Source: an optimization exercise on an open RTL-to-GDS flow (aim: small area). Production flows keep margins and buffers that such runs may drop.
At most, simulation tests tie the RTL to the original design; equivalence was not proved.
The series may have gaps, and a smaller design here may also do less where the tests do not look.
No functional check of the RTL was part of runs 3 and 4.

**Run 1: the metal 1 layer**

Scale bar: 50 µm.
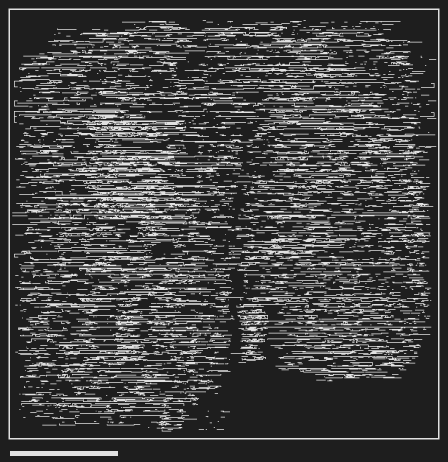
**Run 1: met4 routing**

Scale bar: 50 µm.
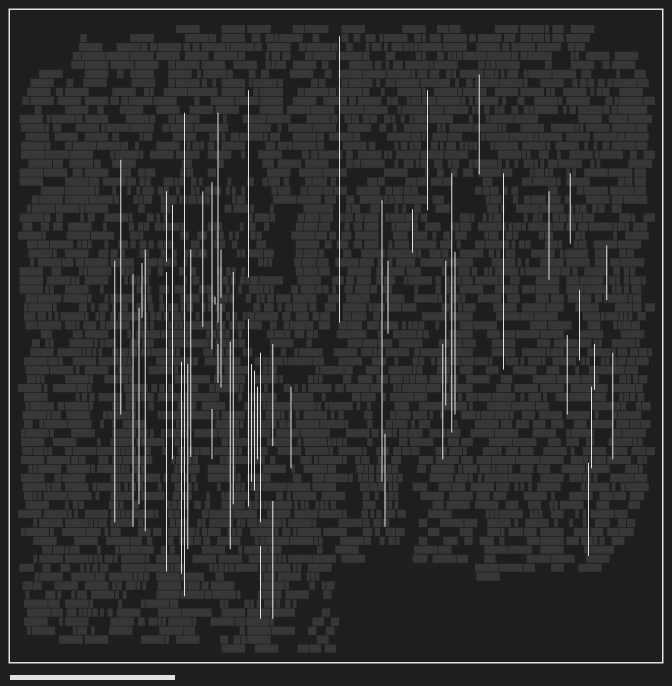
**Run 1: the worst timing path**

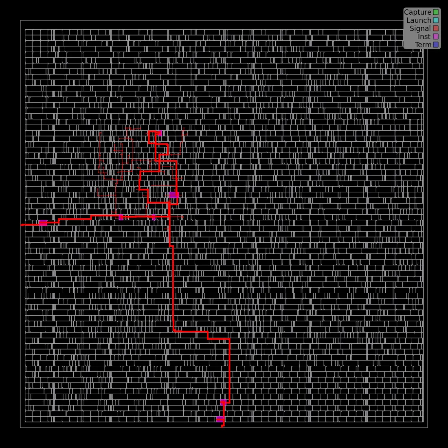
**Run 1: I/O nets highlighted**

Scale bar: 50 µm.
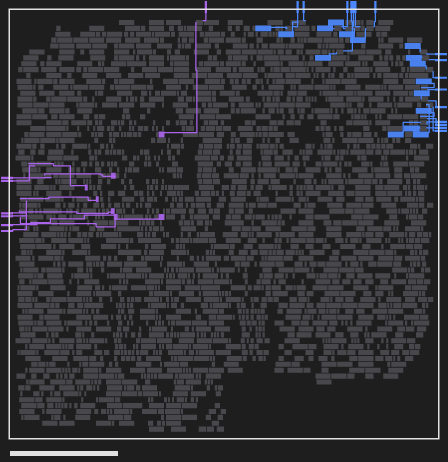
[run.sh]
#!/bin/bash
# synth_recipe.tcl (not shown) runs the flow's synth.tcl, then flattens the netlist and writes it again
# the make line also repeats each setting of config.mk as NAME=value (left out here)
make -C /OpenROAD-flow-scripts/flow DESIGN_CONFIG=/design/flow/config.mk WORK_HOME=/design/flow/orfs CLKGATE_MAP_FILE= SYNTH_SCRIPT=/design/flow/synth_recipe.tcl finish
[config.mk]
export PLATFORM = sky130hd
export DESIGN_NAME = synthesizer
export DESIGN_NICKNAME = synthesizer
export VERILOG_FILES = /design/flow/design.v
export SDC_FILE = /design/flow/constraint.sdc
export NUM_CORES = 4
export LEC_CHECK = 0
export CAP_MARGIN = 5
export CORE_MARGIN = 2
export CORE_UTILIZATION = 60
export CTS_BUF_LIST = sky130_fd_sc_hd__clkbuf_16
export CTS_CLUSTER_DIAMETER = 100
export CTS_CLUSTER_SIZE = 28
export PLACE_DENSITY = 0.75
export SLEW_MARGIN = 5
[constraint.sdc]
create_clock -name core_clock -period 500.0 [get_ports {clk}]
set_input_delay 100.0000 -clock core_clock [delete_from_list [all_inputs] [get_ports {clk}]]
set_output_delay 100.0000 -clock core_clock [all_outputs]
set_load 0.01 [all_outputs]
[design.v]
`timescale 1ns / 1ps
module note_key(freq, key);
    input [11:0] freq;
    output [4:0] key;
    assign key = {freq[5:3], freq[1:0]};
endmodule
module display(freq, segOut);
    input [11:0] freq;
    output [6:0] segOut;
    wire [4:0] key;
    note_key nk (.freq(freq), .key(key));
    seg_table st (.key(key), .seg(segOut));
endmodule
module seg_table(key, seg);
    input [4:0] key;
    output [6:0] seg;
    assign seg[0] = (key[1] & key[3]) | (~key[0] & ~key[3] & key[4]);
    assign seg[1] = (key[0] & ~key[1]) | (key[1] & key[2]) | (key[1] & ~key[3] & ~key[4]) | (key[0] & key[4]);
    assign seg[2] = (key[0] & ~key[1]) | (key[0] & key[2]) | (key[1] & ~key[3] & ~key[4]);
    assign seg[3] = (key[0] & key[2] & key[4]) | (key[2] & key[3]);
    assign seg[4] = (~key[0] & ~key[1] & ~key[3]);
    assign seg[5] = (key[1] & key[3] & ~key[4]) | (~key[0] & ~key[2] & key[4]);
    assign seg[6] = (key[1] & ~key[2] & ~key[3] & ~key[4]) | (key[0] & ~key[3] & ~key[4]);
endmodule
module half_table(key, half);
    input [4:0] key;
    output [11:0] half;
    assign half[0] = (key[1] & key[3] & ~key[4]) | (key[0] & key[2] & key[4]) | (~key[1] & ~key[3] & ~key[4]) | (~key[0] & key[1] & key[2] & ~key[4]);
    assign half[1] = (~key[0] & key[1] & key[2] & ~key[4]) | (~key[1] & ~key[3]);
    assign half[2] = (~key[0] & ~key[2]) | (~key[0] & ~key[3] & key[4]) | (~key[1] & ~key[2]) | (key[0] & key[1] & key[2] & ~key[4]);
    assign half[3] = (key[2] & ~key[3] & ~key[4]) | (key[0] & key[3]) | (key[0] & key[1]);
    assign half[4] = (~key[0] & ~key[2] & ~key[4]) | (~key[0] & key[2] & key[4]) | (key[0] & key[2] & ~key[4]) | (~key[1] & ~key[3]);
    assign half[5] = (~key[3] & ~key[4]) | (~key[0]) | (key[1] & key[4]);
    assign half[6] = (~key[0] & key[2]) | (key[0] & ~key[2]) | (~key[0] & ~key[4]);
    assign half[7] = (~key[0] & key[1] & key[2]) | (~key[1] & ~key[4]) | (key[0] & ~key[3] & ~key[4]) | (~key[2] & key[4]);
    assign half[8] = (key[0] & ~key[1]) | (key[1] & key[3]) | (~key[0] & ~key[2] & ~key[4]) | (key[1] & key[2]);
    assign half[9] = (key[1] & ~key[2] & ~key[3]) | (key[1] & key[4]) | (key[0] & ~key[3]);
    assign half[10] = (key[3] & key[4]) | (key[0] & key[3]) | (~key[0] & key[2] & ~key[3] & ~key[4]) | (key[1] & ~key[2]);
    assign half[11] = (key[0] & key[2] & key[4]) | (~key[1] & ~key[2]) | (~key[0] & key[3] & ~key[4]) | (key[0] & ~key[2] & ~key[4]);
endmodule
module period_table(key, period);
    input [4:0] key;
    output [12:0] period;
    assign period[0] = (key[0] & ~key[2] & ~key[3] & ~key[4]) | (~key[1] & key[2] & ~key[4]) | (~key[0] & ~key[2] & key[4]);
    assign period[1] = (key[1] & key[3] & ~key[4]) | (key[0] & key[2] & key[4]) | (~key[1] & ~key[3] & ~key[4]) | (~key[0] & key[1] & key[2] & ~key[4]);
    assign period[2] = (~key[0] & key[1] & key[2] & ~key[4]) | (~key[1] & ~key[3]);
    assign period[3] = (~key[0] & ~key[2]) | (~key[0] & ~key[3] & key[4]) | (~key[1] & ~key[2]) | (key[0] & key[1] & key[2] & ~key[4]);
    assign period[4] = (key[2] & ~key[3] & ~key[4]) | (key[0] & key[3]) | (key[0] & key[1]);
    assign period[5] = (~key[0] & ~key[2] & ~key[4]) | (~key[0] & key[2] & key[4]) | (key[0] & key[2] & ~key[4]) | (~key[1] & ~key[3]);
    assign period[6] = (~key[3] & ~key[4]) | (~key[0]) | (key[1] & key[4]);
    assign period[7] = (~key[0] & key[2]) | (key[0] & ~key[2]) | (~key[0] & ~key[4]);
    assign period[8] = (~key[0] & key[1] & key[2]) | (~key[1] & ~key[4]) | (key[0] & ~key[3] & ~key[4]) | (~key[2] & key[4]);
    assign period[9] = (key[0] & ~key[1]) | (key[1] & key[3]) | (~key[0] & ~key[2] & ~key[4]) | (key[1] & key[2]);
    assign period[10] = (key[1] & ~key[2] & ~key[3]) | (key[1] & key[4]) | (key[0] & ~key[3]);
    assign period[11] = (key[3] & key[4]) | (key[0] & key[3]) | (~key[0] & key[2] & ~key[3] & ~key[4]) | (key[1] & ~key[2]);
    assign period[12] = (key[0] & key[2] & key[4]) | (~key[1] & ~key[2]) | (~key[0] & key[3] & ~key[4]) | (key[0] & ~key[2] & ~key[4]);
endmodule
module negperiod_table(key, negperiod);
    input [4:0] key;
    output [12:0] negperiod;
    assign negperiod[0] = (key[0] & ~key[2] & ~key[3] & ~key[4]) | (~key[1] & key[2] & ~key[4]) | (~key[0] & ~key[2] & key[4]);
    assign negperiod[1] = (key[0] & key[2] & key[4]) | (~key[0] & ~key[2] & key[4]) | (key[3] & ~key[4]) | (~key[0] & key[1] & key[2] & ~key[4]) | (~key[1] & ~key[2] & ~key[4]) | (key[0] & ~key[2] & ~key[4]);
    assign negperiod[2] = (key[0] & ~key[2] & ~key[3]) | (key[0] & key[2] & key[4]) | (~key[0] & ~key[2] & key[4]) | (key[3] & ~key[4]);
    assign negperiod[3] = (key[2] & ~key[3]) | (key[3] & ~key[4]) | (key[1] & ~key[4]);
    assign negperiod[4] = (~key[0] & ~key[2]) | (~key[0] & ~key[3] & key[4]) | (~key[0] & key[3] & ~key[4]) | (~key[2] & key[4]);
    assign negperiod[5] = (key[0] & key[1] & ~key[2]) | (key[0] & key[2] & key[4]) | (~key[0] & ~key[2] & key[4]) | (~key[0] & key[1] & key[2] & ~key[4]) | (~key[0] & key[3]);
    assign negperiod[6] = (key[0] & ~key[1]) | (key[1] & key[3] & ~key[4]);
    assign negperiod[7] = (~key[0] & ~key[2] & key[4]) | (key[0] & key[2]);
    assign negperiod[8] = (key[1] & key[3] & ~key[4]) | (key[0] & key[2] & key[4]) | (key[2] & key[3] & key[4]) | (~key[0] & key[1] & ~key[2] & ~key[4]);
    assign negperiod[9] = (key[0] & ~key[2] & ~key[3] & ~key[4]) | (~key[0] & ~key[2] & key[4]) | (~key[0] & ~key[1] & key[2]);
    assign negperiod[10] = (~key[0] & key[2] & ~key[4]) | (key[3] & ~key[4]) | (~key[0] & ~key[1]);
    assign negperiod[11] = (~key[1] & ~key[2]) | (key[2] & ~key[3] & key[4]) | (~key[0] & key[3] & ~key[4]) | (key[0] & key[1] & key[2]);
    assign negperiod[12] = (key[0] & ~key[1] & ~key[4]) | (key[2] & ~key[3] & ~key[4]) | (key[3] & key[4]) | (~key[0] & key[1]);
endmodule
module sine_d(key, d, negd);
    input [4:0] key;
    output [10:0] d;
    output [10:0] negd;
    assign d[0] = (key[0] & key[2] & key[4]) | (~key[0] & key[3]) | (~key[0] & key[1] & ~key[2]);
    assign d[1] = (~key[0] & key[1] & key[2]) | (~key[0] & key[2] & ~key[4]) | (key[1] & ~key[2] & ~key[4]);
    assign d[2] = (~key[2] & ~key[3]) | (~key[1] & ~key[3]) | (key[0] & key[4]);
    assign d[3] = (key[0] & key[2] & key[4]) | (key[0] & ~key[1] & key[2]) | (key[2] & key[3] & key[4]) | (~key[2] & ~key[4]) | (~key[0] & ~key[2]);
    assign d[4] = (~key[0] & key[1] & ~key[2]) | (~key[0] & ~key[1] & key[2] & ~key[4]) | (key[0] & key[1] & ~key[4]);
    assign d[5] = (key[2] & key[3] & key[4]) | (~key[1] & ~key[2] & ~key[4]) | (key[0] & ~key[2] & ~key[4]) | (key[1] & key[2] & ~key[4]);
    assign d[6] = (key[0] & ~key[1]) | (~key[0] & key[1] & key[2]) | (key[2] & key[3]) | (~key[0] & key[1] & ~key[4]);
    assign d[7] = (key[0] & ~key[1]) | (key[0] & key[4]) | (key[0] & ~key[2] & ~key[3]) | (~key[0] & key[2] & ~key[4]);
    assign d[8] = (key[0] & ~key[1]) | (key[2] & key[4]) | (key[2] & ~key[3]) | (~key[1] & ~key[2]);
    assign d[9] = (key[0] & key[4]) | (~key[0] & ~key[2]) | (~key[0] & key[3] & ~key[4]);
    assign d[10] = (key[0] & ~key[2] & ~key[4]);
    assign negd[0] = (key[0] & key[2] & key[4]) | (~key[0] & key[3]) | (~key[0] & key[1] & ~key[2]);
    assign negd[1] = (key[2] & key[4]) | (~key[0] & key[4]) | (~key[0] & key[2] & ~key[3]) | (key[0] & ~key[2] & ~key[4]);
    assign negd[2] = (key[1] & key[3]) | (~key[0] & key[1] & key[2]) | (~key[1] & ~key[2]) | (~key[0] & key[3]);
    assign negd[3] = (~key[1] & key[2] & ~key[4]) | (~key[0] & key[1] & key[2]) | (key[0] & ~key[2] & key[4]);
    assign negd[4] = (key[0] & ~key[1]) | (key[3] & key[4]) | (~key[1] & ~key[2]) | (key[1] & key[2]);
    assign negd[5] = (~key[3] & key[4]) | (~key[2] & key[4]) | (~key[1] & key[2] & ~key[4]) | (~key[0] & key[1] & ~key[2]);
    assign negd[6] = (~key[0] & ~key[1] & ~key[3]) | (~key[0] & ~key[2] & key[4]) | (key[0] & key[1]);
    assign negd[7] = (key[1] & key[3] & ~key[4]) | (~key[0] & ~key[2]) | (~key[0] & key[4]) | (key[0] & key[1] & key[2] & ~key[4]);
    assign negd[8] = (~key[0] & key[3] & ~key[4]) | (key[1] & ~key[2]);
    assign negd[9] = (key[2] & ~key[3] & ~key[4]) | (key[0] & ~key[4]) | (~key[0] & key[2] & key[4]);
    assign negd[10] = (key[2]) | (~key[0]) | (key[4]);
endmodule
module sine_c0(key, c1, nc3, nt1, t2, t3);
    input [4:0] key;
    output [22:0] c1;
    output [6:0] nc3;
    output [10:0] nt1;
    output [10:0] t2;
    output [10:0] t3;
    assign c1[0] = (key[1] & key[3]) | (key[3] & ~key[4]) | (~key[1] & ~key[2] & ~key[4]) | (key[0] & key[2] & ~key[4]);
    assign c1[1] = (key[1] & key[3]) | (key[1] & key[4]) | (~key[1] & key[2] & ~key[3]);
    assign c1[2] = (key[3] & key[4]) | (~key[1] & ~key[2]) | (~key[0] & key[3]) | (key[0] & ~key[3] & ~key[4]) | (~key[0] & key[4]);
    assign c1[3] = (key[0] & ~key[1]) | (key[2] & key[4]) | (key[1] & ~key[2] & ~key[3] & ~key[4]) | (key[3] & key[4]) | (~key[0] & key[2] & ~key[3]);
    assign c1[4] = (key[3] & key[4]) | (~key[0] & key[1] & key[2]) | (key[0] & ~key[4]) | (~key[2] & ~key[4]);
    assign c1[5] = (~key[3] & key[4]) | (~key[1] & key[2] & ~key[4]) | (key[0]) | (key[1] & ~key[2]);
    assign c1[6] = (key[2] & key[3]) | (key[1] & key[4]) | (~key[0] & key[1]);
    assign c1[7] = (key[2] & key[4]) | (key[0] & ~key[2] & ~key[3]) | (~key[0] & key[3]);
    assign c1[8] = (key[0] & key[2] & key[4]) | (~key[0] & ~key[2] & ~key[4]) | (key[0] & ~key[1] & key[2]) | (key[2] & key[3] & key[4]) | (~key[0] & key[1] & ~key[4]);
    assign c1[9] = (key[0] & ~key[2] & ~key[3]) | (~key[1] & key[2] & ~key[3]);
    assign c1[10] = (key[1] & ~key[4]) | (key[0] & key[2]) | (~key[1] & ~key[2]);
    assign c1[11] = (key[0] & ~key[1]) | (~key[2] & ~key[3]) | (~key[0] & ~key[4]);
    assign c1[12] = (key[1] & ~key[2] & ~key[3] & ~key[4]) | (key[0] & ~key[2] & key[4]) | (~key[0] & key[2] & ~key[3] & ~key[4]);
    assign c1[13] = (key[3]) | (~key[0] & key[1] & key[2]) | (key[1] & ~key[4]) | (~key[1] & ~key[2]);
    assign c1[14] = (key[0] & ~key[1]) | (key[2] & ~key[3] & ~key[4]) | (key[3] & key[4]) | (~key[0] & key[1]) | (key[0] & ~key[3] & ~key[4]);
    assign c1[15] = (key[0] & ~key[1]) | (~key[0] & key[1] & key[2]) | (key[0] & key[2] & ~key[4]) | (~key[0] & key[3] & ~key[4]) | (~key[0] & key[1] & ~key[4]);
    assign c1[16] = (key[3] & key[4]) | (key[0] & ~key[4]) | (key[1] & key[2] & ~key[4]);
    assign c1[17] = (key[2] & ~key[3] & key[4]) | (key[3] & ~key[4]) | (~key[0] & key[1] & ~key[2]);
    assign c1[18] = (~key[0] & ~key[2] & key[4]) | (~key[1] & ~key[2] & ~key[4]) | (~key[0] & key[3]) | (key[0] & key[1] & ~key[4]);
    assign c1[19] = (key[3] & key[4]) | (key[1] & ~key[2]) | (~key[1] & key[2] & ~key[3]);
    assign c1[20] = (~key[3] & key[4]) | (~key[2] & key[4]) | (~key[0] & ~key[2]) | (~key[0] & key[3] & ~key[4]) | (key[0] & key[1] & key[2]);
    assign c1[21] = (key[0] & ~key[1] & key[2]) | (key[2] & ~key[3] & ~key[4]) | (~key[0] & key[2] & key[4]);
    assign c1[22] = 1'b0;
    assign nc3[0] = (~key[0] & ~key[1]) | (~key[0] & key[4]) | (key[0] & key[1] & ~key[4]) | (key[1] & ~key[2]);
    assign nc3[1] = (key[1] & ~key[2] & ~key[4]) | (~key[0] & key[2] & ~key[3]) | (key[0] & key[4]);
    assign nc3[2] = (~key[0] & key[1] & key[2]) | (~key[1] & ~key[4]) | (key[0] & ~key[3] & key[4]) | (key[0] & ~key[2] & ~key[4]);
    assign nc3[3] = (key[4]) | (key[0] & key[1]) | (~key[2]) | (~key[0] & ~key[1]);
    assign nc3[4] = (key[1]) | (key[3] & ~key[4]) | (~key[2]);
    assign nc3[5] = (key[3]) | (~key[2]) | (~key[0] & ~key[4]) | (key[0] & key[4]);
    assign nc3[6] = 1'b1;
    assign nt1[0] = (~key[3]) | (key[4]) | (key[0]);
    assign nt1[1] = (~key[0] & key[2]) | (~key[3] & ~key[4]) | (key[3] & key[4]) | (~key[1]);
    assign nt1[2] = (key[3] & ~key[4]) | (~key[2] & ~key[3] & key[4]) | (key[1] & ~key[4]);
    assign nt1[3] = (~key[0] & key[2]) | (key[1] & key[3]) | (key[2] & ~key[3] & ~key[4]) | (~key[0] & ~key[1]) | (~key[2] & key[4]);
    assign nt1[4] = (key[3] & key[4]) | (~key[0] & key[2] & key[4]) | (~key[0] & ~key[1]);
    assign nt1[5] = (~key[0] & key[3]) | (key[1] & key[2]) | (key[0] & key[4]);
    assign nt1[6] = (key[0] & key[3] & key[4]) | (key[2] & ~key[3] & key[4]) | (key[0] & key[1] & key[2]);
    assign nt1[7] = (~key[0] & ~key[2]) | (~key[4]) | (key[0] & ~key[3]);
    assign nt1[8] = (key[0] & ~key[1]) | (key[4]) | (~key[0] & key[1]) | (key[0] & ~key[2]);
    assign nt1[9] = 1'b1;
    assign nt1[10] = 1'b1;
    assign t2[0] = (key[1] & key[3]) | (~key[1] & ~key[2] & ~key[4]) | (key[0] & key[2]);
    assign t2[1] = (key[0] & key[2] & key[4]) | (key[1] & ~key[2] & key[4]) | (~key[0] & key[1] & ~key[4]) | (~key[0] & key[3]);
    assign t2[2] = (~key[0] & key[2] & ~key[4]) | (key[3] & key[4]) | (~key[0] & ~key[1]) | (key[0] & ~key[3] & ~key[4]);
    assign t2[3] = (key[1] & ~key[2] & ~key[3] & ~key[4]) | (key[3] & key[4]) | (~key[0] & key[1] & key[2]);
    assign t2[4] = (key[2] & key[4]) | (key[1] & key[3] & ~key[4]) | (~key[0] & key[2] & ~key[3]) | (~key[0] & key[1] & ~key[4]);
    assign t2[5] = (key[0] & ~key[1]) | (key[0] & key[2] & key[4]) | (~key[2] & ~key[3] & key[4]) | (~key[1] & key[4]) | (key[0] & ~key[2] & ~key[4]) | (~key[1] & key[2] & ~key[3]);
    assign t2[6] = (~key[0] & key[2]) | (~key[3] & key[4]) | (~key[1]) | (key[0] & ~key[2] & ~key[4]);
    assign t2[7] = (~key[0] & key[2] & ~key[4]) | (~key[0] & ~key[2] & key[4]) | (key[2] & key[3]);
    assign t2[8] = (~key[1] & ~key[2]) | (key[0] & key[1] & key[2]);
    assign t2[9] = (key[1] & key[3] & key[4]) | (key[0] & ~key[2] & ~key[3] & ~key[4]) | (~key[0] & key[3] & ~key[4]);
    assign t2[10] = 1'b0;
    assign t3[0] = (key[0] & ~key[1]) | (key[3] & ~key[4]) | (~key[0] & key[1] & key[2]) | (key[2] & ~key[4]);
    assign t3[1] = (~key[3] & key[4]) | (key[2] & key[3] & ~key[4]) | (~key[0] & key[1]);
    assign t3[2] = (key[1] & key[3]) | (~key[0] & ~key[2]) | (~key[0] & key[3] & ~key[4]) | (key[0] & key[4]);
    assign t3[3] = (key[0] & ~key[2] & ~key[3]) | (~key[0] & key[1] & key[2] & ~key[4]) | (key[3] & key[4]) | (~key[0] & key[3]);
    assign t3[4] = (key[0] & ~key[2] & ~key[3]) | (key[3] & ~key[4]) | (~key[0] & key[2] & ~key[3]);
    assign t3[5] = (~key[1] & key[4]) | (~key[0] & key[4]) | (~key[0] & key[1] & ~key[2]);
    assign t3[6] = (key[1] & ~key[2] & ~key[3] & ~key[4]) | (key[0] & ~key[3] & ~key[4]) | (~key[0] & key[3] & ~key[4]);
    assign t3[7] = (key[0] & ~key[3] & key[4]) | (key[1] & ~key[2] & ~key[3]) | (key[0] & key[3] & ~key[4]);
    assign t3[8] = (key[1] & key[3] & ~key[4]) | (key[0] & key[2] & key[4]) | (key[2] & key[3] & key[4]) | (~key[0] & ~key[2] & key[4]) | (~key[0] & key[1] & ~key[4]);
    assign t3[9] = (key[0] & ~key[2] & ~key[4]) | (~key[0] & key[3] & ~key[4]);
    assign t3[10] = 1'b0;
endmodule
`timescale 1ns / 1ps
module osc_square(freq, clk, rst, sq);
    input [11:0] freq;
    input clk;
    input rst;
    output reg sq;           
    reg [11:0] cycleCount;
    wire [4:0] key;
    wire [11:0] half;
    note_key nk (.freq(freq), .key(key));
    half_table ht (.key(key), .half(half));
    wire reached;            
    ge_rc #(12) cmp (.a(cycleCount), .b(half), .ge(reached));
    wire [11:0] cnt1;
    inc_rc #(12) inc (.a(cycleCount), .ci(1'b1), .s(cnt1), .co());
    always @(posedge clk) begin
        if (rst) begin
            sq <= 1'b1;
            cycleCount <= 0;
        end else if (reached) begin
            sq <= ~sq;
            cycleCount <= 0;
        end else begin
            cycleCount <= cnt1;
        end
    end
endmodule
`timescale 1ns / 1ps
module osc_tri_saw(freq, clk, rst, q, X, valid);
    input [11:0] freq;
    input clk;
    input rst;
    output [12:0] q;
    output X;
    output valid;
    reg [12:0] cc;
    reg [4:0] ckey;
    wire [4:0] key;
    wire [12:0] pnow, np;
    note_key nk (.freq(freq), .key(key));
    period_table ptn (.key(key), .period(pnow));
    negperiod_table ptc (.key(ckey), .negperiod(np));    
    wire [12:0] cnext;
    wire wrap;
    inc_rc #(13) inc (.a(cc), .ci(1'b1), .s(cnext), .co());
    ge_rc #(13) cmp (.a(cnext), .b(pnow), .ge(wrap));
    always @(posedge clk) begin
        if (rst) begin
            cc <= 13'h1fff;
        end else begin
            cc <= wrap ? 13'd0 : cnext;
        end
        ckey <= key;
    end
    assign valid = ~&cc;
    wire [12:0] lo;
    wire z;
    inc_rc #(13) neg (.a(~cc), .ci(1'b1), .s(lo), .co(z));
    wire [12:0] r [0:13];
    assign r[13] = ~lo & {13{~z}};
    genvar i;
    generate
        for (i = 12; i >= 0; i = i - 1) begin : st_
            div_step #(14, 13) ds (.a({r[i+1], lo[i]}), .nb({1'b1, np}), .q(q[i]), .r(r[i]));
        end
    endgenerate
    carry_rc #(14) cmpx (.a({cc, 1'b0}), .b({1'b1, np}), .ci(1'b0), .co(X));
endmodule
`timescale 1ns / 1ps
module osc_sine(freq, clk, rst, sin);
    input [11:0] freq;
    input clk;
    input rst;
    output [15:0] sin;
    reg [31:0] s;
    reg [22:0] C1;
    reg [14:0] nS2;
    reg [6:0] nS3, nC3;
    reg [10:0] r1, r2, nr3, nt1, t2, t3;
    reg [4:0] dkey;
    reg restart;
    wire [4:0] key;
    note_key nk (.freq(freq), .key(key));
    wire [4:0] lkey = rst ? 5'b11100 : key;
    wire [10:0] d, negd;
    sine_d sd (.key(dkey), .d(d), .negd(negd));
    wire [22:0] C1_0;
    wire [6:0] nC3_0;
    wire [10:0] nt1_0, t2_0, t3_0;
    sine_c0 sc (.key(lkey), .c1(C1_0), .nc3(nC3_0), .nt1(nt1_0), .t2(t2_0), .t3(t3_0));
    wire [31:0] se   = {restart ? 16'd0 : s[31:16], s[15:0]};
    wire [14:0] nS2e = nS2;
    wire [6:0]  nS3e = nS3;
    wire [10:0] r1e  = r1;
    wire [10:0] r2e  = r2;
    wire [10:0] nr3e = nr3;
    wire [22:0] C1e  = C1;
    wire [6:0]  nC3e = nC3;
    wire [10:0] nt1e = nt1;
    wire [10:0] t2e  = t2;
    wire [10:0] t3e  = t3;
    wire [11:0] d12 = {1'b0, d};
    wire [11:0] negd12 = {1'b1, negd};       
    wire sneg = se[31];
    wire cneg = ~nC3e[6];
    wire S3neg = ~nS3e[6];
    wire dc = cneg & ~(&nt1e);
    wire ds = sneg & (|r1e);
    wire [31:0] Sn;
    add_rc #(32) a_s (.a(se), .b({{9{C1e[22]}}, C1e}), .ci(dc), .s(Sn), .co());
    wire [11:0] U1, M1, U2, M2;
    wire g1, g2;
    add_rc #(11) a_u1 (.a(r1e), .b(t2e), .ci(dc), .s(U1[10:0]), .co(U1[11]));
    add_rc #(12) a_m1 (.a(U1), .b(negd12), .ci(1'b0), .s(M1), .co(g1));
    wire [10:0] r1n = g1 ? M1[10:0] : U1[10:0];
    add_rc #(11) a_u2 (.a(r2e), .b(t3e), .ci(g1), .s(U2[10:0]), .co(U2[11]));
    add_rc #(12) a_m2 (.a(U2), .b(negd12), .ci(1'b0), .s(M2), .co(g2));
    wire [10:0] r2n = g2 ? M2[10:0] : U2[10:0];
    wire [14:0] nS2n;
    add_rc #(15) a_s2 (.a(nS2e), .b({{8{nC3e[6]}}, nC3e}), .ci(~g2), .s(nS2n), .co());
    wire [11:0] nV, AV;
    add_rc #(12) a_v (.a({1'b1, nr3e}), .b({{5{nC3e[6]}}, nC3e}), .ci(~g2), .s(nV), .co());
    add_rc #(12) a_av (.a(nV), .b(d12 ^ {12{cneg}}), .ci(cneg), .s(AV), .co());
    wire uv = cneg ? ~nV[11] : AV[11];
    wire [10:0] nr3n = uv ? AV[10:0] : nV[10:0];
    wire [6:0] nS3n;
    add_rc #(7) a_s3 (.a(nS3e), .b({7{uv & ~cneg}}), .ci(uv & cneg), .s(nS3n), .co());
    wire [11:0] X1, B2;
    add_rc #(12) a_b1 (.a({1'b1, nt1e}), .b({1'b0, r2e}), .ci(ds), .s(X1), .co());
    wire b1 = ~X1[11];
    wire [10:0] X1d;
    add_rc #(11) a_b1d (.a(X1[10:0]), .b(negd), .ci(1'b0), .s(X1d), .co());
    wire [10:0] nt1n = b1 ? X1d : X1[10:0];
    wire [22:0] C1n;
    add_rc #(23) a_c1 (.a(C1e), .b({{8{nS2e[14]}}, nS2e}), .ci(~b1), .s(C1n), .co());
    add_rc #(12) a_b2 (.a({1'b0, t2e}), .b({1'b1, nr3e}), .ci(~b1), .s(B2), .co());
    wire b2 = B2[11];
    wire [10:0] B2d;
    add_rc #(11) a_b2d (.a(B2[10:0]), .b(d), .ci(1'b0), .s(B2d), .co());
    wire [10:0] t2n = b2 ? B2d : B2[10:0];
    wire [11:0] W, AW;
    add_rc #(12) a_w (.a({1'b0, t3e}), .b({{5{nS3e[6]}}, nS3e}), .ci(~b2), .s(W), .co());
    add_rc #(12) a_aw (.a(W), .b(d12 ^ {12{S3neg}}), .ci(S3neg), .s(AW), .co());
    wire uw = S3neg ? ~AW[11] : W[11];
    wire [10:0] t3n = uw ? AW[10:0] : W[10:0];
    wire [6:0] nC3n;
    add_rc #(7) a_c3 (.a(nC3e), .b({7{uw & S3neg}}), .ci(uw & ~S3neg), .s(nC3n), .co());
    wire crossing = ~Sn[31] & sneg;
    wire load = rst | crossing;
    always @(posedge clk) begin
        if (rst) begin
            s[31:16] <= 16'd0;
            restart <= 1'b1;
        end else begin
            s[31:16] <= Sn[31:16];
            restart <= crossing;
        end
        if (load) begin
            dkey <= lkey;
            s[15:0] <= 16'd0;
            C1 <= C1_0; nS2 <= 15'h7fff; nS3 <= 7'h7f; nC3 <= nC3_0;
            r1 <= 11'd0; r2 <= 11'd0; nr3 <= 11'h7ff;
            nt1 <= nt1_0; t2 <= t2_0; t3 <= t3_0;
        end else begin
            s[15:0] <= Sn[15:0];
            C1 <= C1n; nS2 <= nS2n; nS3 <= nS3n; nC3 <= nC3n;
            r1 <= r1n; r2 <= r2n; nr3 <= nr3n;
            nt1 <= nt1n; t2 <= t2n; t3 <= t3n;
        end
    end
    assign sin = s[31:16];
endmodule
`timescale 1ns / 1ps
module sig_adder(clk, rst, sw, sq, q, X, saw_valid, sig_sine, sig);
    input clk;
    input rst;
    input [4:0] sw;
    input sq;
    input [12:0] q;
    input X;
    input saw_valid;
    input [15:0] sig_sine;
    output reg [15:0] sig;
    reg [15:0] sig_noise;
    wire [15:0] noise_next = { sig_noise[14:0], sig_noise[15] ^ sig_noise[14] ^ sig_noise[12] ^ sig_noise[3] };
    wire v1 = sw[1] & saw_valid;
    wire v2 = sw[2] & saw_valid;
    wire xb = X & v1;
    wire [15:0] a = {{3{xb}}, q & {13{v1}}};
    wire [15:0] b = {1'b0, (q ^ {13{X}}) & {13{v2}}, 2'b00};
    wire [15:0] c = v2 ? (sw[0] ? (sq ? 16'hF003 : 16'hD004) : 16'hE004)
                       : (sw[0] ? (sq ? 16'h0FFF : 16'hF000) : 16'h0000);
    wire [15:0] d = sw[3] ? sig_sine : 16'd0;
    wire [15:0] e = sw[4] ? noise_next : 16'd0;
    wire [15:0] s1 = a ^ b ^ c;
    wire [15:0] c1 = {(a[14:0] & b[14:0]) | (a[14:0] & c[14:0]) | (b[14:0] & c[14:0]), 1'b0};
    wire [15:0] s2 = s1 ^ c1 ^ d;
    wire [15:0] c2 = {(s1[14:0] & c1[14:0]) | (s1[14:0] & d[14:0]) | (c1[14:0] & d[14:0]), 1'b0};
    wire [15:0] s3 = s2 ^ c2 ^ e;
    wire [15:0] c3 = {(s2[14:0] & c2[14:0]) | (s2[14:0] & e[14:0]) | (c2[14:0] & e[14:0]), 1'b0};
    wire [15:0] sum;
    add_rc #(16) fin (.a(s3), .b(c3), .ci(xb), .s(sum), .co());
    always @(posedge clk) begin
        if (rst) begin
            sig <= 0;
            sig_noise <= 773;
        end else begin
            sig <= sum;
            if (sw[4]) sig_noise <= noise_next;
        end
    end
endmodule
`timescale 1ns / 1ps
module synthesizer(clk, rst, sw, freq, sig, seg);
    input clk;           
    input rst;           
    input [4:0] sw;      
    input [11:0] freq;   
    output [15:0] sig;   
    output [6:0] seg;    
    wire sq;
    wire [12:0] saw_q;
    wire saw_x, saw_valid;
    wire [15:0] sig_sine;
    display disp_ (.freq(freq), .segOut(seg));
    osc_square squosc_ (.freq(freq), .clk(clk), .rst(rst), .sq(sq));
    osc_tri_saw trisawsc_ (.freq(freq), .clk(clk), .rst(rst),
                           .q(saw_q), .X(saw_x), .valid(saw_valid));
    osc_sine sinesc_ (.freq(freq), .clk(clk), .rst(rst), .sin(sig_sine));
    sig_adder sigadd_ (.clk(clk), .rst(rst), .sw(sw), .sq(sq), .q(saw_q),
                       .X(saw_x), .saw_valid(saw_valid), .sig_sine(sig_sine), .sig(sig));
endmodule
module add_rc #(parameter W = 8) (a, b, ci, s, co);
    input [W-1:0] a, b;
    input ci;
    output [W-1:0] s;
    output co;
    wire [W:0] c;
    assign c[0] = ci;
    genvar i;
    generate
        for (i = 0; i < W; i = i + 1) begin : bit_
            assign s[i] = a[i] ^ b[i] ^ c[i];
            assign c[i+1] = (a[i] & b[i]) | (c[i] & (a[i] ^ b[i]));
        end
    endgenerate
    assign co = c[W];
endmodule
module inc_rc #(parameter W = 8) (a, ci, s, co);
    input [W-1:0] a;
    input ci;
    output [W-1:0] s;
    output co;
    wire [W:0] c;
    assign c[0] = ci;
    genvar i;
    generate
        for (i = 0; i < W; i = i + 1) begin : bit_
            assign s[i] = a[i] ^ c[i];
            assign c[i+1] = a[i] & c[i];
        end
    endgenerate
    assign co = c[W];
endmodule
module carry_rc #(parameter W = 8) (a, b, ci, co);
    input [W-1:0] a, b;
    input ci;
    output co;
    wire [W:0] c;
    assign c[0] = ci;
    genvar i;
    generate
        for (i = 0; i < W; i = i + 1) begin : bit_
            assign c[i+1] = (a[i] & b[i]) | (a[i] & c[i]) | (b[i] & c[i]);
        end
    endgenerate
    assign co = c[W];
endmodule
module ge_rc #(parameter W = 8) (a, b, ge);
    input [W-1:0] a, b;
    output ge;
    wire [W:0] c;
    assign c[0] = 1'b1;
    genvar i;
    generate
        for (i = 0; i < W; i = i + 1) begin : bit_
            assign c[i+1] = (a[i] & ~b[i]) | (a[i] & c[i]) | (~b[i] & c[i]);
        end
    endgenerate
    assign ge = c[W];
endmodule
module div_step #(parameter W = 8, parameter R = 8) (a, nb, q, r);
    input [W-1:0] a, nb;
    output q;
    output [R-1:0] r;
    wire [W-1:0] d;
    add_rc #(W) sub (.a(a), .b(nb), .ci(1'b0), .s(d), .co(q));
    assign r = q ? d[R-1:0] : a[R-1:0];
endmodule
==> results.py, run 1 <==
metrics = {
    "sta": {
        "final_setup_violation_count": 0,
        "final_hold_viol_count": 0,
        "fmax_mhz": 4.94,
    },
    "global_route": {
        "grt.busiest_layer": "met2",
        "fraction_of_met3_tracks_used_by_global_routing": 0.0287,
        "antenna_found_initial": 0,
        "grt_max_degree": 92,
        "global_route_wire_length_before_repair_um": 89800,
    },
    "synth": {
        "synth.yosys.seq_area_share": 0.197,
        "number_of_distinct_library_cell_variants_in_the_gate_level_netlist_after_synthesis": 91,
        "yosys-top-cells-count": "sky130_fd_sc_hd__fa_1 (403), sky130_fd_sc_hd__inv_1 (280), sky130_fd_sc_hd__dfxtp_1 (214)",
        "netlist_instances": 2275,
        "syn_nets": 2770,
        "synth.avg_cell_area_um2": 9.88,
    },
    "worst_setup_path": {
        "regToRegEndpoint": "sigadd_.sig[15]$_SDFF_PP0_",
        "critical-path-max-stage-delay_ns": 0.54,
        "critical_path.reg2reg.startpoint": "trisawsc_.cc[0]$_SDFF_PP1_",
    },
    "status": {
        "outcome": "no timing/DRC/antenna violations",
    },
    "clocking": {
        "post_cts_resized": 0,
        "clk_root_buffer_cell": "sky130_fd_sc_hd__clkbuf_16",
    },
    "min_path": {
        "worst_hold_path.endpoint": "sigadd_.sig_noise[8]$_SDFFE_PP1P_",
    },
    "drt": {
        "wl_per_cell_um": 19.9,
        "met1Wirelength_um": 22300,
    },
    "cells_and_area": {
        "seq_area_frac": 0.189,
        "inv_count": 284,
    },
}
About 'the metal 1 layer':
- wire length on this layer: 22.3 mm
- main direction: horizontal
- share of all routed wire: 41%

About 'met4 routing':
- main direction: vertical
- nets with wire on the layer: 49
- share of all routed wire: 4.5%
- longest straight run: 146 µm
- wire length on this layer: 2400 µm

About 'the worst timing path':
setup TNS after final layout: 0 ns
core occupancy in the finished layout: 0.639
smallest setup slack after layout: 297.56 ns
time the final worst path needs with I/O delays and setup: 202.44 ns
Final Non-Filler Cells: 2711

About 'I/O nets highlighted':
- sig: blue (direction output; edge 9 right, 7 top; end cells 16; wire 224 µm)
- seg: purple (direction output; edge 6 left, 1 top; end cells 7; wire 427 µm)
Ports: 42
count of buffers from port buffering: 34

==> run 2, diff against run 1 <==
--- a/design.v
+++ b/design.v
@@ -355,15 +355,20 @@
     output reg [15:0] sig;
     reg [15:0] sig_noise;
     wire [15:0] noise_next = { sig_noise[14:0], sig_noise[15] ^ sig_noise[14] ^ sig_noise[12] ^ sig_noise[3] };
-    wire v1 = sw[1] & saw_valid;
-    wire v2 = sw[2] & saw_valid;
+    wire on = ~rst;
+    wire v0 = sw[0] & on;
+    wire v1 = sw[1] & saw_valid & on;
+    wire v2 = sw[2] & saw_valid & on;
+    wire v3 = sw[3] & on;
+    wire v4 = sw[4] & on;
     wire xb = X & v1;
-    wire [15:0] a = {{3{xb}}, q & {13{v1}}};
+    wire [15:0] a = {3'b000, q & {13{v1}}};
     wire [15:0] b = {1'b0, (q ^ {13{X}}) & {13{v2}}, 2'b00};
-    wire [15:0] c = v2 ? (sw[0] ? (sq ? 16'hF003 : 16'hD004) : 16'hE004)
-                       : (sw[0] ? (sq ? 16'h0FFF : 16'hF000) : 16'h0000);
-    wire [15:0] d = sw[3] ? sig_sine : 16'd0;
-    wire [15:0] e = sw[4] ? noise_next : 16'd0;
+    wire [15:0] c0 = v2 ? (v0 ? (sq ? 16'hF003 : 16'hD004) : 16'hE004)
+                        : (v0 ? (sq ? 16'h0FFF : 16'hF000) : 16'h0000);
+    wire [15:0] c = {c0[15:13] + {3{xb}}, c0[12:0]};
+    wire [15:0] d = v3 ? sig_sine : 16'd0;
+    wire [15:0] e = v4 ? noise_next : 16'd0;
     wire [15:0] s1 = a ^ b ^ c;
     wire [15:0] c1 = {(a[14:0] & b[14:0]) | (a[14:0] & c[14:0]) | (b[14:0] & c[14:0]), 1'b0};
     wire [15:0] s2 = s1 ^ c1 ^ d;
@@ -373,13 +378,9 @@
     wire [15:0] sum;
     add_rc #(16) fin (.a(s3), .b(c3), .ci(xb), .s(sum), .co());
     always @(posedge clk) begin
-        if (rst) begin
-            sig <= 0;
-            sig_noise <= 773;
-        end else begin
-            sig <= sum;
-            if (sw[4]) sig_noise <= noise_next;
-        end
+        sig <= sum;
+        if (rst) sig_noise <= 773;
+        else if (sw[4]) sig_noise <= noise_next;
     end
 endmodule
 `timescale 1ns / 1ps
==> flow/run.sh (new file) <==
#!/bin/bash
bash standard.sh > standard.log 2>&1
==> standard.sh (new file) <==
#!/bin/bash
# synth_recipe.tcl (not shown) runs the flow's synth.tcl, then flattens the netlist and writes it again
# the make line also repeats each setting of config.mk as NAME=value (left out here)
make -C /OpenROAD-flow-scripts/flow DESIGN_CONFIG=/design/flow/config.mk WORK_HOME=/design/flow/orfs CLKGATE_MAP_FILE= SYNTH_SCRIPT=/design/flow/synth_recipe.tcl "${@:-finish}"
removed: run.sh
**Run 2: met4 routing**

Scale bar: 50 µm.
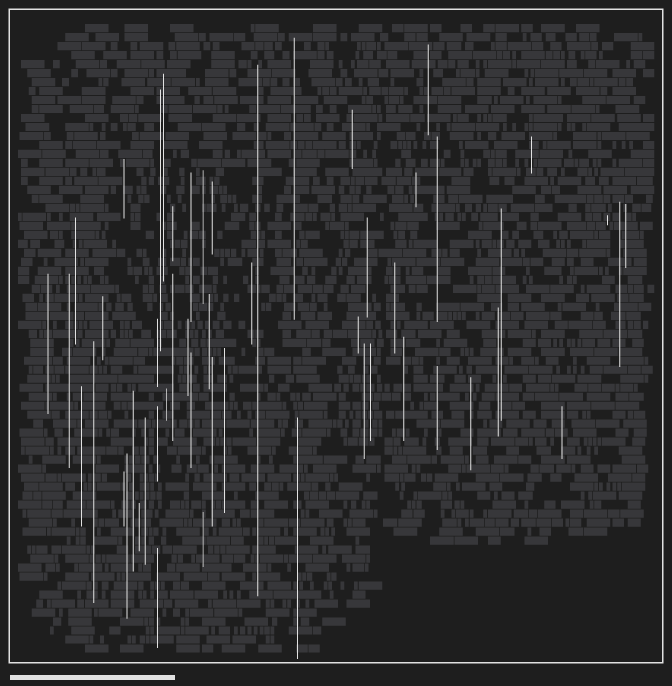
- wire length on this layer: 1950 µm
- main direction: vertical
- share of all routed wire: 3.7%
- longest straight run: 161 µm
via count of the routed design: 15700
routed wire length: 53000 µm

**Run 2: routing congestion**

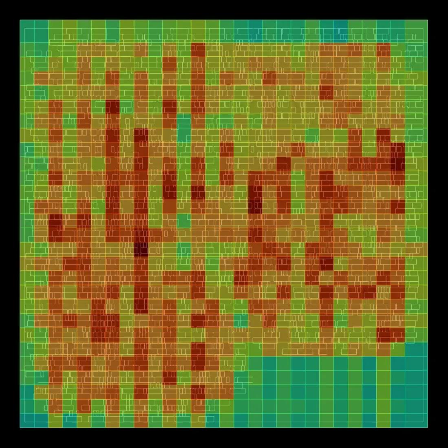
average detailed-routed wire length per instance: 19.6 µm
busiest grt layer: met2
fraction of met3 tracks used by global routing: 0.0304

==> run 2 against run 1 <==
  * Still clean on timing, DRC and antenna
  * Die area is 0.29% lower
  * Synthesized cell count decreased by 1.1%
  * Sequential cell count stayed put
  * Critical path type unchanged
  * Highest routed layer unchanged
==> results.py, run 2 <==
metrics = {
    "cells_and_area": {
        "finalNonFillerCells": 2701,
        "seq_area_frac": 0.188,
    },
    "global_route": {
        "global_route_wire_length_before_repair_um": 88200,
        "grt_max_degree": 67,
        "antenna_found_initial": 1,
    },
    "clocking": {
        "post_cts_resized": 0,
        "clk_root_buffer_cell": "sky130_fd_sc_hd__clkbuf_16",
    },
    "synth": {
        "synth.yosys.seq_area_share": 0.198,
        "number_of_distinct_library_cell_variants_in_the_gate_level_netlist_after_synthesis": 102,
        "yosys-top-cells-count": "sky130_fd_sc_hd__fa_1 (401), sky130_fd_sc_hd__inv_1 (276), sky130_fd_sc_hd__dfxtp_1 (214)",
        "synth.avg_cell_area_um2": 9.96,
        "netlist_instances": 2249,
    },
    "worst_setup_path": {
        "critical_path.reg2reg.startpoint": "trisawsc_.cc[0]$_SDFF_PP1_",
        "regToRegEndpoint": "sigadd_.sig[15]$_DFF_P_",
        "critical-path-max-stage-delay_ns": 0.54,
    },
    "sta": {
        "setup_tns_after_final_layout_ns": 0,
        "fmax_mhz": 4.94,
        "final_setup_violation_count": 0,
        "final_hold_viol_count": 0,
        "finalCriticalPeriod_ns": 202.33,
    },
    "status": {
        "outcome": "no timing/DRC/antenna violations",
    },
    "min_path": {
        "worst_hold_path.endpoint": "sigadd_.sig_noise[8]$_SDFFE_PP1P_",
    },
    "place": {
        "port_buffers": 34,
    },
}
==> run 3, diff against run 2 <==
--- a/design.v
+++ b/design.v
@@ -178,9 +178,10 @@
     output reg sq;           
     reg [11:0] cycleCount;
     wire [4:0] key;
-    wire [11:0] half;
+    wire [12:0] period;
     note_key nk (.freq(freq), .key(key));
-    half_table ht (.key(key), .half(half));
+    period_table pt (.key(key), .period(period));
+    wire [11:0] half = period[12:1];
     wire reached;            
     ge_rc #(12) cmp (.a(cycleCount), .b(half), .ge(reached));
     wire [11:0] cnt1;
==> flow/run.sh (replaced) <==
#!/bin/bash
# Standard synthesis, then inverters pushed across full adders (flow/fapol.py:
# a full adder with all inputs and outputs inverted is the same adder), then
# the standard layout from the modified netlist.
set -euo pipefail
R=orfs/results/sky130hd/synthesizer/base
bash standard.sh synth > synth.log 2>&1
cp $R/1_2_yosys.v yosys_netlist_orig.v
python3 flow/fapol.py yosys_netlist_orig.v $R/1_2_yosys.v > fapol.log 2>&1
rm -f $R/1_synth.odb $R/1_synth.sdc
touch $R/1_2_yosys.v
bash standard.sh "BUFFER_PORTS_ARGS=-buffer_cell sky130_fd_sc_hd__buf_1" finish > layout.log 2>&1
==> flow/fapol.py (new file) <==
#!/usr/bin/env python3
"""Inverter pushing across full adders in a mapped sky130 netlist.

A full adder is self-dual: FA(~a, ~b, ~c) = (~sum, ~cout). Each fa cell
may therefore be "flipped" (fed inverted inputs, giving inverted outputs)
without changing the function. This chooses flips that minimise the number
of nets needing an inverted copy, then rewires the netlist with one shared
inverter per such net. Registers and all other cells are kept as they are.

usage: fapol.py IN.v OUT.v
"""
import re, sys
from collections import defaultdict

src = open(sys.argv[1]).read()
cell_re = re.compile(r'^(\s*)(sky130_fd_sc_hd__\w+)\s+(\S+)\s*\((.*?)\);\n', re.S | re.M)
pin_re = re.compile(r'\.(\w+)\(([^()]*)\)')
OUTS = {'X', 'Y', 'Q', 'Q_N', 'SUM', 'COUT', 'HI', 'LO'}

cells = []
for m in cell_re.finditer(src):
    pins = [(p, n.strip()) for p, n in pin_re.findall(m.group(4))]
    cells.append(dict(type=m.group(2), name=m.group(3), pins=pins, span=m.span()))

mod = re.search(r'module\s+(\w+)\((.*?)\);', src, re.S)
port_nets = set()
for m in re.finditer(r'^\s*output\s+(\[(\d+):(\d+)\]\s*)?(\S+);', src, re.M):
    if m.group(1):
        for i in range(int(m.group(3)), int(m.group(2)) + 1):
            port_nets.add('%s[%d]' % (m.group(4), i))
    else:
        port_nets.add(m.group(4))

def is_inv(c): return re.match(r'sky130_fd_sc_hd__inv_\d+$', c['type']) is not None
def is_fa(c): return c['type'] == 'sky130_fd_sc_hd__fa_1' or re.match(r'sky130_fd_sc_hd__fa_\d+$', c['type'])

driver = {}
for i, c in enumerate(cells):
    for p, n in c['pins']:
        if p in OUTS: driver[n] = (i, p)

# removable inverters: output not a port net
removable = set(i for i, c in enumerate(cells) if is_inv(c) and dict(c['pins'])['Y'] not in port_nets)

memo = {}
def root(n):
    if n in memo: return memo[n]
    d = driver.get(n)
    if d and d[0] in removable:
        r, q = root(dict(cells[d[0]]['pins'])['A'])
        res = (r, q ^ 1)
    else:
        res = (n, 0)
    memo[n] = res
    return res

fas = [i for i, c in enumerate(cells) if is_fa(c)]
fixed = set()
for i in fas:
    for p, n in cells[i]['pins']:
        if p in OUTS and n in port_nets: fixed.add(i)
fa_of_root = {}
for i in fas:
    for p, n in cells[i]['pins']:
        if p in OUTS: fa_of_root[n] = i

# consumers: (cell index, pin, root, parity)
cons = []
for i, c in enumerate(cells):
    if i in removable: continue
    for p, n in c['pins']:
        if p in OUTS: continue
        r, q = root(n)
        cons.append((i, p, r, q))
by_root = defaultdict(list)
for k, (i, p, r, q) in enumerate(cons): by_root[r].append(k)
fa_cons = defaultdict(list)
for k, (i, p, r, q) in enumerate(cons):
    if i in fa_of_root.values() and is_fa(cells[i]): fa_cons[i].append(k)

flip = defaultdict(int)
def pol(r):
    f = fa_of_root.get(r)
    return flip[f] if f is not None else 0
def need(k):
    i, p, r, q = cons[k]
    return q ^ (flip[i] if is_fa(cells[i]) else 0)
def root_cost(r):
    pr = pol(r)
    return 1 if any(need(k) != pr for k in by_root[r]) else 0

def fa_roots(i):
    rs = set()
    for p, n in cells[i]['pins']:
        if p in OUTS: rs.add(n)
        else: rs.add(root(n)[0])
    return rs

total0 = sum(root_cost(r) for r in by_root)
improved = True
it = 0
while improved and it < 50:
    improved = False; it += 1
    for i in fas:
        if i in fixed: continue
        rs = fa_roots(i)
        before = sum(root_cost(r) for r in rs)
        flip[i] ^= 1
        after = sum(root_cost(r) for r in rs)
        if after < before: improved = True
        else: flip[i] ^= 1
# annealing over single flips and over flips of whole runs of adders
# linked by their carries, to get out of local minima
import random
random.seed(1)
nxt = {}
for i in fas:
    co = dict(cells[i]['pins'])['COUT']
    for k in by_root.get(co, []):
        j = cons[k][0]
        if is_fa(cells[j]) and cons[k][1] == 'CIN': nxt[i] = j
groups = []
for i in fas:
    g = [i]; j = i
    for _ in range(40):
        j = nxt.get(j)
        if j is None or j in g: break
        g.append(j); groups.append(list(g))
groups += [[i] for i in fas]
cur = sum(root_cost(r) for r in by_root)
best = cur; bestflip = dict(flip)
T = 1.0
for step in range(200000):
    g = random.choice(groups)
    if any(i in fixed for i in g): continue
    rs = set()
    for i in g: rs |= fa_roots(i)
    before = sum(root_cost(r) for r in rs)
    for i in g: flip[i] ^= 1
    after = sum(root_cost(r) for r in rs)
    dlt = after - before
    if dlt <= 0 or random.random() < pow(2.718, -dlt / T):
        cur += dlt
        if cur < best: best = cur; bestflip = dict(flip)
    else:
        for i in g: flip[i] ^= 1
    T = max(0.05, 1.0 - step / 150000.0)
flip = defaultdict(int, bestflip)
total1 = sum(root_cost(r) for r in by_root)
old_inv = len(removable)
sys.stderr.write("inverters: %d removable before; nets needing inverted copy: %d -> %d; flipped %d of %d fa\n"
                 % (old_inv, total0, total1, sum(flip[i] for i in fas), len(fas)))

# rebuild
newpins = {i: list(c['pins']) for i, c in enumerate(cells)}
inv_net = {}
newcells = []
newwires = []
k = 0
for idx, (i, p, r, q) in enumerate(cons):
    pass
for kk, (i, p, r, q) in enumerate(cons):
    want = need(kk)
    if want == pol(r):
        net = r
    else:
        if r not in inv_net:
            nm = '_fapol_n%d_' % len(inv_net)
            inv_net[r] = nm
            newwires.append(nm)
            newcells.append('  sky130_fd_sc_hd__inv_1 _fapol_i%d_ (\n    .A(%s),\n    .Y(%s)\n  );\n' % (len(inv_net) - 1, r if not r.startswith('\\') else r + ' ', nm))
        net = inv_net[r]
    pins = newpins[i]
    for j, (pp, nn) in enumerate(pins):
        if pp == p and not isinstance(nn, tuple):
            pins[j] = (pp, (net,))
            break

def fmt(n):
    return n + ' ' if n.startswith('\\') else n
out = []
pos = 0
for i, c in enumerate(cells):
    s, e = c['span']
    out.append(src[pos:s]); pos = e
    if i in removable: continue
    body = ',\n'.join('    .%s(%s)' % (p, fmt(n[0]) if isinstance(n, tuple) else fmt(n)) for p, n in newpins[i])
    out.append('  %s %s (\n%s\n  );\n' % (c['type'], c['name'], body))
rest = src[pos:]
ei = rest.rfind('endmodule')
out.append(rest[:ei])
out.extend(newcells)
out.append(rest[ei:])
res = ''.join(out)
# declare new wires after the module header
hdr_end = res.index(';', res.index('module ')) + 1
res = res[:hdr_end] + '\n' + ''.join('  wire %s;\n' % w for w in newwires) + res[hdr_end:]
open(sys.argv[2], 'w').write(res)
sys.stderr.write("inverters now: %d\n" % len(newcells))
**Run 3: the worst timing path**

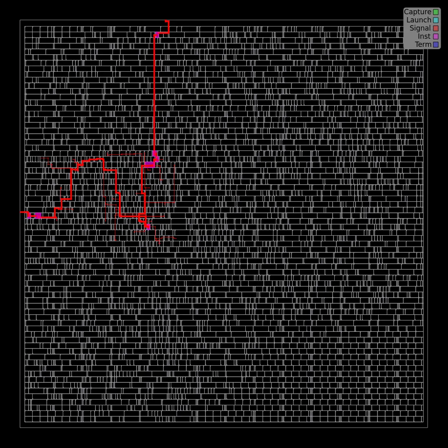
smallest setup slack after layout: 298.51 ns
Final Non-Filler Cells: 2648
core occupancy in the finished layout: 0.632

**Run 3: met4 routing**

Scale bar: 50 µm.
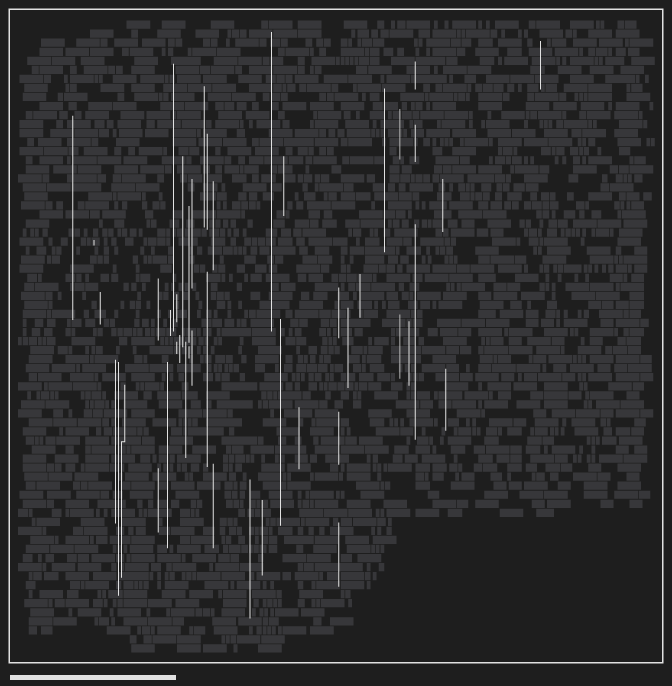
- main direction: vertical
- share of all routed wire: 2.6%
- wire length on this layer: 1390 µm
- nets with wire on the layer: 41

==> run 3 against run 2 <==
  * Still clean
  * Critical path depth unchanged
  * Via count grew 1.1%
  * Sequential cell count stayed put
  * Global-route usage up 0.34 points
  * First-iteration DRC count is 37% higher
  * Register-to-register slack got worse by 1.2 ns
  * Synthesized area decreased by 1.1%
  * Clock-buffer cell count down 1
  * Largest cell class unchanged
  * Highest routed layer unchanged
==> results.py, run 3 <==
metrics = {
    "worst_setup_path": {
        "timing.critical_path.slowest_stage_cell": "sky130_fd_sc_hd__ha_1",
        "crit_end": "seg[5]",
        "worst_ep_required_ns": 400.00,
        "critical-path-max-stage-delay_ns": 0.35,
        "crit_path_from": "freq[0]",
        "critical_path_depth": 7,
        "cp.buffers_inverters": 4,
        "critical_path.reg2reg.startpoint": "trisawsc_.cc[0]$_SDFF_PP1_",
        "regToRegEndpoint": "sigadd_.sig[15]$_DFF_P_",
    },
    "floorplan": {
        "die_area_um2": 38500,
        "start_util": 0.607,
        "io_pins": 42,
    },
    "drt": {
        "met1Wirelength_um": 22000,
        "wl_per_cell_um": 19.9,
        "totalWireLength_um": 52800,
        "routed-via-count": 15900,
    },
    "global_route": {
        "grt_max_degree": 66,
        "grt.busiest_layer": "met2",
        "antenna_found_initial": 0,
        "fraction_of_met3_tracks_used_by_global_routing": 0.0282,
        "global_route_wire_length_before_repair_um": 88900,
    },
    "cells_and_area": {
        "layout.filler_cells": 3042,
        "n_all_buffers": 71,
        "inv_count": 198,
        "seq_area_frac": 0.192,
        "drive_above_1_share": 0.0711,
        "final-nonclk-buf-share": 0.0178,
    },
    "clocking": {
        "clock_sink_count": 219,
        "clk_pin_slew_worst_paths_ns": 0.10,
        "cts_tree": "yes",
        "post_cts_resized": 0,
        "clk_root_buffer_cell": "sky130_fd_sc_hd__clkbuf_16",
        "clock_latency_ns": 0.52,
    },
    "synth": {
        "netlist_instances": 2201,
        "syn_nets": 2697,
        "synth.avg_cell_area_um2": 10.1,
        "synth.yosys.warnings": 4,
    },
    "sta": {
        "hold_ws_ns": 0.497,
        "final_hold_viol_count": 0,
        "setup_repair_after_global_routing_missed_its_margin": "false",
        "setup_tns_after_final_layout_ns": 0,
        "final_setup_violation_count": 0,
        "fmax_mhz": 4.96,
        "finalCriticalPeriod_ns": 201.49,
    },
    "place": {
        "port_buffers": 34,
        "place.detailed.instances": 2629,
    },
    "status": {
        "outcome": "no timing/DRC/antenna violations",
    },
    "min_path": {
        "worst_hold_path.endpoint": "sigadd_.sig_noise[9]$_SDFFE_PP1P_",
    },
}
==> run 4, diff against run 3 <==
--- a/config.mk
+++ b/config.mk
@@ -11,5 +11,6 @@
 export CTS_BUF_LIST = sky130_fd_sc_hd__clkbuf_16
 export CTS_CLUSTER_DIAMETER = 100
 export CTS_CLUSTER_SIZE = 28
+export GPL_TIMING_DRIVEN = 0
 export PLACE_DENSITY = 0.75
 export SLEW_MARGIN = 5
**Run 4: hierarchy map of the flops**

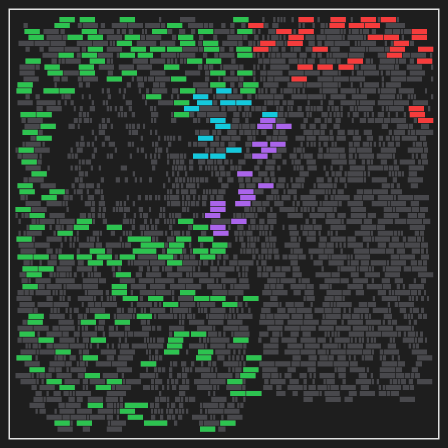
- trisawsc_: purple (sequential cells 18; where center)
- squosc_: cyan (sequential cells 13; where top center)
- sigadd_: red (sequential cells 32; where upper right)
- sinesc_: green (sequential cells 156)
core occupancy in the finished layout: 0.637
full die area: 38500 µm²
Final Non-Filler Cells: 2723

**Run 4: routing congestion**

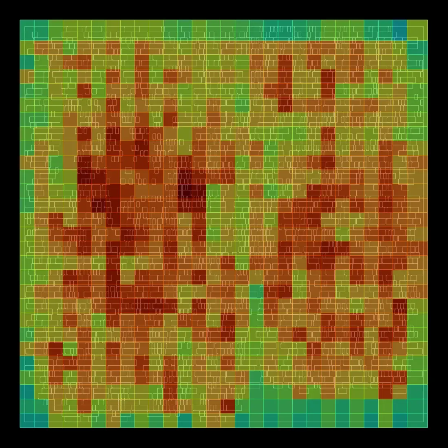
average detailed-routed wire length per instance: 22.5 µm
global routing usage summed across all routing layers: 0.337
GR Util met2: 0.564
fraction of met3 tracks used by global routing: 0.0435

==> run 4 against run 3 <==
  * Still clean
  * Cell area up 0.83%
  * Utilization grew 0.52 points
  * Critical path depth is 1 higher
  * Die area did not move
  * Global-route usage is 4.5 points higher
  * Sequential share of layout area down 0.16 points
  * Clock skew shrank 0.044 ns
  * Routed wire length grew 16%
  * Register-to-register slack got worse by 1.9 ns
  * Maximum frequency fell by 0.72%
  * First-iteration DRC count shrank 1.1%
  * Largest cell class unchanged
  * Highest routed layer unchanged
==> results.py, run 4 <==
metrics = {
    "place": {
        "port_buffers": 34,
        "dpl_cell_area_um2": 22900,
    },
    "cells_and_area": {
        "inv_count": 198,
        "drive_above_1_share": 0.0599,
        "seq_area_frac": 0.191,
        "n_all_buffers": 148,
        "final-nonclk-buf-share": 0.0268,
    },
    "worst_setup_path": {
        "timing.critical_path.slowest_stage_cell": "sky130_fd_sc_hd__buf_1",
        "worst_ep_required_ns": 400.00,
        "critical_path_depth": 8,
        "regToRegEndpoint": "sigadd_.sig[15]$_DFF_P_",
        "cp.buffers_inverters": 7,
        "crit_end": "seg[5]",
        "critical_path.reg2reg.startpoint": "trisawsc_.cc[0]$_SDFF_PP1_",
        "crit_path_from": "freq[5]",
        "critical-path-max-stage-delay_ns": 0.52,
    },
    "synth": {
        "synth.yosys.warnings": 4,
        "syn_nets": 2697,
        "synth.avg_cell_area_um2": 10.1,
        "netlist_instances": 2201,
    },
    "clocking": {
        "clk_root_buffer_cell": "sky130_fd_sc_hd__clkbuf_16",
        "ctsHoldBuffers": 0,
        "cts_tree": "yes",
        "clockBufferDepth": 3,
        "clock_sink_count": 219,
        "clock_latency_ns": 0.50,
        "post_cts_resized": 0,
        "clk_pin_slew_worst_paths_ns": 0.11,
    },
    "sta": {
        "setup_tns_after_final_layout_ns": 0,
        "final_setup_violation_count": 0,
        "final_hold_viol_count": 0,
        "fmax_mhz": 4.93,
        "timing.final.ws_setup_ns": 297.05,
        "hold_ws_ns": 0.519,
    },
    "drt": {
        "met1Wirelength_um": 25000,
        "routed-via-count": 16500,
        "highest_routed_layer": "met4",
        "route.met2.wl_um": 29300,
        "drt_pre_antenna_iters": 6,
    },
    "status": {
        "outcome": "no timing/DRC/antenna violations",
    },
    "global_route": {
        "grt.busiest_layer": "met2",
        "grt_max_degree": 29,
        "global_route_wire_length_before_repair_um": 98800,
        "antenna_found_initial": 0,
    },
    "floorplan": {
        "io_pins": 42,
        "start_util": 0.607,
    },
    "min_path": {
        "worst_hold_path.endpoint": "squosc_.cycleCount[0]$_SDFF_PP0_",
    },
}
==> run 5, diff against run 4 <==
--- a/design.v
+++ b/design.v
@@ -178,10 +178,9 @@
     output reg sq;           
     reg [11:0] cycleCount;
     wire [4:0] key;
-    wire [12:0] period;
+    wire [11:0] half;
     note_key nk (.freq(freq), .key(key));
-    period_table pt (.key(key), .period(period));
-    wire [11:0] half = period[12:1];
+    half_table ht (.key(key), .half(half));
     wire reached;            
     ge_rc #(12) cmp (.a(cycleCount), .b(half), .ge(reached));
     wire [11:0] cnt1;
--- a/flow/run.sh
+++ b/flow/run.sh
@@ -9,4 +9,4 @@
 python3 flow/fapol.py yosys_netlist_orig.v $R/1_2_yosys.v > fapol.log 2>&1
 rm -f $R/1_synth.odb $R/1_synth.sdc
 touch $R/1_2_yosys.v
-bash standard.sh "BUFFER_PORTS_ARGS=-buffer_cell sky130_fd_sc_hd__buf_1" finish > layout.log 2>&1
+bash standard.sh finish > layout.log 2>&1
--- a/config.mk
+++ b/config.mk
@@ -11,6 +11,5 @@
 export CTS_BUF_LIST = sky130_fd_sc_hd__clkbuf_16
 export CTS_CLUSTER_DIAMETER = 100
 export CTS_CLUSTER_SIZE = 28
-export GPL_TIMING_DRIVEN = 0
 export PLACE_DENSITY = 0.75
 export SLEW_MARGIN = 5
**Run 5: routing congestion**

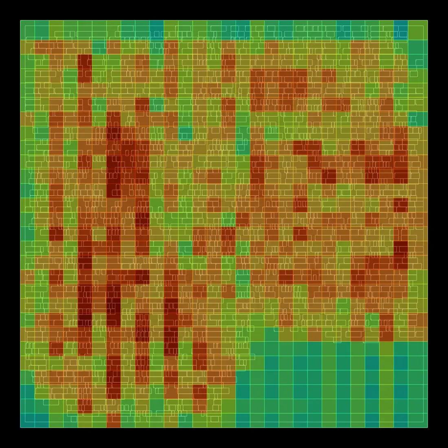
global routing usage summed across all routing layers: 0.289
met1 track demand over resource in global routing: 0.386
average detailed-routed wire length per instance: 20.1 µm
core occupancy in the finished layout: 0.637
fraction of met3 tracks used by global routing: 0.0258

**Run 5: the worst timing path**

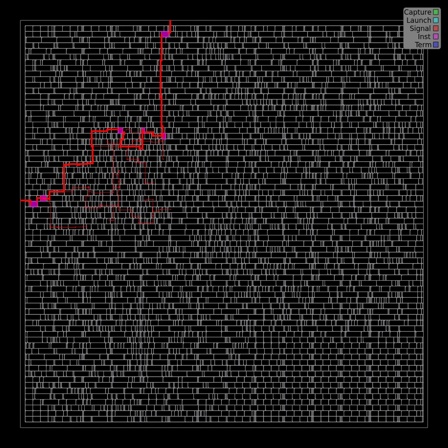
Final Non-Filler Cells: 2606
time the final worst path needs with I/O delays and setup: 202.41 ns
smallest setup slack after layout: 297.59 ns

==> run 5 against run 4 <==
  * Register-to-register slack gained 3.2 ns
  * Synthesized area is 0.48% lower
  * Sequential cell count unchanged
  * Critical path type unchanged
==> results.py, run 5 <==
metrics = {
    "cells_and_area": {
        "inv_count": 185,
        "drive_above_1_share": 0.0786,
        "seq_area_frac": 0.191,
        "layout.filler_cells": 2909,
        "final-nonclk-buf-share": 0.0273,
    },
    "floorplan": {
        "die_area_um2": 38300,
        "start_util": 0.605,
        "io_pins": 42,
    },
    "drt": {
        "highest_routed_layer": "met4",
        "met1Wirelength_um": 21800,
        "totalWireLength_um": 52400,
        "routed-via-count": 15600,
        "route.met2.wl_um": 26500,
        "drt_pre_antenna_iters": 6,
    },
    "min_path": {
        "worst_hold_path.endpoint": "sigadd_.sig_noise[9]$_SDFFE_PP1P_",
        "timing.hold.worst_path_depth": 1,
    },
    "global_route": {
        "grt.busiest_layer": "met2",
        "global_route_wire_length_before_repair_um": 87800,
        "grt_pass1_vias": 16400,
        "grt_max_degree": 67,
    },
    "sta": {
        "final_setup_violation_count": 0,
        "hold_ws_ns": 0.515,
        "setup_repair_after_global_routing_missed_its_margin": "false",
        "final_hold_viol_count": 0,
    },
    "synth": {
        "synth.yosys.warnings": 4,
        "syn_nets": 2651,
        "netlist_instances": 2155,
        "synth.avg_cell_area_um2": 10.2,
    },
    "worst_setup_path": {
        "critical-path-max-stage-delay_ns": 0.60,
        "r2r_cells": 246,
        "critical_path_depth": 6,
        "regToRegEndpoint": "sigadd_.sig[15]$_DFF_P_",
        "crit_path_from": "freq[1]",
        "cp.buffers_inverters": 3,
        "worst_ep_required_ns": 400.00,
        "critical_path.reg2reg.startpoint": "trisawsc_.cc[0]$_SDFF_PP1_",
        "critPathKind": "input port to output pin",
        "timing.critical_path.slowest_stage_cell": "sky130_fd_sc_hd__clkdlybuf4s50_1",
    },
    "clocking": {
        "clock_latency_ns": 0.49,
        "clk_root_buffer_cell": "sky130_fd_sc_hd__clkbuf_16",
        "clock_sink_count": 219,
        "clockBufferDepth": 3,
        "post_cts_resized": 0,
        "clk_pin_slew_worst_paths_ns": 0.09,
        "ctsHoldBuffers": 0,
        "cts_tree": "yes",
    },
    "place": {
        "place.detailed.instances": 2588,
        "dpl_cell_area_um2": 22800,
    },
    "status": {
        "outcome": "no timing/DRC/antenna violations",
    },
}
## Run 6: large edit since run 5, in outline
design.v: 472 -> 471 lines; modules unchanged: 7
  note_key: edited, 5 -> 5 lines
  note_440: new, 4 lines
  display: edited, 7 -> 7 lines
  note_enc: new, 8 lines
  seg_table: edited, 11 -> 11 lines
  period_table: edited, 17 -> 17 lines
  negperiod_table: edited, 17 -> 17 lines
  sine_d: edited, 27 -> 27 lines
  sine_c0: edited, 71 -> 71 lines
  osc_square: edited, 26 -> 27 lines
  osc_tri_saw: edited, 40 -> 40 lines
  osc_sine: edited, 103 -> 105 lines
  removed: half_table
==> module osc_square as of run 6 <==
module osc_square(freq, clk, rst, sq);
    input [11:0] freq;
    input clk;
    input rst;
    output reg sq;           
    reg [11:0] cycleCount;
    wire [3:0] key;
    wire [12:0] period;
    note_key nk (.freq(freq), .key(key));
    period_table pt (.key(key), .period(period));
    wire [11:0] half = period[12:1];
    wire reached;            
    ge_rc #(12) cmp (.a(cycleCount), .b(half), .ge(reached));
    wire [11:0] cnt1;
    inc_rc #(12) inc (.a(cycleCount), .ci(1'b1), .s(cnt1), .co());
    always @(posedge clk) begin
        if (rst) begin
            sq <= 1'b1;
            cycleCount <= 0;
        end else if (reached) begin
            sq <= ~sq;
            cycleCount <= 0;
        end else begin
            cycleCount <= cnt1;
        end
    end
endmodule
==> module note_440 as of run 6 <==
module note_440(code);
    output [3:0] code;
    assign code = 4'd2;
endmodule
==> module osc_tri_saw as of run 6 <==
module osc_tri_saw(freq, clk, rst, q, X, valid);
    input [11:0] freq;
    input clk;
    input rst;
    output [12:0] q;
    output X;
    output valid;
    reg [12:0] cc;
    reg [3:0] ckey;
    wire [3:0] key;
    wire [12:0] pnow, np;
    note_key nk (.freq(freq), .key(key));
    period_table ptn (.key(key), .period(pnow));
    negperiod_table ptc (.key(ckey), .negperiod(np));    
    wire [12:0] cnext;
    wire wrap;
    inc_rc #(13) inc (.a(cc), .ci(1'b1), .s(cnext), .co());
    ge_rc #(13) cmp (.a(cnext), .b(pnow), .ge(wrap));
    always @(posedge clk) begin
        if (rst) begin
            cc <= 13'h1fff;
        end else begin
            cc <= wrap ? 13'd0 : cnext;
        end
        ckey <= key;
    end
    assign valid = ~&cc;
    wire [12:0] lo;
    wire z;
    inc_rc #(13) neg (.a(~cc), .ci(1'b1), .s(lo), .co(z));
    wire [12:0] r [0:13];
    assign r[13] = ~lo & {13{~z}};
    genvar i;
    generate
        for (i = 12; i >= 0; i = i - 1) begin : st_
            div_step #(14, 13) ds (.a({r[i+1], lo[i]}), .nb({1'b1, np}), .q(q[i]), .r(r[i]));
        end
    endgenerate
    carry_rc #(14) cmpx (.a({cc, 1'b0}), .b({1'b1, np}), .ci(1'b0), .co(X));
endmodule
==> module sine_c0 as of run 6 <==
module sine_c0(key, c1, nc3, nt1, t2, t3);
    input [3:0] key;
    output [22:0] c1;
    output [6:0] nc3;
    output [10:0] nt1;
    output [10:0] t2;
    output [10:0] t3;
    assign c1[0] = (~key[0] & key[1] & key[3]) | (~key[1] & ~key[2] & key[3]) | (key[0] & key[2] & key[3]) | (key[0] & key[1] & ~key[2] & ~key[3]);
    assign c1[1] = (~key[0] & ~key[1] & key[3]) | (~key[0] & key[1] & key[2] & ~key[3]) | (~key[0] & ~key[2] & key[3]) | (key[0] & ~key[1] & ~key[2]) | (key[0] & ~key[1] & ~key[3]);
    assign c1[2] = (key[0] & ~key[2]) | (key[0] & key[3]) | (key[1] & ~key[3]);
    assign c1[3] = (~key[0] & key[2]) | (key[2] & ~key[3]) | (key[0] & ~key[2] & key[3]) | (~key[0] & ~key[3]);
    assign c1[4] = (key[1] & key[3]) | (key[0] & key[3]) | (~key[0] & ~key[3]);
    assign c1[5] = (key[1] & key[3]) | (~key[1] & ~key[2]) | (~key[0] & key[3]) | (key[0] & ~key[3]) | (key[1] & key[2]);
    assign c1[6] = (~key[0] & key[2]) | (~key[2] & ~key[3]) | (~key[1] & ~key[2]);
    assign c1[7] = (key[0] & key[1] & ~key[2]) | (key[1] & ~key[3]) | (~key[0] & ~key[1] & key[3]);
    assign c1[8] = (~key[0] & ~key[1]) | (~key[0] & ~key[2] & ~key[3]) | (~key[1] & key[2] & key[3]) | (~key[0] & key[2] & key[3]);
    assign c1[9] = (key[0] & key[2] & ~key[3]) | (key[0] & key[1] & ~key[2] & key[3]);
    assign c1[10] = (~key[0] & ~key[1]) | (key[2] & key[3]) | (key[1] & key[3]) | (key[0] & key[1] & key[2]);
    assign c1[11] = (key[0] & key[1] & ~key[2]) | (~key[1] & ~key[3]) | (key[0] & ~key[1] & key[2]) | (key[0] & ~key[3]) | (~key[0] & key[1] & key[2] & key[3]);
    assign c1[12] = (~key[0] & ~key[1] & ~key[3]) | (key[0] & ~key[2] & key[3]) | (key[0] & key[2] & ~key[3]);
    assign c1[13] = (key[0] & key[3]) | (key[1]) | (~key[0] & ~key[3]);
    assign c1[14] = (~key[1] & ~key[3]) | (key[1] & key[2]) | (key[0] & ~key[2] & key[3]) | (~key[0] & ~key[3]);
    assign c1[15] = (~key[0] & ~key[1] & ~key[3]) | (key[0] & key[1] & ~key[3]) | (key[1] & key[2]);
    assign c1[16] = (~key[2] & key[3]) | (~key[0] & ~key[1] & key[2] & ~key[3]) | (key[1] & key[3]) | (~key[0] & key[1] & ~key[2]);
    assign c1[17] = (~key[1] & ~key[2] & ~key[3]) | (key[0] & ~key[2] & ~key[3]) | (~key[0] & key[3]) | (~key[0] & key[1] & key[2]);
    assign c1[18] = (key[1] & ~key[2]) | (key[0] & ~key[2] & ~key[3]) | (key[0] & key[2] & key[3]);
    assign c1[19] = (~key[2] & key[3]) | (~key[0] & ~key[2]) | (key[0] & ~key[1] & ~key[3]);
    assign c1[20] = (key[0] & ~key[2] & ~key[3]) | (key[0] & key[2] & key[3]) | (key[1] & key[2] & ~key[3]) | (~key[1] & ~key[2]) | (~key[1] & key[3]);
    assign c1[21] = (~key[0] & key[1] & ~key[3]) | (key[1] & key[2] & key[3]) | (~key[1] & key[2] & ~key[3]);
    assign c1[22] = 1'b0;
    assign nc3[0] = (key[0] & ~key[1]) | (~key[0] & key[1] & ~key[3]) | (~key[2]) | (key[0] & key[3]);
    assign nc3[1] = (~key[0] & ~key[1]) | (~key[2] & key[3]) | (key[2] & ~key[3]);
    assign nc3[2] = (key[0] & key[1] & ~key[2]) | (~key[0] & key[3]) | (key[2] & ~key[3]) | (~key[1] & key[2]);
    assign nc3[3] = (key[1] & ~key[3]) | (key[0]) | (~key[1] & key[3]) | (~key[2]);
    assign nc3[4] = (~key[0] & ~key[1]) | (key[0] & ~key[2]) | (key[1] & key[2]) | (key[3]);
    assign nc3[5] = (~key[1]) | (key[0] & ~key[3]) | (~key[0] & key[3]) | (~key[2]);
    assign nc3[6] = 1'b1;
    assign nt1[0] = (key[3]) | (~key[1]) | (key[2]) | (~key[0]);
    assign nt1[1] = (key[2] & ~key[3]) | (key[0] & key[3]) | (~key[0] & ~key[3]) | (key[0] & key[1]) | (key[1] & key[2]);
    assign nt1[2] = (~key[1] & ~key[2] & ~key[3]) | (key[1] & key[3]) | (~key[0] & ~key[1] & ~key[3]) | (key[0] & key[1]);
    assign nt1[3] = (key[0] & ~key[1]) | (key[2] & ~key[3]) | (key[0] & key[2]) | (~key[0] & ~key[2] & key[3]) | (key[1] & ~key[3]);
    assign nt1[4] = (~key[0] & key[1] & ~key[3]) | (key[0] & ~key[1] & key[2]) | (key[1] & ~key[2] & ~key[3]) | (~key[1] & ~key[2] & key[3]);
    assign nt1[5] = (~key[0] & ~key[1] & key[2]) | (~key[1] & ~key[2] & key[3]) | (key[0] & key[1] & key[2]) | (key[1] & ~key[3]);
    assign nt1[6] = (key[0] & key[1] & key[2] & key[3]) | (~key[0] & ~key[1] & key[3]) | (~key[1] & ~key[2] & key[3]) | (~key[0] & key[1] & key[2] & ~key[3]);
    assign nt1[7] = (key[1] & key[3]) | (~key[1] & key[2]) | (~key[0] & ~key[1]) | (key[0] & ~key[3]);
    assign nt1[8] = (key[1] & key[2] & ~key[3]) | (~key[2] & key[3]) | (~key[0]) | (~key[1] & ~key[2]);
    assign nt1[9] = 1'b1;
    assign nt1[10] = 1'b1;
    assign t2[0] = (~key[1] & key[3]) | (key[2] & key[3]) | (~key[0] & key[3]);
    assign t2[1] = (~key[0] & ~key[1]) | (~key[2] & ~key[3]) | (~key[1] & ~key[2]);
    assign t2[2] = (key[1] & ~key[2] & ~key[3]) | (key[0] & key[3]) | (~key[1] & key[2] & ~key[3]);
    assign t2[3] = (~key[0] & ~key[3]) | (key[0] & ~key[2] & key[3]);
    assign t2[4] = (~key[0] & ~key[1]) | (~key[1] & key[2] & ~key[3]) | (~key[0] & ~key[2]) | (~key[0] & ~key[3]);
    assign t2[5] = (key[0] & key[2] & ~key[3]) | (~key[0] & key[3]) | (key[1] & ~key[2] & key[3]) | (key[0] & ~key[1] & ~key[3]) | (~key[0] & key[1] & ~key[2]);
    assign t2[6] = (~key[0] & key[2]) | (~key[1] & key[2]) | (key[1] & ~key[2]) | (key[0] & ~key[3]);
    assign t2[7] = (key[0] & ~key[1] & ~key[3]) | (key[1] & ~key[2] & ~key[3]) | (~key[1] & key[2] & ~key[3]) | (~key[0] & key[1] & key[2] & key[3]);
    assign t2[8] = (~key[1] & key[2] & key[3]) | (key[0] & key[1] & key[2]);
    assign t2[9] = (key[0] & key[1] & ~key[2]) | (key[0] & ~key[2] & key[3]);
    assign t2[10] = 1'b0;
    assign t3[0] = (key[0] & key[1] & ~key[3]) | (key[2] & ~key[3]) | (~key[0] & key[1] & key[3]) | (key[1] & key[2]);
    assign t3[1] = (~key[1] & ~key[2] & ~key[3]) | (~key[0] & key[2]) | (key[0] & key[1] & ~key[3]);
    assign t3[2] = (key[0] & key[1] & ~key[3]) | (~key[0] & ~key[2] & key[3]) | (~key[1] & ~key[2]) | (~key[1] & key[3]);
    assign t3[3] = (~key[0] & ~key[1] & key[2] & ~key[3]) | (key[1] & ~key[2] & ~key[3]) | (key[0] & key[1] & ~key[3]) | (key[0] & ~key[2] & key[3]);
    assign t3[4] = (key[0] & key[1] & ~key[2]) | (key[2] & ~key[3]) | (~key[0] & key[1] & key[3]);
    assign t3[5] = (~key[1] & ~key[2] & ~key[3]) | (~key[0] & key[1] & ~key[3]) | (key[1] & key[2] & ~key[3]);
    assign t3[6] = (key[0] & key[1] & ~key[2]) | (key[0] & key[1] & key[3]) | (~key[0] & ~key[1] & ~key[2]);
    assign t3[7] = (~key[1] & ~key[2] & ~key[3]) | (~key[0] & key[3]) | (key[0] & key[1] & key[2] & ~key[3]) | (key[1] & ~key[2] & key[3]);
    assign t3[8] = (~key[1] & ~key[2] & ~key[3]) | (~key[0] & ~key[2]) | (~key[0] & ~key[1]);
    assign t3[9] = (~key[0] & ~key[2] & key[3]) | (key[0] & key[1] & ~key[2]);
    assign t3[10] = 1'b0;
endmodule
==> module note_enc as of run 6 <==
module note_enc(k, code);
    input [4:0] k;
    output [3:0] code;
    assign code[0] = (~k[0] & ~k[1] & ~k[4]) | (k[0] & ~k[3] & ~k[4]) | (~k[2] & k[4]);
    assign code[1] = (k[0] & ~k[1]) | (k[3] & ~k[4]) | (k[0] & ~k[4]) | (~k[0] & k[2] & k[4]);
    assign code[2] = (k[0] & ~k[1]) | (k[2] & ~k[3]) | (~k[1] & ~k[2]);
    assign code[3] = (k[0] & k[3]) | (~k[1] & ~k[2] & ~k[4]) | (k[0] & k[1]);
endmodule
==> module note_key as of run 6 <==
module note_key(freq, key);
    input [11:0] freq;
    output [3:0] key;
    note_enc e (.k({freq[5:3], freq[1:0]}), .code(key));
endmodule
==> module display as of run 6 <==
module display(freq, segOut);
    input [11:0] freq;
    output [6:0] segOut;
    wire [3:0] key;
    note_key nk (.freq(freq), .key(key));
    seg_table st (.key(key), .seg(segOut));
endmodule
==> module period_table as of run 6 <==
module period_table(key, period);
    input [3:0] key;
    output [12:0] period;
    assign period[0] = (key[0] & key[1] & ~key[2]) | (key[0] & ~key[1] & ~key[3]) | (~key[0] & key[1] & key[2] & key[3]);
    assign period[1] = (~key[1] & key[2]) | (~key[0] & ~key[2] & key[3]);
    assign period[2] = (key[0] & ~key[1] & key[2]) | (~key[1] & key[2] & ~key[3]) | (key[0] & key[2] & ~key[3]);
    assign period[3] = (~key[1] & ~key[2] & ~key[3]) | (key[0] & key[2] & key[3]) | (key[1] & key[2] & ~key[3]);
    assign period[4] = (~key[2] & key[3]) | (key[1] & key[3]) | (~key[0] & key[3]) | (~key[1] & key[2] & ~key[3]);
    assign period[5] = (~key[0] & ~key[2] & ~key[3]) | (key[0] & key[2]) | (key[1] & key[2]);
    assign period[6] = (key[0] & ~key[2]) | (~key[1]) | (key[0] & key[3]) | (~key[0] & ~key[3]);
    assign period[7] = (~key[0] & ~key[2]) | (key[2] & ~key[3]) | (key[1] & ~key[2]) | (key[0] & ~key[1] & key[3]);
    assign period[8] = (key[2] & ~key[3]) | (key[0]) | (key[1] & key[2]);
    assign period[9] = (~key[0] & ~key[1]) | (~key[0] & key[3]) | (key[1] & key[2]) | (~key[1] & key[3]);
    assign period[10] = (~key[0] & ~key[1] & key[3]) | (key[0] & key[1] & key[3]) | (key[1] & key[2] & ~key[3]) | (~key[1] & ~key[2]);
    assign period[11] = (~key[2] & key[3]) | (~key[0] & ~key[2]) | (~key[1] & ~key[3]) | (~key[0] & key[1] & key[3]);
    assign period[12] = (~key[1] & key[2] & key[3]) | (key[0] & key[1] & ~key[3]) | (key[1] & ~key[2] & key[3]);
endmodule
==> module seg_table as of run 6 <==
module seg_table(key, seg);
    input [3:0] key;
    output [6:0] seg;
    assign seg[0] = (~key[0] & ~key[2] & key[3]) | (key[0] & ~key[1] & ~key[2]) | (~key[0] & key[1] & key[2] & ~key[3]);
    assign seg[1] = (~key[0] & ~key[1]) | (key[0] & ~key[2] & key[3]) | (key[1] & key[2]);
    assign seg[2] = (~key[0] & ~key[1]) | (~key[0] & key[2] & key[3]) | (key[0] & key[1] & key[3]) | (key[0] & key[1] & key[2]);
    assign seg[3] = (~key[0] & key[2] & key[3]) | (key[1] & ~key[2] & ~key[3]);
    assign seg[4] = (key[0] & ~key[1] & key[2]);
    assign seg[5] = (key[0] & ~key[1] & ~key[2] & ~key[3]) | (~key[0] & ~key[2] & key[3]);
    assign seg[6] = (~key[0] & ~key[1] & ~key[2]) | (key[0] & key[1] & key[3]);
endmodule
--- a/flow/run.sh
+++ b/flow/run.sh
@@ -10,3 +10,3 @@
 rm -f $R/1_synth.odb $R/1_synth.sdc
 touch $R/1_2_yosys.v
-bash standard.sh finish > layout.log 2>&1
+bash standard.sh "BUFFER_PORTS_ARGS=-buffer_cell sky130_fd_sc_hd__buf_1" finish > layout.log 2>&1
--- a/config.mk
+++ b/config.mk
@@ -6,5 +6,5 @@
 export NUM_CORES = 4
 export LEC_CHECK = 0
-export CAP_MARGIN = 5
+export CAP_MARGIN = 0
 export CORE_MARGIN = 2
 export CORE_UTILIZATION = 60
@@ -13,3 +13,3 @@
 export CTS_CLUSTER_SIZE = 28
 export PLACE_DENSITY = 0.75
-export SLEW_MARGIN = 5
+export SLEW_MARGIN = 0
**Run 6: routing congestion**

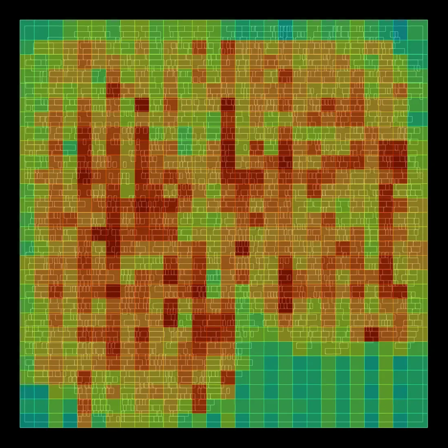
met1 track demand over resource in global routing: 0.391
global routing usage summed across all routing layers: 0.293
fraction of met3 tracks used by global routing: 0.0311

**Run 6: met4 routing**

Scale bar: 50 µm.
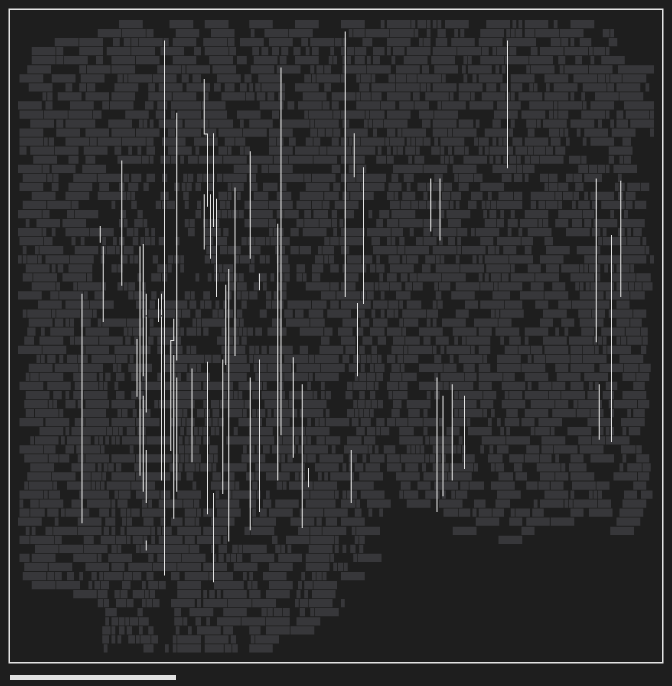
- nets with wire on the layer: 48
- longest straight run: 161 µm
- main direction: vertical
via count of the routed design: 15900
routed wire length: 53100 µm

==> run 6 against run 5 <==
  * Cell area is 0.72% lower
  * Sequential share of layout area fell by 0.078 points
  * Register-to-register slack gained 0.25 ns
  * Clock skew rose by 0.046 ns
  * Maximum frequency down 0.36%
  * Non-clock buffer count decreased by 3
  * Critical endpoint is now seg[2]
==> results.py, run 6 <==
metrics = {
    "status": {
        "outcome": "no timing/DRC/antenna violations",
    },
    "sta": {
        "fmax_mhz": 4.92,
        "finalCriticalPeriod_ns": 203.15,
        "setup_repair_after_global_routing_missed_its_margin": "false",
        "hold_ws_ns": 0.490,
        "final_hold_viol_count": 0,
    },
    "synth": {
        "syn_nets": 2684,
        "synth.avg_cell_area_um2": 10.1,
    },
    "place": {
        "dpl_cell_area_um2": 22600,
        "place.detailed.instances": 2620,
        "port_buffers": 34,
    },
    "global_route": {
        "grtUsageMet2": 0.500,
        "grt_max_degree": 68,
        "antenna_found_initial": 1,
        "grt.busiest_layer": "met2",
        "grt_pass1_vias": 16700,
    },
    "worst_setup_path": {
        "worst_ep_required_ns": 400.00,
        "crit_end": "seg[2]",
        "regToRegEndpoint": "sigadd_.sig[15]$_DFF_P_",
        "critical_path_depth": 10,
        "timing.critical_path.slowest_stage_cell": "sky130_fd_sc_hd__nor2_1",
        "critical-path-max-stage-delay_ns": 0.80,
        "r2r_cells": 259,
    },
    "cells_and_area": {
        "insertedDiodeCount": 0,
        "drive_above_1_share": 0.0755,
        "finalNonFillerCells": 2640,
        "seq_area_frac": 0.190,
        "final-nonclk-buf-share": 0.0178,
    },
    "clocking": {
        "clock_sink_count": 217,
        "clk_root_buffer_cell": "sky130_fd_sc_hd__clkbuf_16",
        "clk_pin_slew_worst_paths_ns": 0.10,
        "ctsHoldBuffers": 0,
        "post_cts_resized": 0,
    },
    "drt": {
        "highest_routed_layer": "met5",
        "drt_pre_antenna_iters": 5,
        "met1Wirelength_um": 22400,
    },
    "floorplan": {
        "io_pins": 42,
        "die_area_um2": 38400,
    },
    "min_path": {
        "worst_hold_path.endpoint": "squosc_.cycleCount[0]$_SDFF_PP0_",
    },
}
==> run 7, diff against run 6 <==
--- a/config.mk
+++ b/config.mk
@@ -5,11 +5,11 @@
 export SDC_FILE = /design/flow/constraint.sdc
 export NUM_CORES = 4
 export LEC_CHECK = 0
-export CAP_MARGIN = 0
+export CAP_MARGIN = 5
 export CORE_MARGIN = 2
 export CORE_UTILIZATION = 60
 export CTS_BUF_LIST = sky130_fd_sc_hd__clkbuf_16
 export CTS_CLUSTER_DIAMETER = 100
 export CTS_CLUSTER_SIZE = 28
 export PLACE_DENSITY = 0.75
-export SLEW_MARGIN = 0
+export SLEW_MARGIN = 5
**Run 7: the worst timing path**

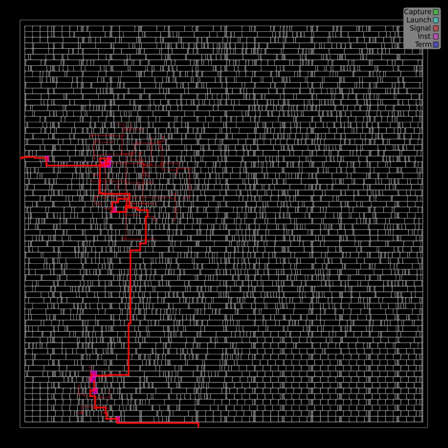
Final Non-Filler Cells: 2641
time the final worst path needs with I/O delays and setup: 203.13 ns
smallest setup slack after layout: 296.87 ns

**Run 7: met4 routing**

Scale bar: 50 µm.
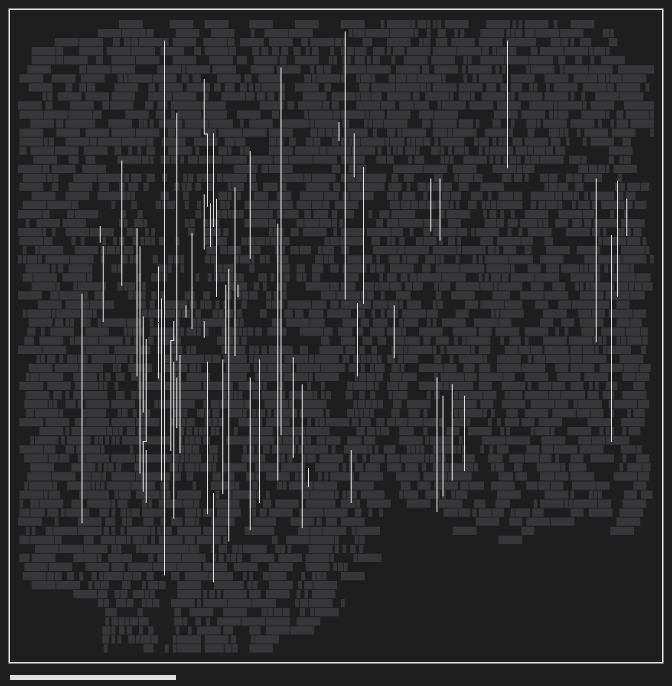
- longest straight run: 161 µm
- main direction: vertical
- share of all routed wire: 4.0%
- nets with wire on the layer: 51

==> run 7 against run 6 <==
  * Clock-buffer cell count unchanged
  * Sequential share of layout area about the same
  * Via count decreased by 0.16%
  * Non-clock buffer count increased by 1
  * Utilization about the same
  * Worst setup slack improved by 0.017 ns
  * Die area unchanged
  * First-iteration DRC count decreased by 0.57%
  * Critical endpoint unchanged
==> results.py, run 7 <==
metrics = {
    "sta": {
        "fmax_mhz": 4.92,
        "final_setup_violation_count": 0,
        "setup_repair_after_global_routing_missed_its_margin": "false",
    },
    "global_route": {
        "antenna_found_initial": 1,
        "grt_max_degree": 68,
        "grt_use_total": 0.293,
        "grt_pass1_vias": 16700,
        "global_route_wire_length_before_repair_um": 88700,
        "met1_track_demand_over_resource_in_global_routing": 0.391,
    },
    "place": {
        "dpl_cell_area_um2": 22600,
        "place.detailed.instances": 2620,
    },
    "worst_setup_path": {
        "critical_path.reg2reg.startpoint": "trisawsc_.cc[0]$_SDFF_PP1_",
        "crit_end": "seg[2]",
        "critical-path-max-stage-delay_ns": 0.79,
        "r2r_cells": 259,
    },
    "clocking": {
        "clk_root_buffer_cell": "sky130_fd_sc_hd__clkbuf_16",
        "clock_sink_count": 217,
        "ctsHoldBuffers": 0,
        "post_cts_resized": 0,
        "clockBufferDepth": 3,
    },
    "synth": {
        "syn_nets": 2684,
        "synth.yosys.warnings": 4,
    },
    "cells_and_area": {
        "drive_above_1_share": 0.0759,
        "insertedDiodeCount": 0,
    },
    "status": {
        "outcome": "no timing/DRC/antenna violations",
    },
    "drt": {
        "drt_pre_antenna_iters": 5,
    },
}
==> run 8, diff against run 7 <==
--- a/config.mk
+++ b/config.mk
@@ -7,9 +7,9 @@
 export LEC_CHECK = 0
 export CAP_MARGIN = 5
 export CORE_MARGIN = 2
-export CORE_UTILIZATION = 60
+export CORE_UTILIZATION = 75
 export CTS_BUF_LIST = sky130_fd_sc_hd__clkbuf_16
 export CTS_CLUSTER_DIAMETER = 100
 export CTS_CLUSTER_SIZE = 28
-export PLACE_DENSITY = 0.75
+export PLACE_DENSITY = 0.85
 export SLEW_MARGIN = 5
**Run 8: the worst timing path**

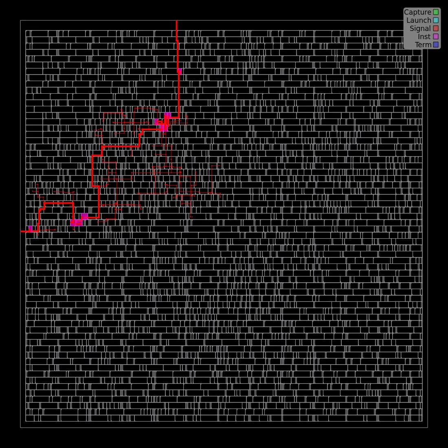
smallest setup slack after layout: 296.93 ns
core occupancy in the finished layout: 0.793

**Run 8: routing congestion**

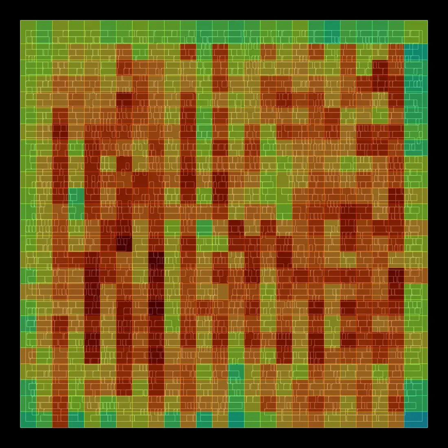
GR Util met2: 0.651
met1 track demand over resource in global routing: 0.475
fraction of met3 tracks used by global routing: 0.0483

==> run 8 against run 7 <==
  * Synthesized area is the same
  * Sequential share of layout area increased by 0.13 points
  * Register-to-register slack lost 1.1 ns
  * Still clean on timing, DRC and antenna
  * Cell count fell by 3.3%
  * Synthesized cell count is the same
  * Clock-buffer cell count is 1 lower
==> results.py, run 8 <==
metrics = {
    "global_route": {
        "grt_max_degree": 71,
        "grt_pass1_vias": 17300,
        "grt_use_total": 0.376,
        "antenna_found_initial": 1,
        "grt.busiest_layer": "met2",
    },
    "cells_and_area": {
        "final-nonclk-buf-share": 0.0176,
        "seq_area_frac": 0.192,
        "layout.filler_cells": 1917,
        "drive_above_1_share": 0.0747,
        "finalNonFillerCells": 2554,
    },
    "floorplan": {
        "die_area_um2": 30900,
        "start_util": 0.766,
        "io_pins": 42,
    },
    "synth": {
        "netlist_instances": 2192,
        "synth.yosys.warnings": 4,
        "synth.avg_cell_area_um2": 10.1,
    },
    "drt": {
        "met1Wirelength_um": 20500,
        "totalWireLength_um": 55200,
        "wl_per_cell_um": 21.6,
        "route.met2.wl_um": 27800,
        "highest_routed_layer": "met4",
    },
    "worst_setup_path": {
        "worst_ep_required_ns": 400.00,
        "crit_path_from": "freq[3]",
        "cp.buffers_inverters": 4,
        "critPathKind": "input port to output pin",
        "critical_path_depth": 10,
        "timing.critical_path.slowest_stage_cell": "sky130_fd_sc_hd__nor2_1",
        "regToRegEndpoint": "sigadd_.sig[15]$_DFF_P_",
        "crit_end": "seg[2]",
    },
    "status": {
        "outcome": "no timing/DRC/antenna violations",
    },
    "sta": {
        "fmax_mhz": 4.92,
        "final_hold_viol_count": 0,
        "final_setup_violation_count": 0,
        "setup_tns_after_final_layout_ns": 0,
    },
    "place": {
        "port_buffers": 34,
        "place.detailed.instances": 2535,
    },
    "min_path": {
        "timing.hold.worst_path_depth": 1,
    },
    "clocking": {
        "clk_pin_slew_worst_paths_ns": 0.09,
        "clockBufferDepth": 3,
        "clock_latency_ns": 0.51,
        "post_cts_resized": 0,
    },
}
==> run 9, diff against run 8 <==
--- a/config.mk
+++ b/config.mk
@@ -8,8 +8,8 @@
 export CAP_MARGIN = 5
 export CORE_MARGIN = 2
 export CORE_UTILIZATION = 75
-export CTS_BUF_LIST = sky130_fd_sc_hd__clkbuf_16
-export CTS_CLUSTER_DIAMETER = 100
-export CTS_CLUSTER_SIZE = 28
+export CTS_BUF_LIST = sky130_fd_sc_hd__clkbuf_8
+export CTS_CLUSTER_DIAMETER = 70
+export CTS_CLUSTER_SIZE = 16
 export PLACE_DENSITY = 0.85
 export SLEW_MARGIN = 5
**Run 9: routing congestion**

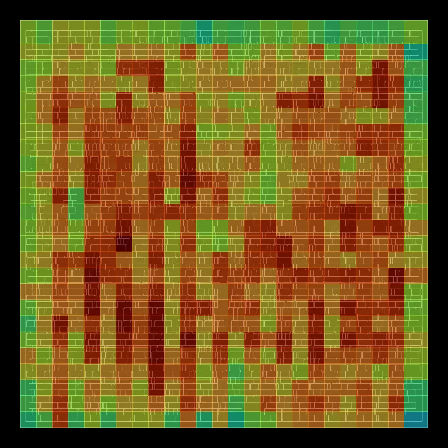
global routing usage summed across all routing layers: 0.372
core occupancy in the finished layout: 0.796
met1 track demand over resource in global routing: 0.468

**Run 9: the metal 1 layer**

Scale bar: 50 µm.
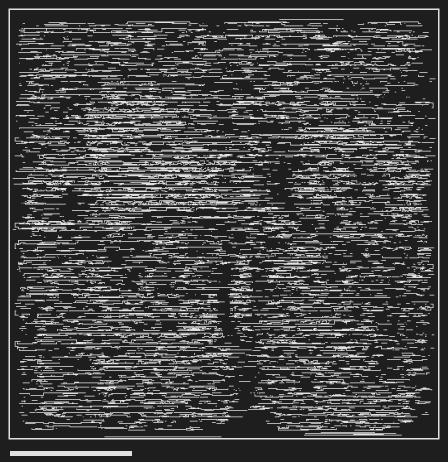
- nets with wire on the layer: 2500
- main direction: horizontal
via count of the routed design: 16300
routed wire length: 54600 µm

==> run 9 against run 8 <==
  * Non-clock buffer count is the same
  * Critical path depth is the same
==> results.py, run 9 <==
metrics = {
    "status": {
        "outcome": "no timing/DRC/antenna violations",
    },
    "clocking": {
        "post_cts_resized": 0,
        "clk_root_buffer_cell": "sky130_fd_sc_hd__clkbuf_8",
        "ctsHoldBuffers": 0,
        "clock_sink_count": 217,
        "clk_pin_slew_worst_paths_ns": 0.10,
        "cts_tree": "yes",
        "clockBufferDepth": 3,
    },
    "sta": {
        "hold_ws_ns": 0.511,
        "finalCriticalPeriod_ns": 203.08,
        "setup_repair_after_global_routing_missed_its_margin": "false",
        "fmax_mhz": 4.92,
        "timing.final.ws_setup_ns": 296.93,
        "final_setup_violation_count": 0,
    },
    "synth": {
        "synth.yosys.warnings": 4,
        "syn_nets": 2684,
    },
    "global_route": {
        "grt_max_degree": 71,
        "grtUsageMet2": 0.640,
        "global_route_wire_length_before_repair_um": 89900,
    },
    "worst_setup_path": {
        "critical_path_depth": 10,
        "crit_path_from": "freq[3]",
        "r2r_cells": 258,
        "timing.critical_path.slowest_stage_cell": "sky130_fd_sc_hd__nor2_1",
        "cp.buffers_inverters": 4,
        "regToRegEndpoint": "sigadd_.sig[15]$_DFF_P_",
        "worst_ep_required_ns": 400.00,
    },
    "floorplan": {
        "start_util": 0.766,
        "io_pins": 42,
    },
    "min_path": {
        "timing.hold.worst_path_depth": 1,
    },
    "cells_and_area": {
        "inv_count": 208,
    },
    "place": {
        "place.detailed.instances": 2535,
        "dpl_cell_area_um2": 22500,
    },
    "drt": {
        "highest_routed_layer": "met4",
        "wl_per_cell_um": 21.2,
    },
}
==> run 10, diff against run 9 <==
--- a/config.mk
+++ b/config.mk
@@ -7,9 +7,9 @@
 export LEC_CHECK = 0
 export CAP_MARGIN = 5
 export CORE_MARGIN = 2
-export CORE_UTILIZATION = 75
+export CORE_UTILIZATION = 60
 export CTS_BUF_LIST = sky130_fd_sc_hd__clkbuf_8
 export CTS_CLUSTER_DIAMETER = 70
 export CTS_CLUSTER_SIZE = 16
-export PLACE_DENSITY = 0.85
+export PLACE_DENSITY = 0.75
 export SLEW_MARGIN = 5
**Run 10: routing congestion**

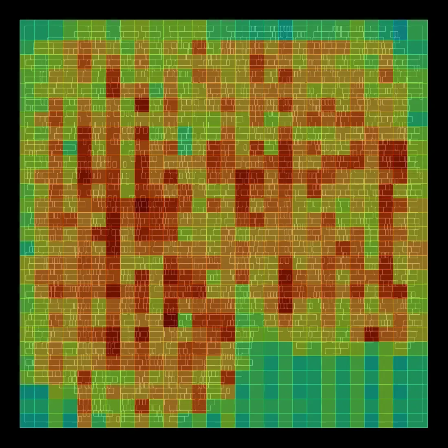
GR Util met2: 0.495
fraction of met3 tracks used by global routing: 0.0354
met1 track demand over resource in global routing: 0.390
average detailed-routed wire length per instance: 20.0 µm

**Run 10: hierarchy map of the flops**

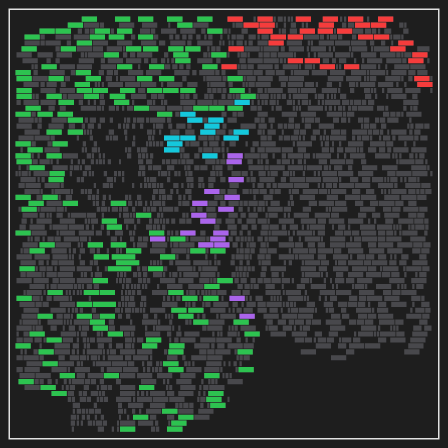
- sigadd_: red (sequential cells 32)
- squosc_: cyan (sequential cells 13)
- sinesc_: green (sequential cells 155)
- trisawsc_: purple (sequential cells 17; where center)

==> run 10 against run 9 <==
  * Sequential share of layout area hardly changed
  * Clock skew is 0.036 ns lower
  * Routed wire length is 2.7% lower
  * Utilization is 17 points lower
  * Maximum frequency hardly changed
==> results.py, run 10 <==
metrics = {
    "status": {
        "outcome": "no timing/DRC/antenna violations",
    },
    "clocking": {
        "post_cts_resized": 0,
        "clock_sink_count": 217,
        "ctsHoldBuffers": 0,
        "clk_pin_slew_worst_paths_ns": 0.10,
        "clock_latency_ns": 0.59,
        "clockBufferDepth": 3,
        "clk_root_buffer_cell": "sky130_fd_sc_hd__clkbuf_8",
        "cts_tree": "yes",
    },
    "cells_and_area": {
        "drive_above_1_share": 0.0789,
        "insertedDiodeCount": 0,
        "finalNonFillerCells": 2648,
        "seq_area_frac": 0.191,
        "n_all_buffers": 72,
        "inv_count": 208,
        "final-nonclk-buf-share": 0.0181,
        "final_core_utilization": 0.630,
        "layout.filler_cells": 3011,
    },
    "worst_setup_path": {
        "cp.buffers_inverters": 4,
        "timing.critical_path.slowest_stage_cell": "sky130_fd_sc_hd__nor2_1",
        "crit_end": "seg[2]",
        "crit_path_from": "freq[3]",
        "worst_ep_required_ns": 400.00,
        "critical-path-max-stage-delay_ns": 0.79,
        "r2r_cells": 259,
    },
    "sta": {
        "hold_ws_ns": 0.492,
        "setup_repair_after_global_routing_missed_its_margin": "false",
        "final_hold_viol_count": 0,
        "timing.final.ws_setup_ns": 296.90,
        "fmax_mhz": 4.92,
        "final_setup_violation_count": 0,
        "setup_tns_after_final_layout_ns": 0,
    },
    "drt": {
        "totalWireLength_um": 53100,
        "drt_pre_antenna_iters": 6,
        "met1Wirelength_um": 22000,
        "routed-via-count": 15900,
    },
    "floorplan": {
        "die_area_um2": 38400,
        "io_pins": 42,
    },
    "min_path": {
        "worst_hold_path.endpoint": "squosc_.cycleCount[0]$_SDFF_PP0_",
        "timing.hold.worst_path_depth": 1,
    },
    "synth": {
        "synth.yosys.warnings": 4,
        "syn_nets": 2684,
        "netlist_instances": 2192,
    },
    "place": {
        "place.detailed.instances": 2620,
        "dpl_cell_area_um2": 22600,
        "port_buffers": 34,
    },
    "global_route": {
        "grt_pass1_vias": 16700,
        "grt_use_total": 0.293,
        "grt.busiest_layer": "met2",
        "global_route_wire_length_before_repair_um": 88700,
        "antenna_found_initial": 1,
    },
}

## Gallery

I/O nets highlighted.
Scale bar: 50 µm.
image #1
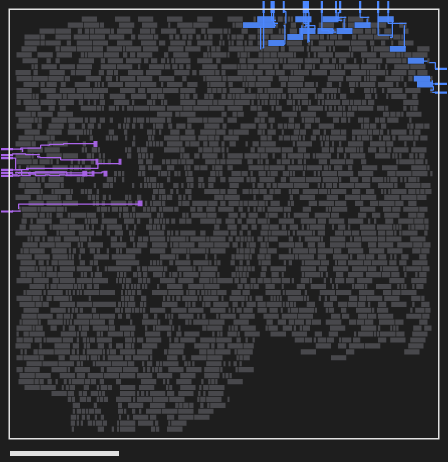
image #2
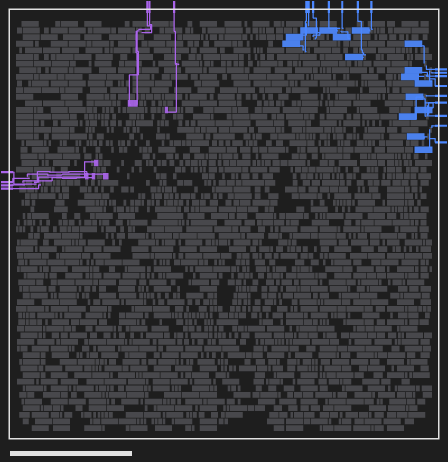
Image #1 is run 10.
Image #2 is run 8.
The one with the largest die is image #1.

Key to image #1:
- seg: purple (direction output; edge left; end cells 7; wire 335 µm)
- sig: blue (direction output; edge 13 top, 3 right; end cells 16; wire 235 µm)


==> screenshots <==
Met4 routing.
Scale bar: 50 µm.
shot_01.png
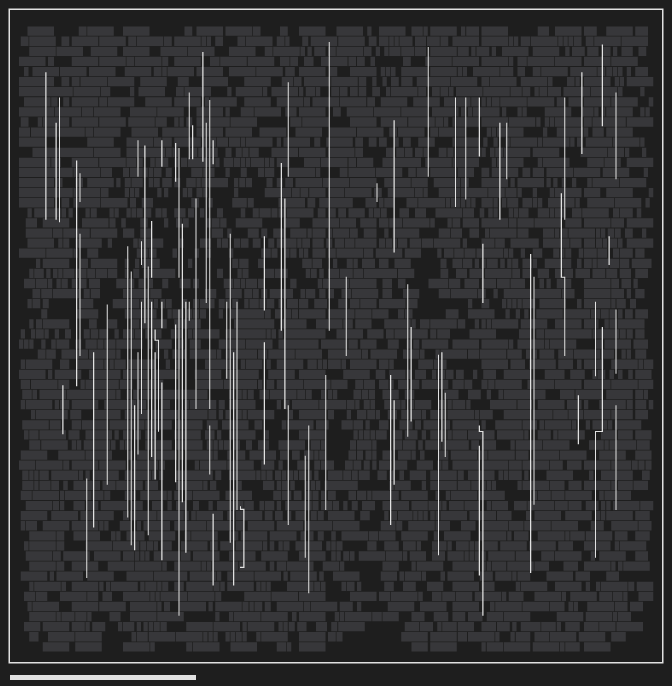
shot_02.png
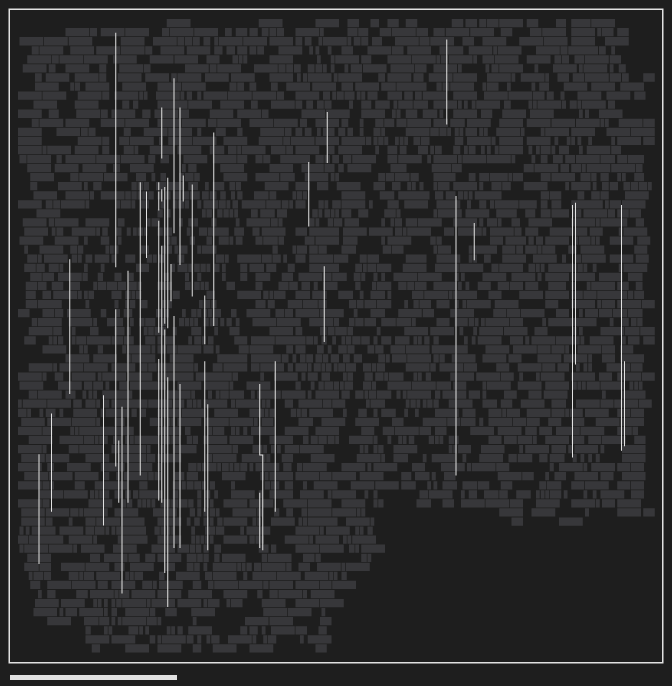
shot_03.png
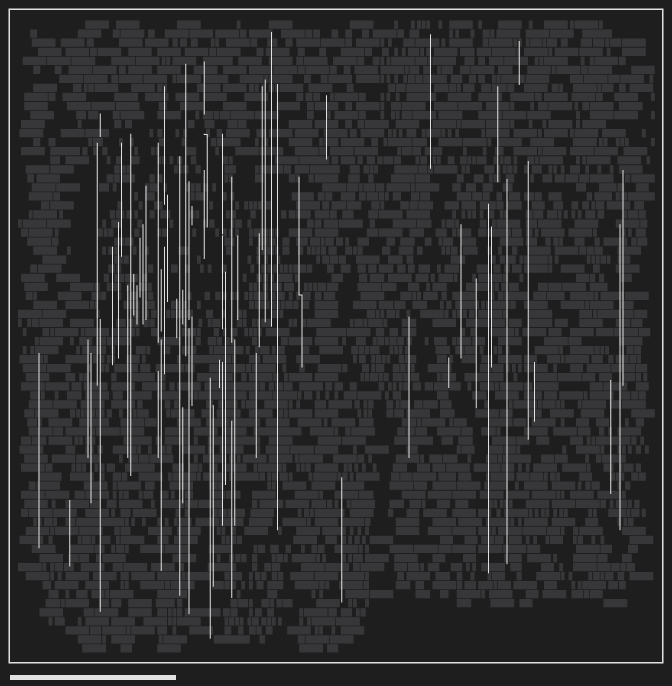
| picture | from |
|---|---|
| shot_03.png | run 4 |
| shot_02.png | run 5 |
| shot_01.png | run 8 |
- smallest die: shot_01.png

Key to shot_03.png:
- nets with wire on the layer: 61
- main direction: vertical
- wire length on this layer: 3270 µm
- longest straight run: 134 µm

==> static timing again, ports no longer ideal <==
How much do the figures lean on ideal ports? The routed layouts below were timed once more, with nothing changed but the port constraints.
Step 1 (the two cells are an assumption about what drives the block):
set clk [get_ports {clk}]
set_driving_cell -lib_cell sky130_fd_sc_hd__clkbuf_16 $clk
set_driving_cell -lib_cell sky130_fd_sc_hd__buf_2 [delete_from_list [all_inputs] $clk]
Step 2 moves the port delays by t, midway between the first and last clock arrival at a register: inputs arrive t later, outputs are due t later. That takes back most of the time a late clock gives input paths.
Three values: ideal, step 1, step 2; two values: the first two.
| run | t, ns | slack for setup (ns) | latest minus earliest clock arrival (ns) |
|---|---|---|---|
| run 1 | 0.547 | 297.556 / 297.532 / 297.532 | 0.046 / 0.046 |
| run 2 | 0.548 | 297.670 / 297.648 / 297.648 | 0.075 / 0.075 |
| run 3 | 0.552 | 298.514 / 298.491 / 298.491 | 0.068 / 0.068 |
| run 4 | 0.544 | 297.051 / 297.029 / 297.029 | 0.017 / 0.017 |
| run 5 | 0.536 | 297.588 / 297.564 / 297.564 | 0.018 / 0.018 |
| run 6 | 0.547 | 296.850 / 296.792 / 296.792 | 0.066 / 0.066 |
| run 7 | 0.545 | 296.867 / 296.808 / 296.808 | 0.062 / 0.062 |
| run 8 | 0.545 | 296.928 / 296.905 / 296.905 | 0.049 / 0.049 |
| run 9 | 0.617 | 296.925 / 296.902 / 296.902 | 0.077 / 0.077 |
| run 10 | 0.617 | 296.896 / 296.838 / 296.838 | 0.043 / 0.043 |
After both steps every run listed still meets setup and hold. The setup slack of run 7, which loses most, moves by -0.059 ns with the drivers and by -0.059 ns with both steps.
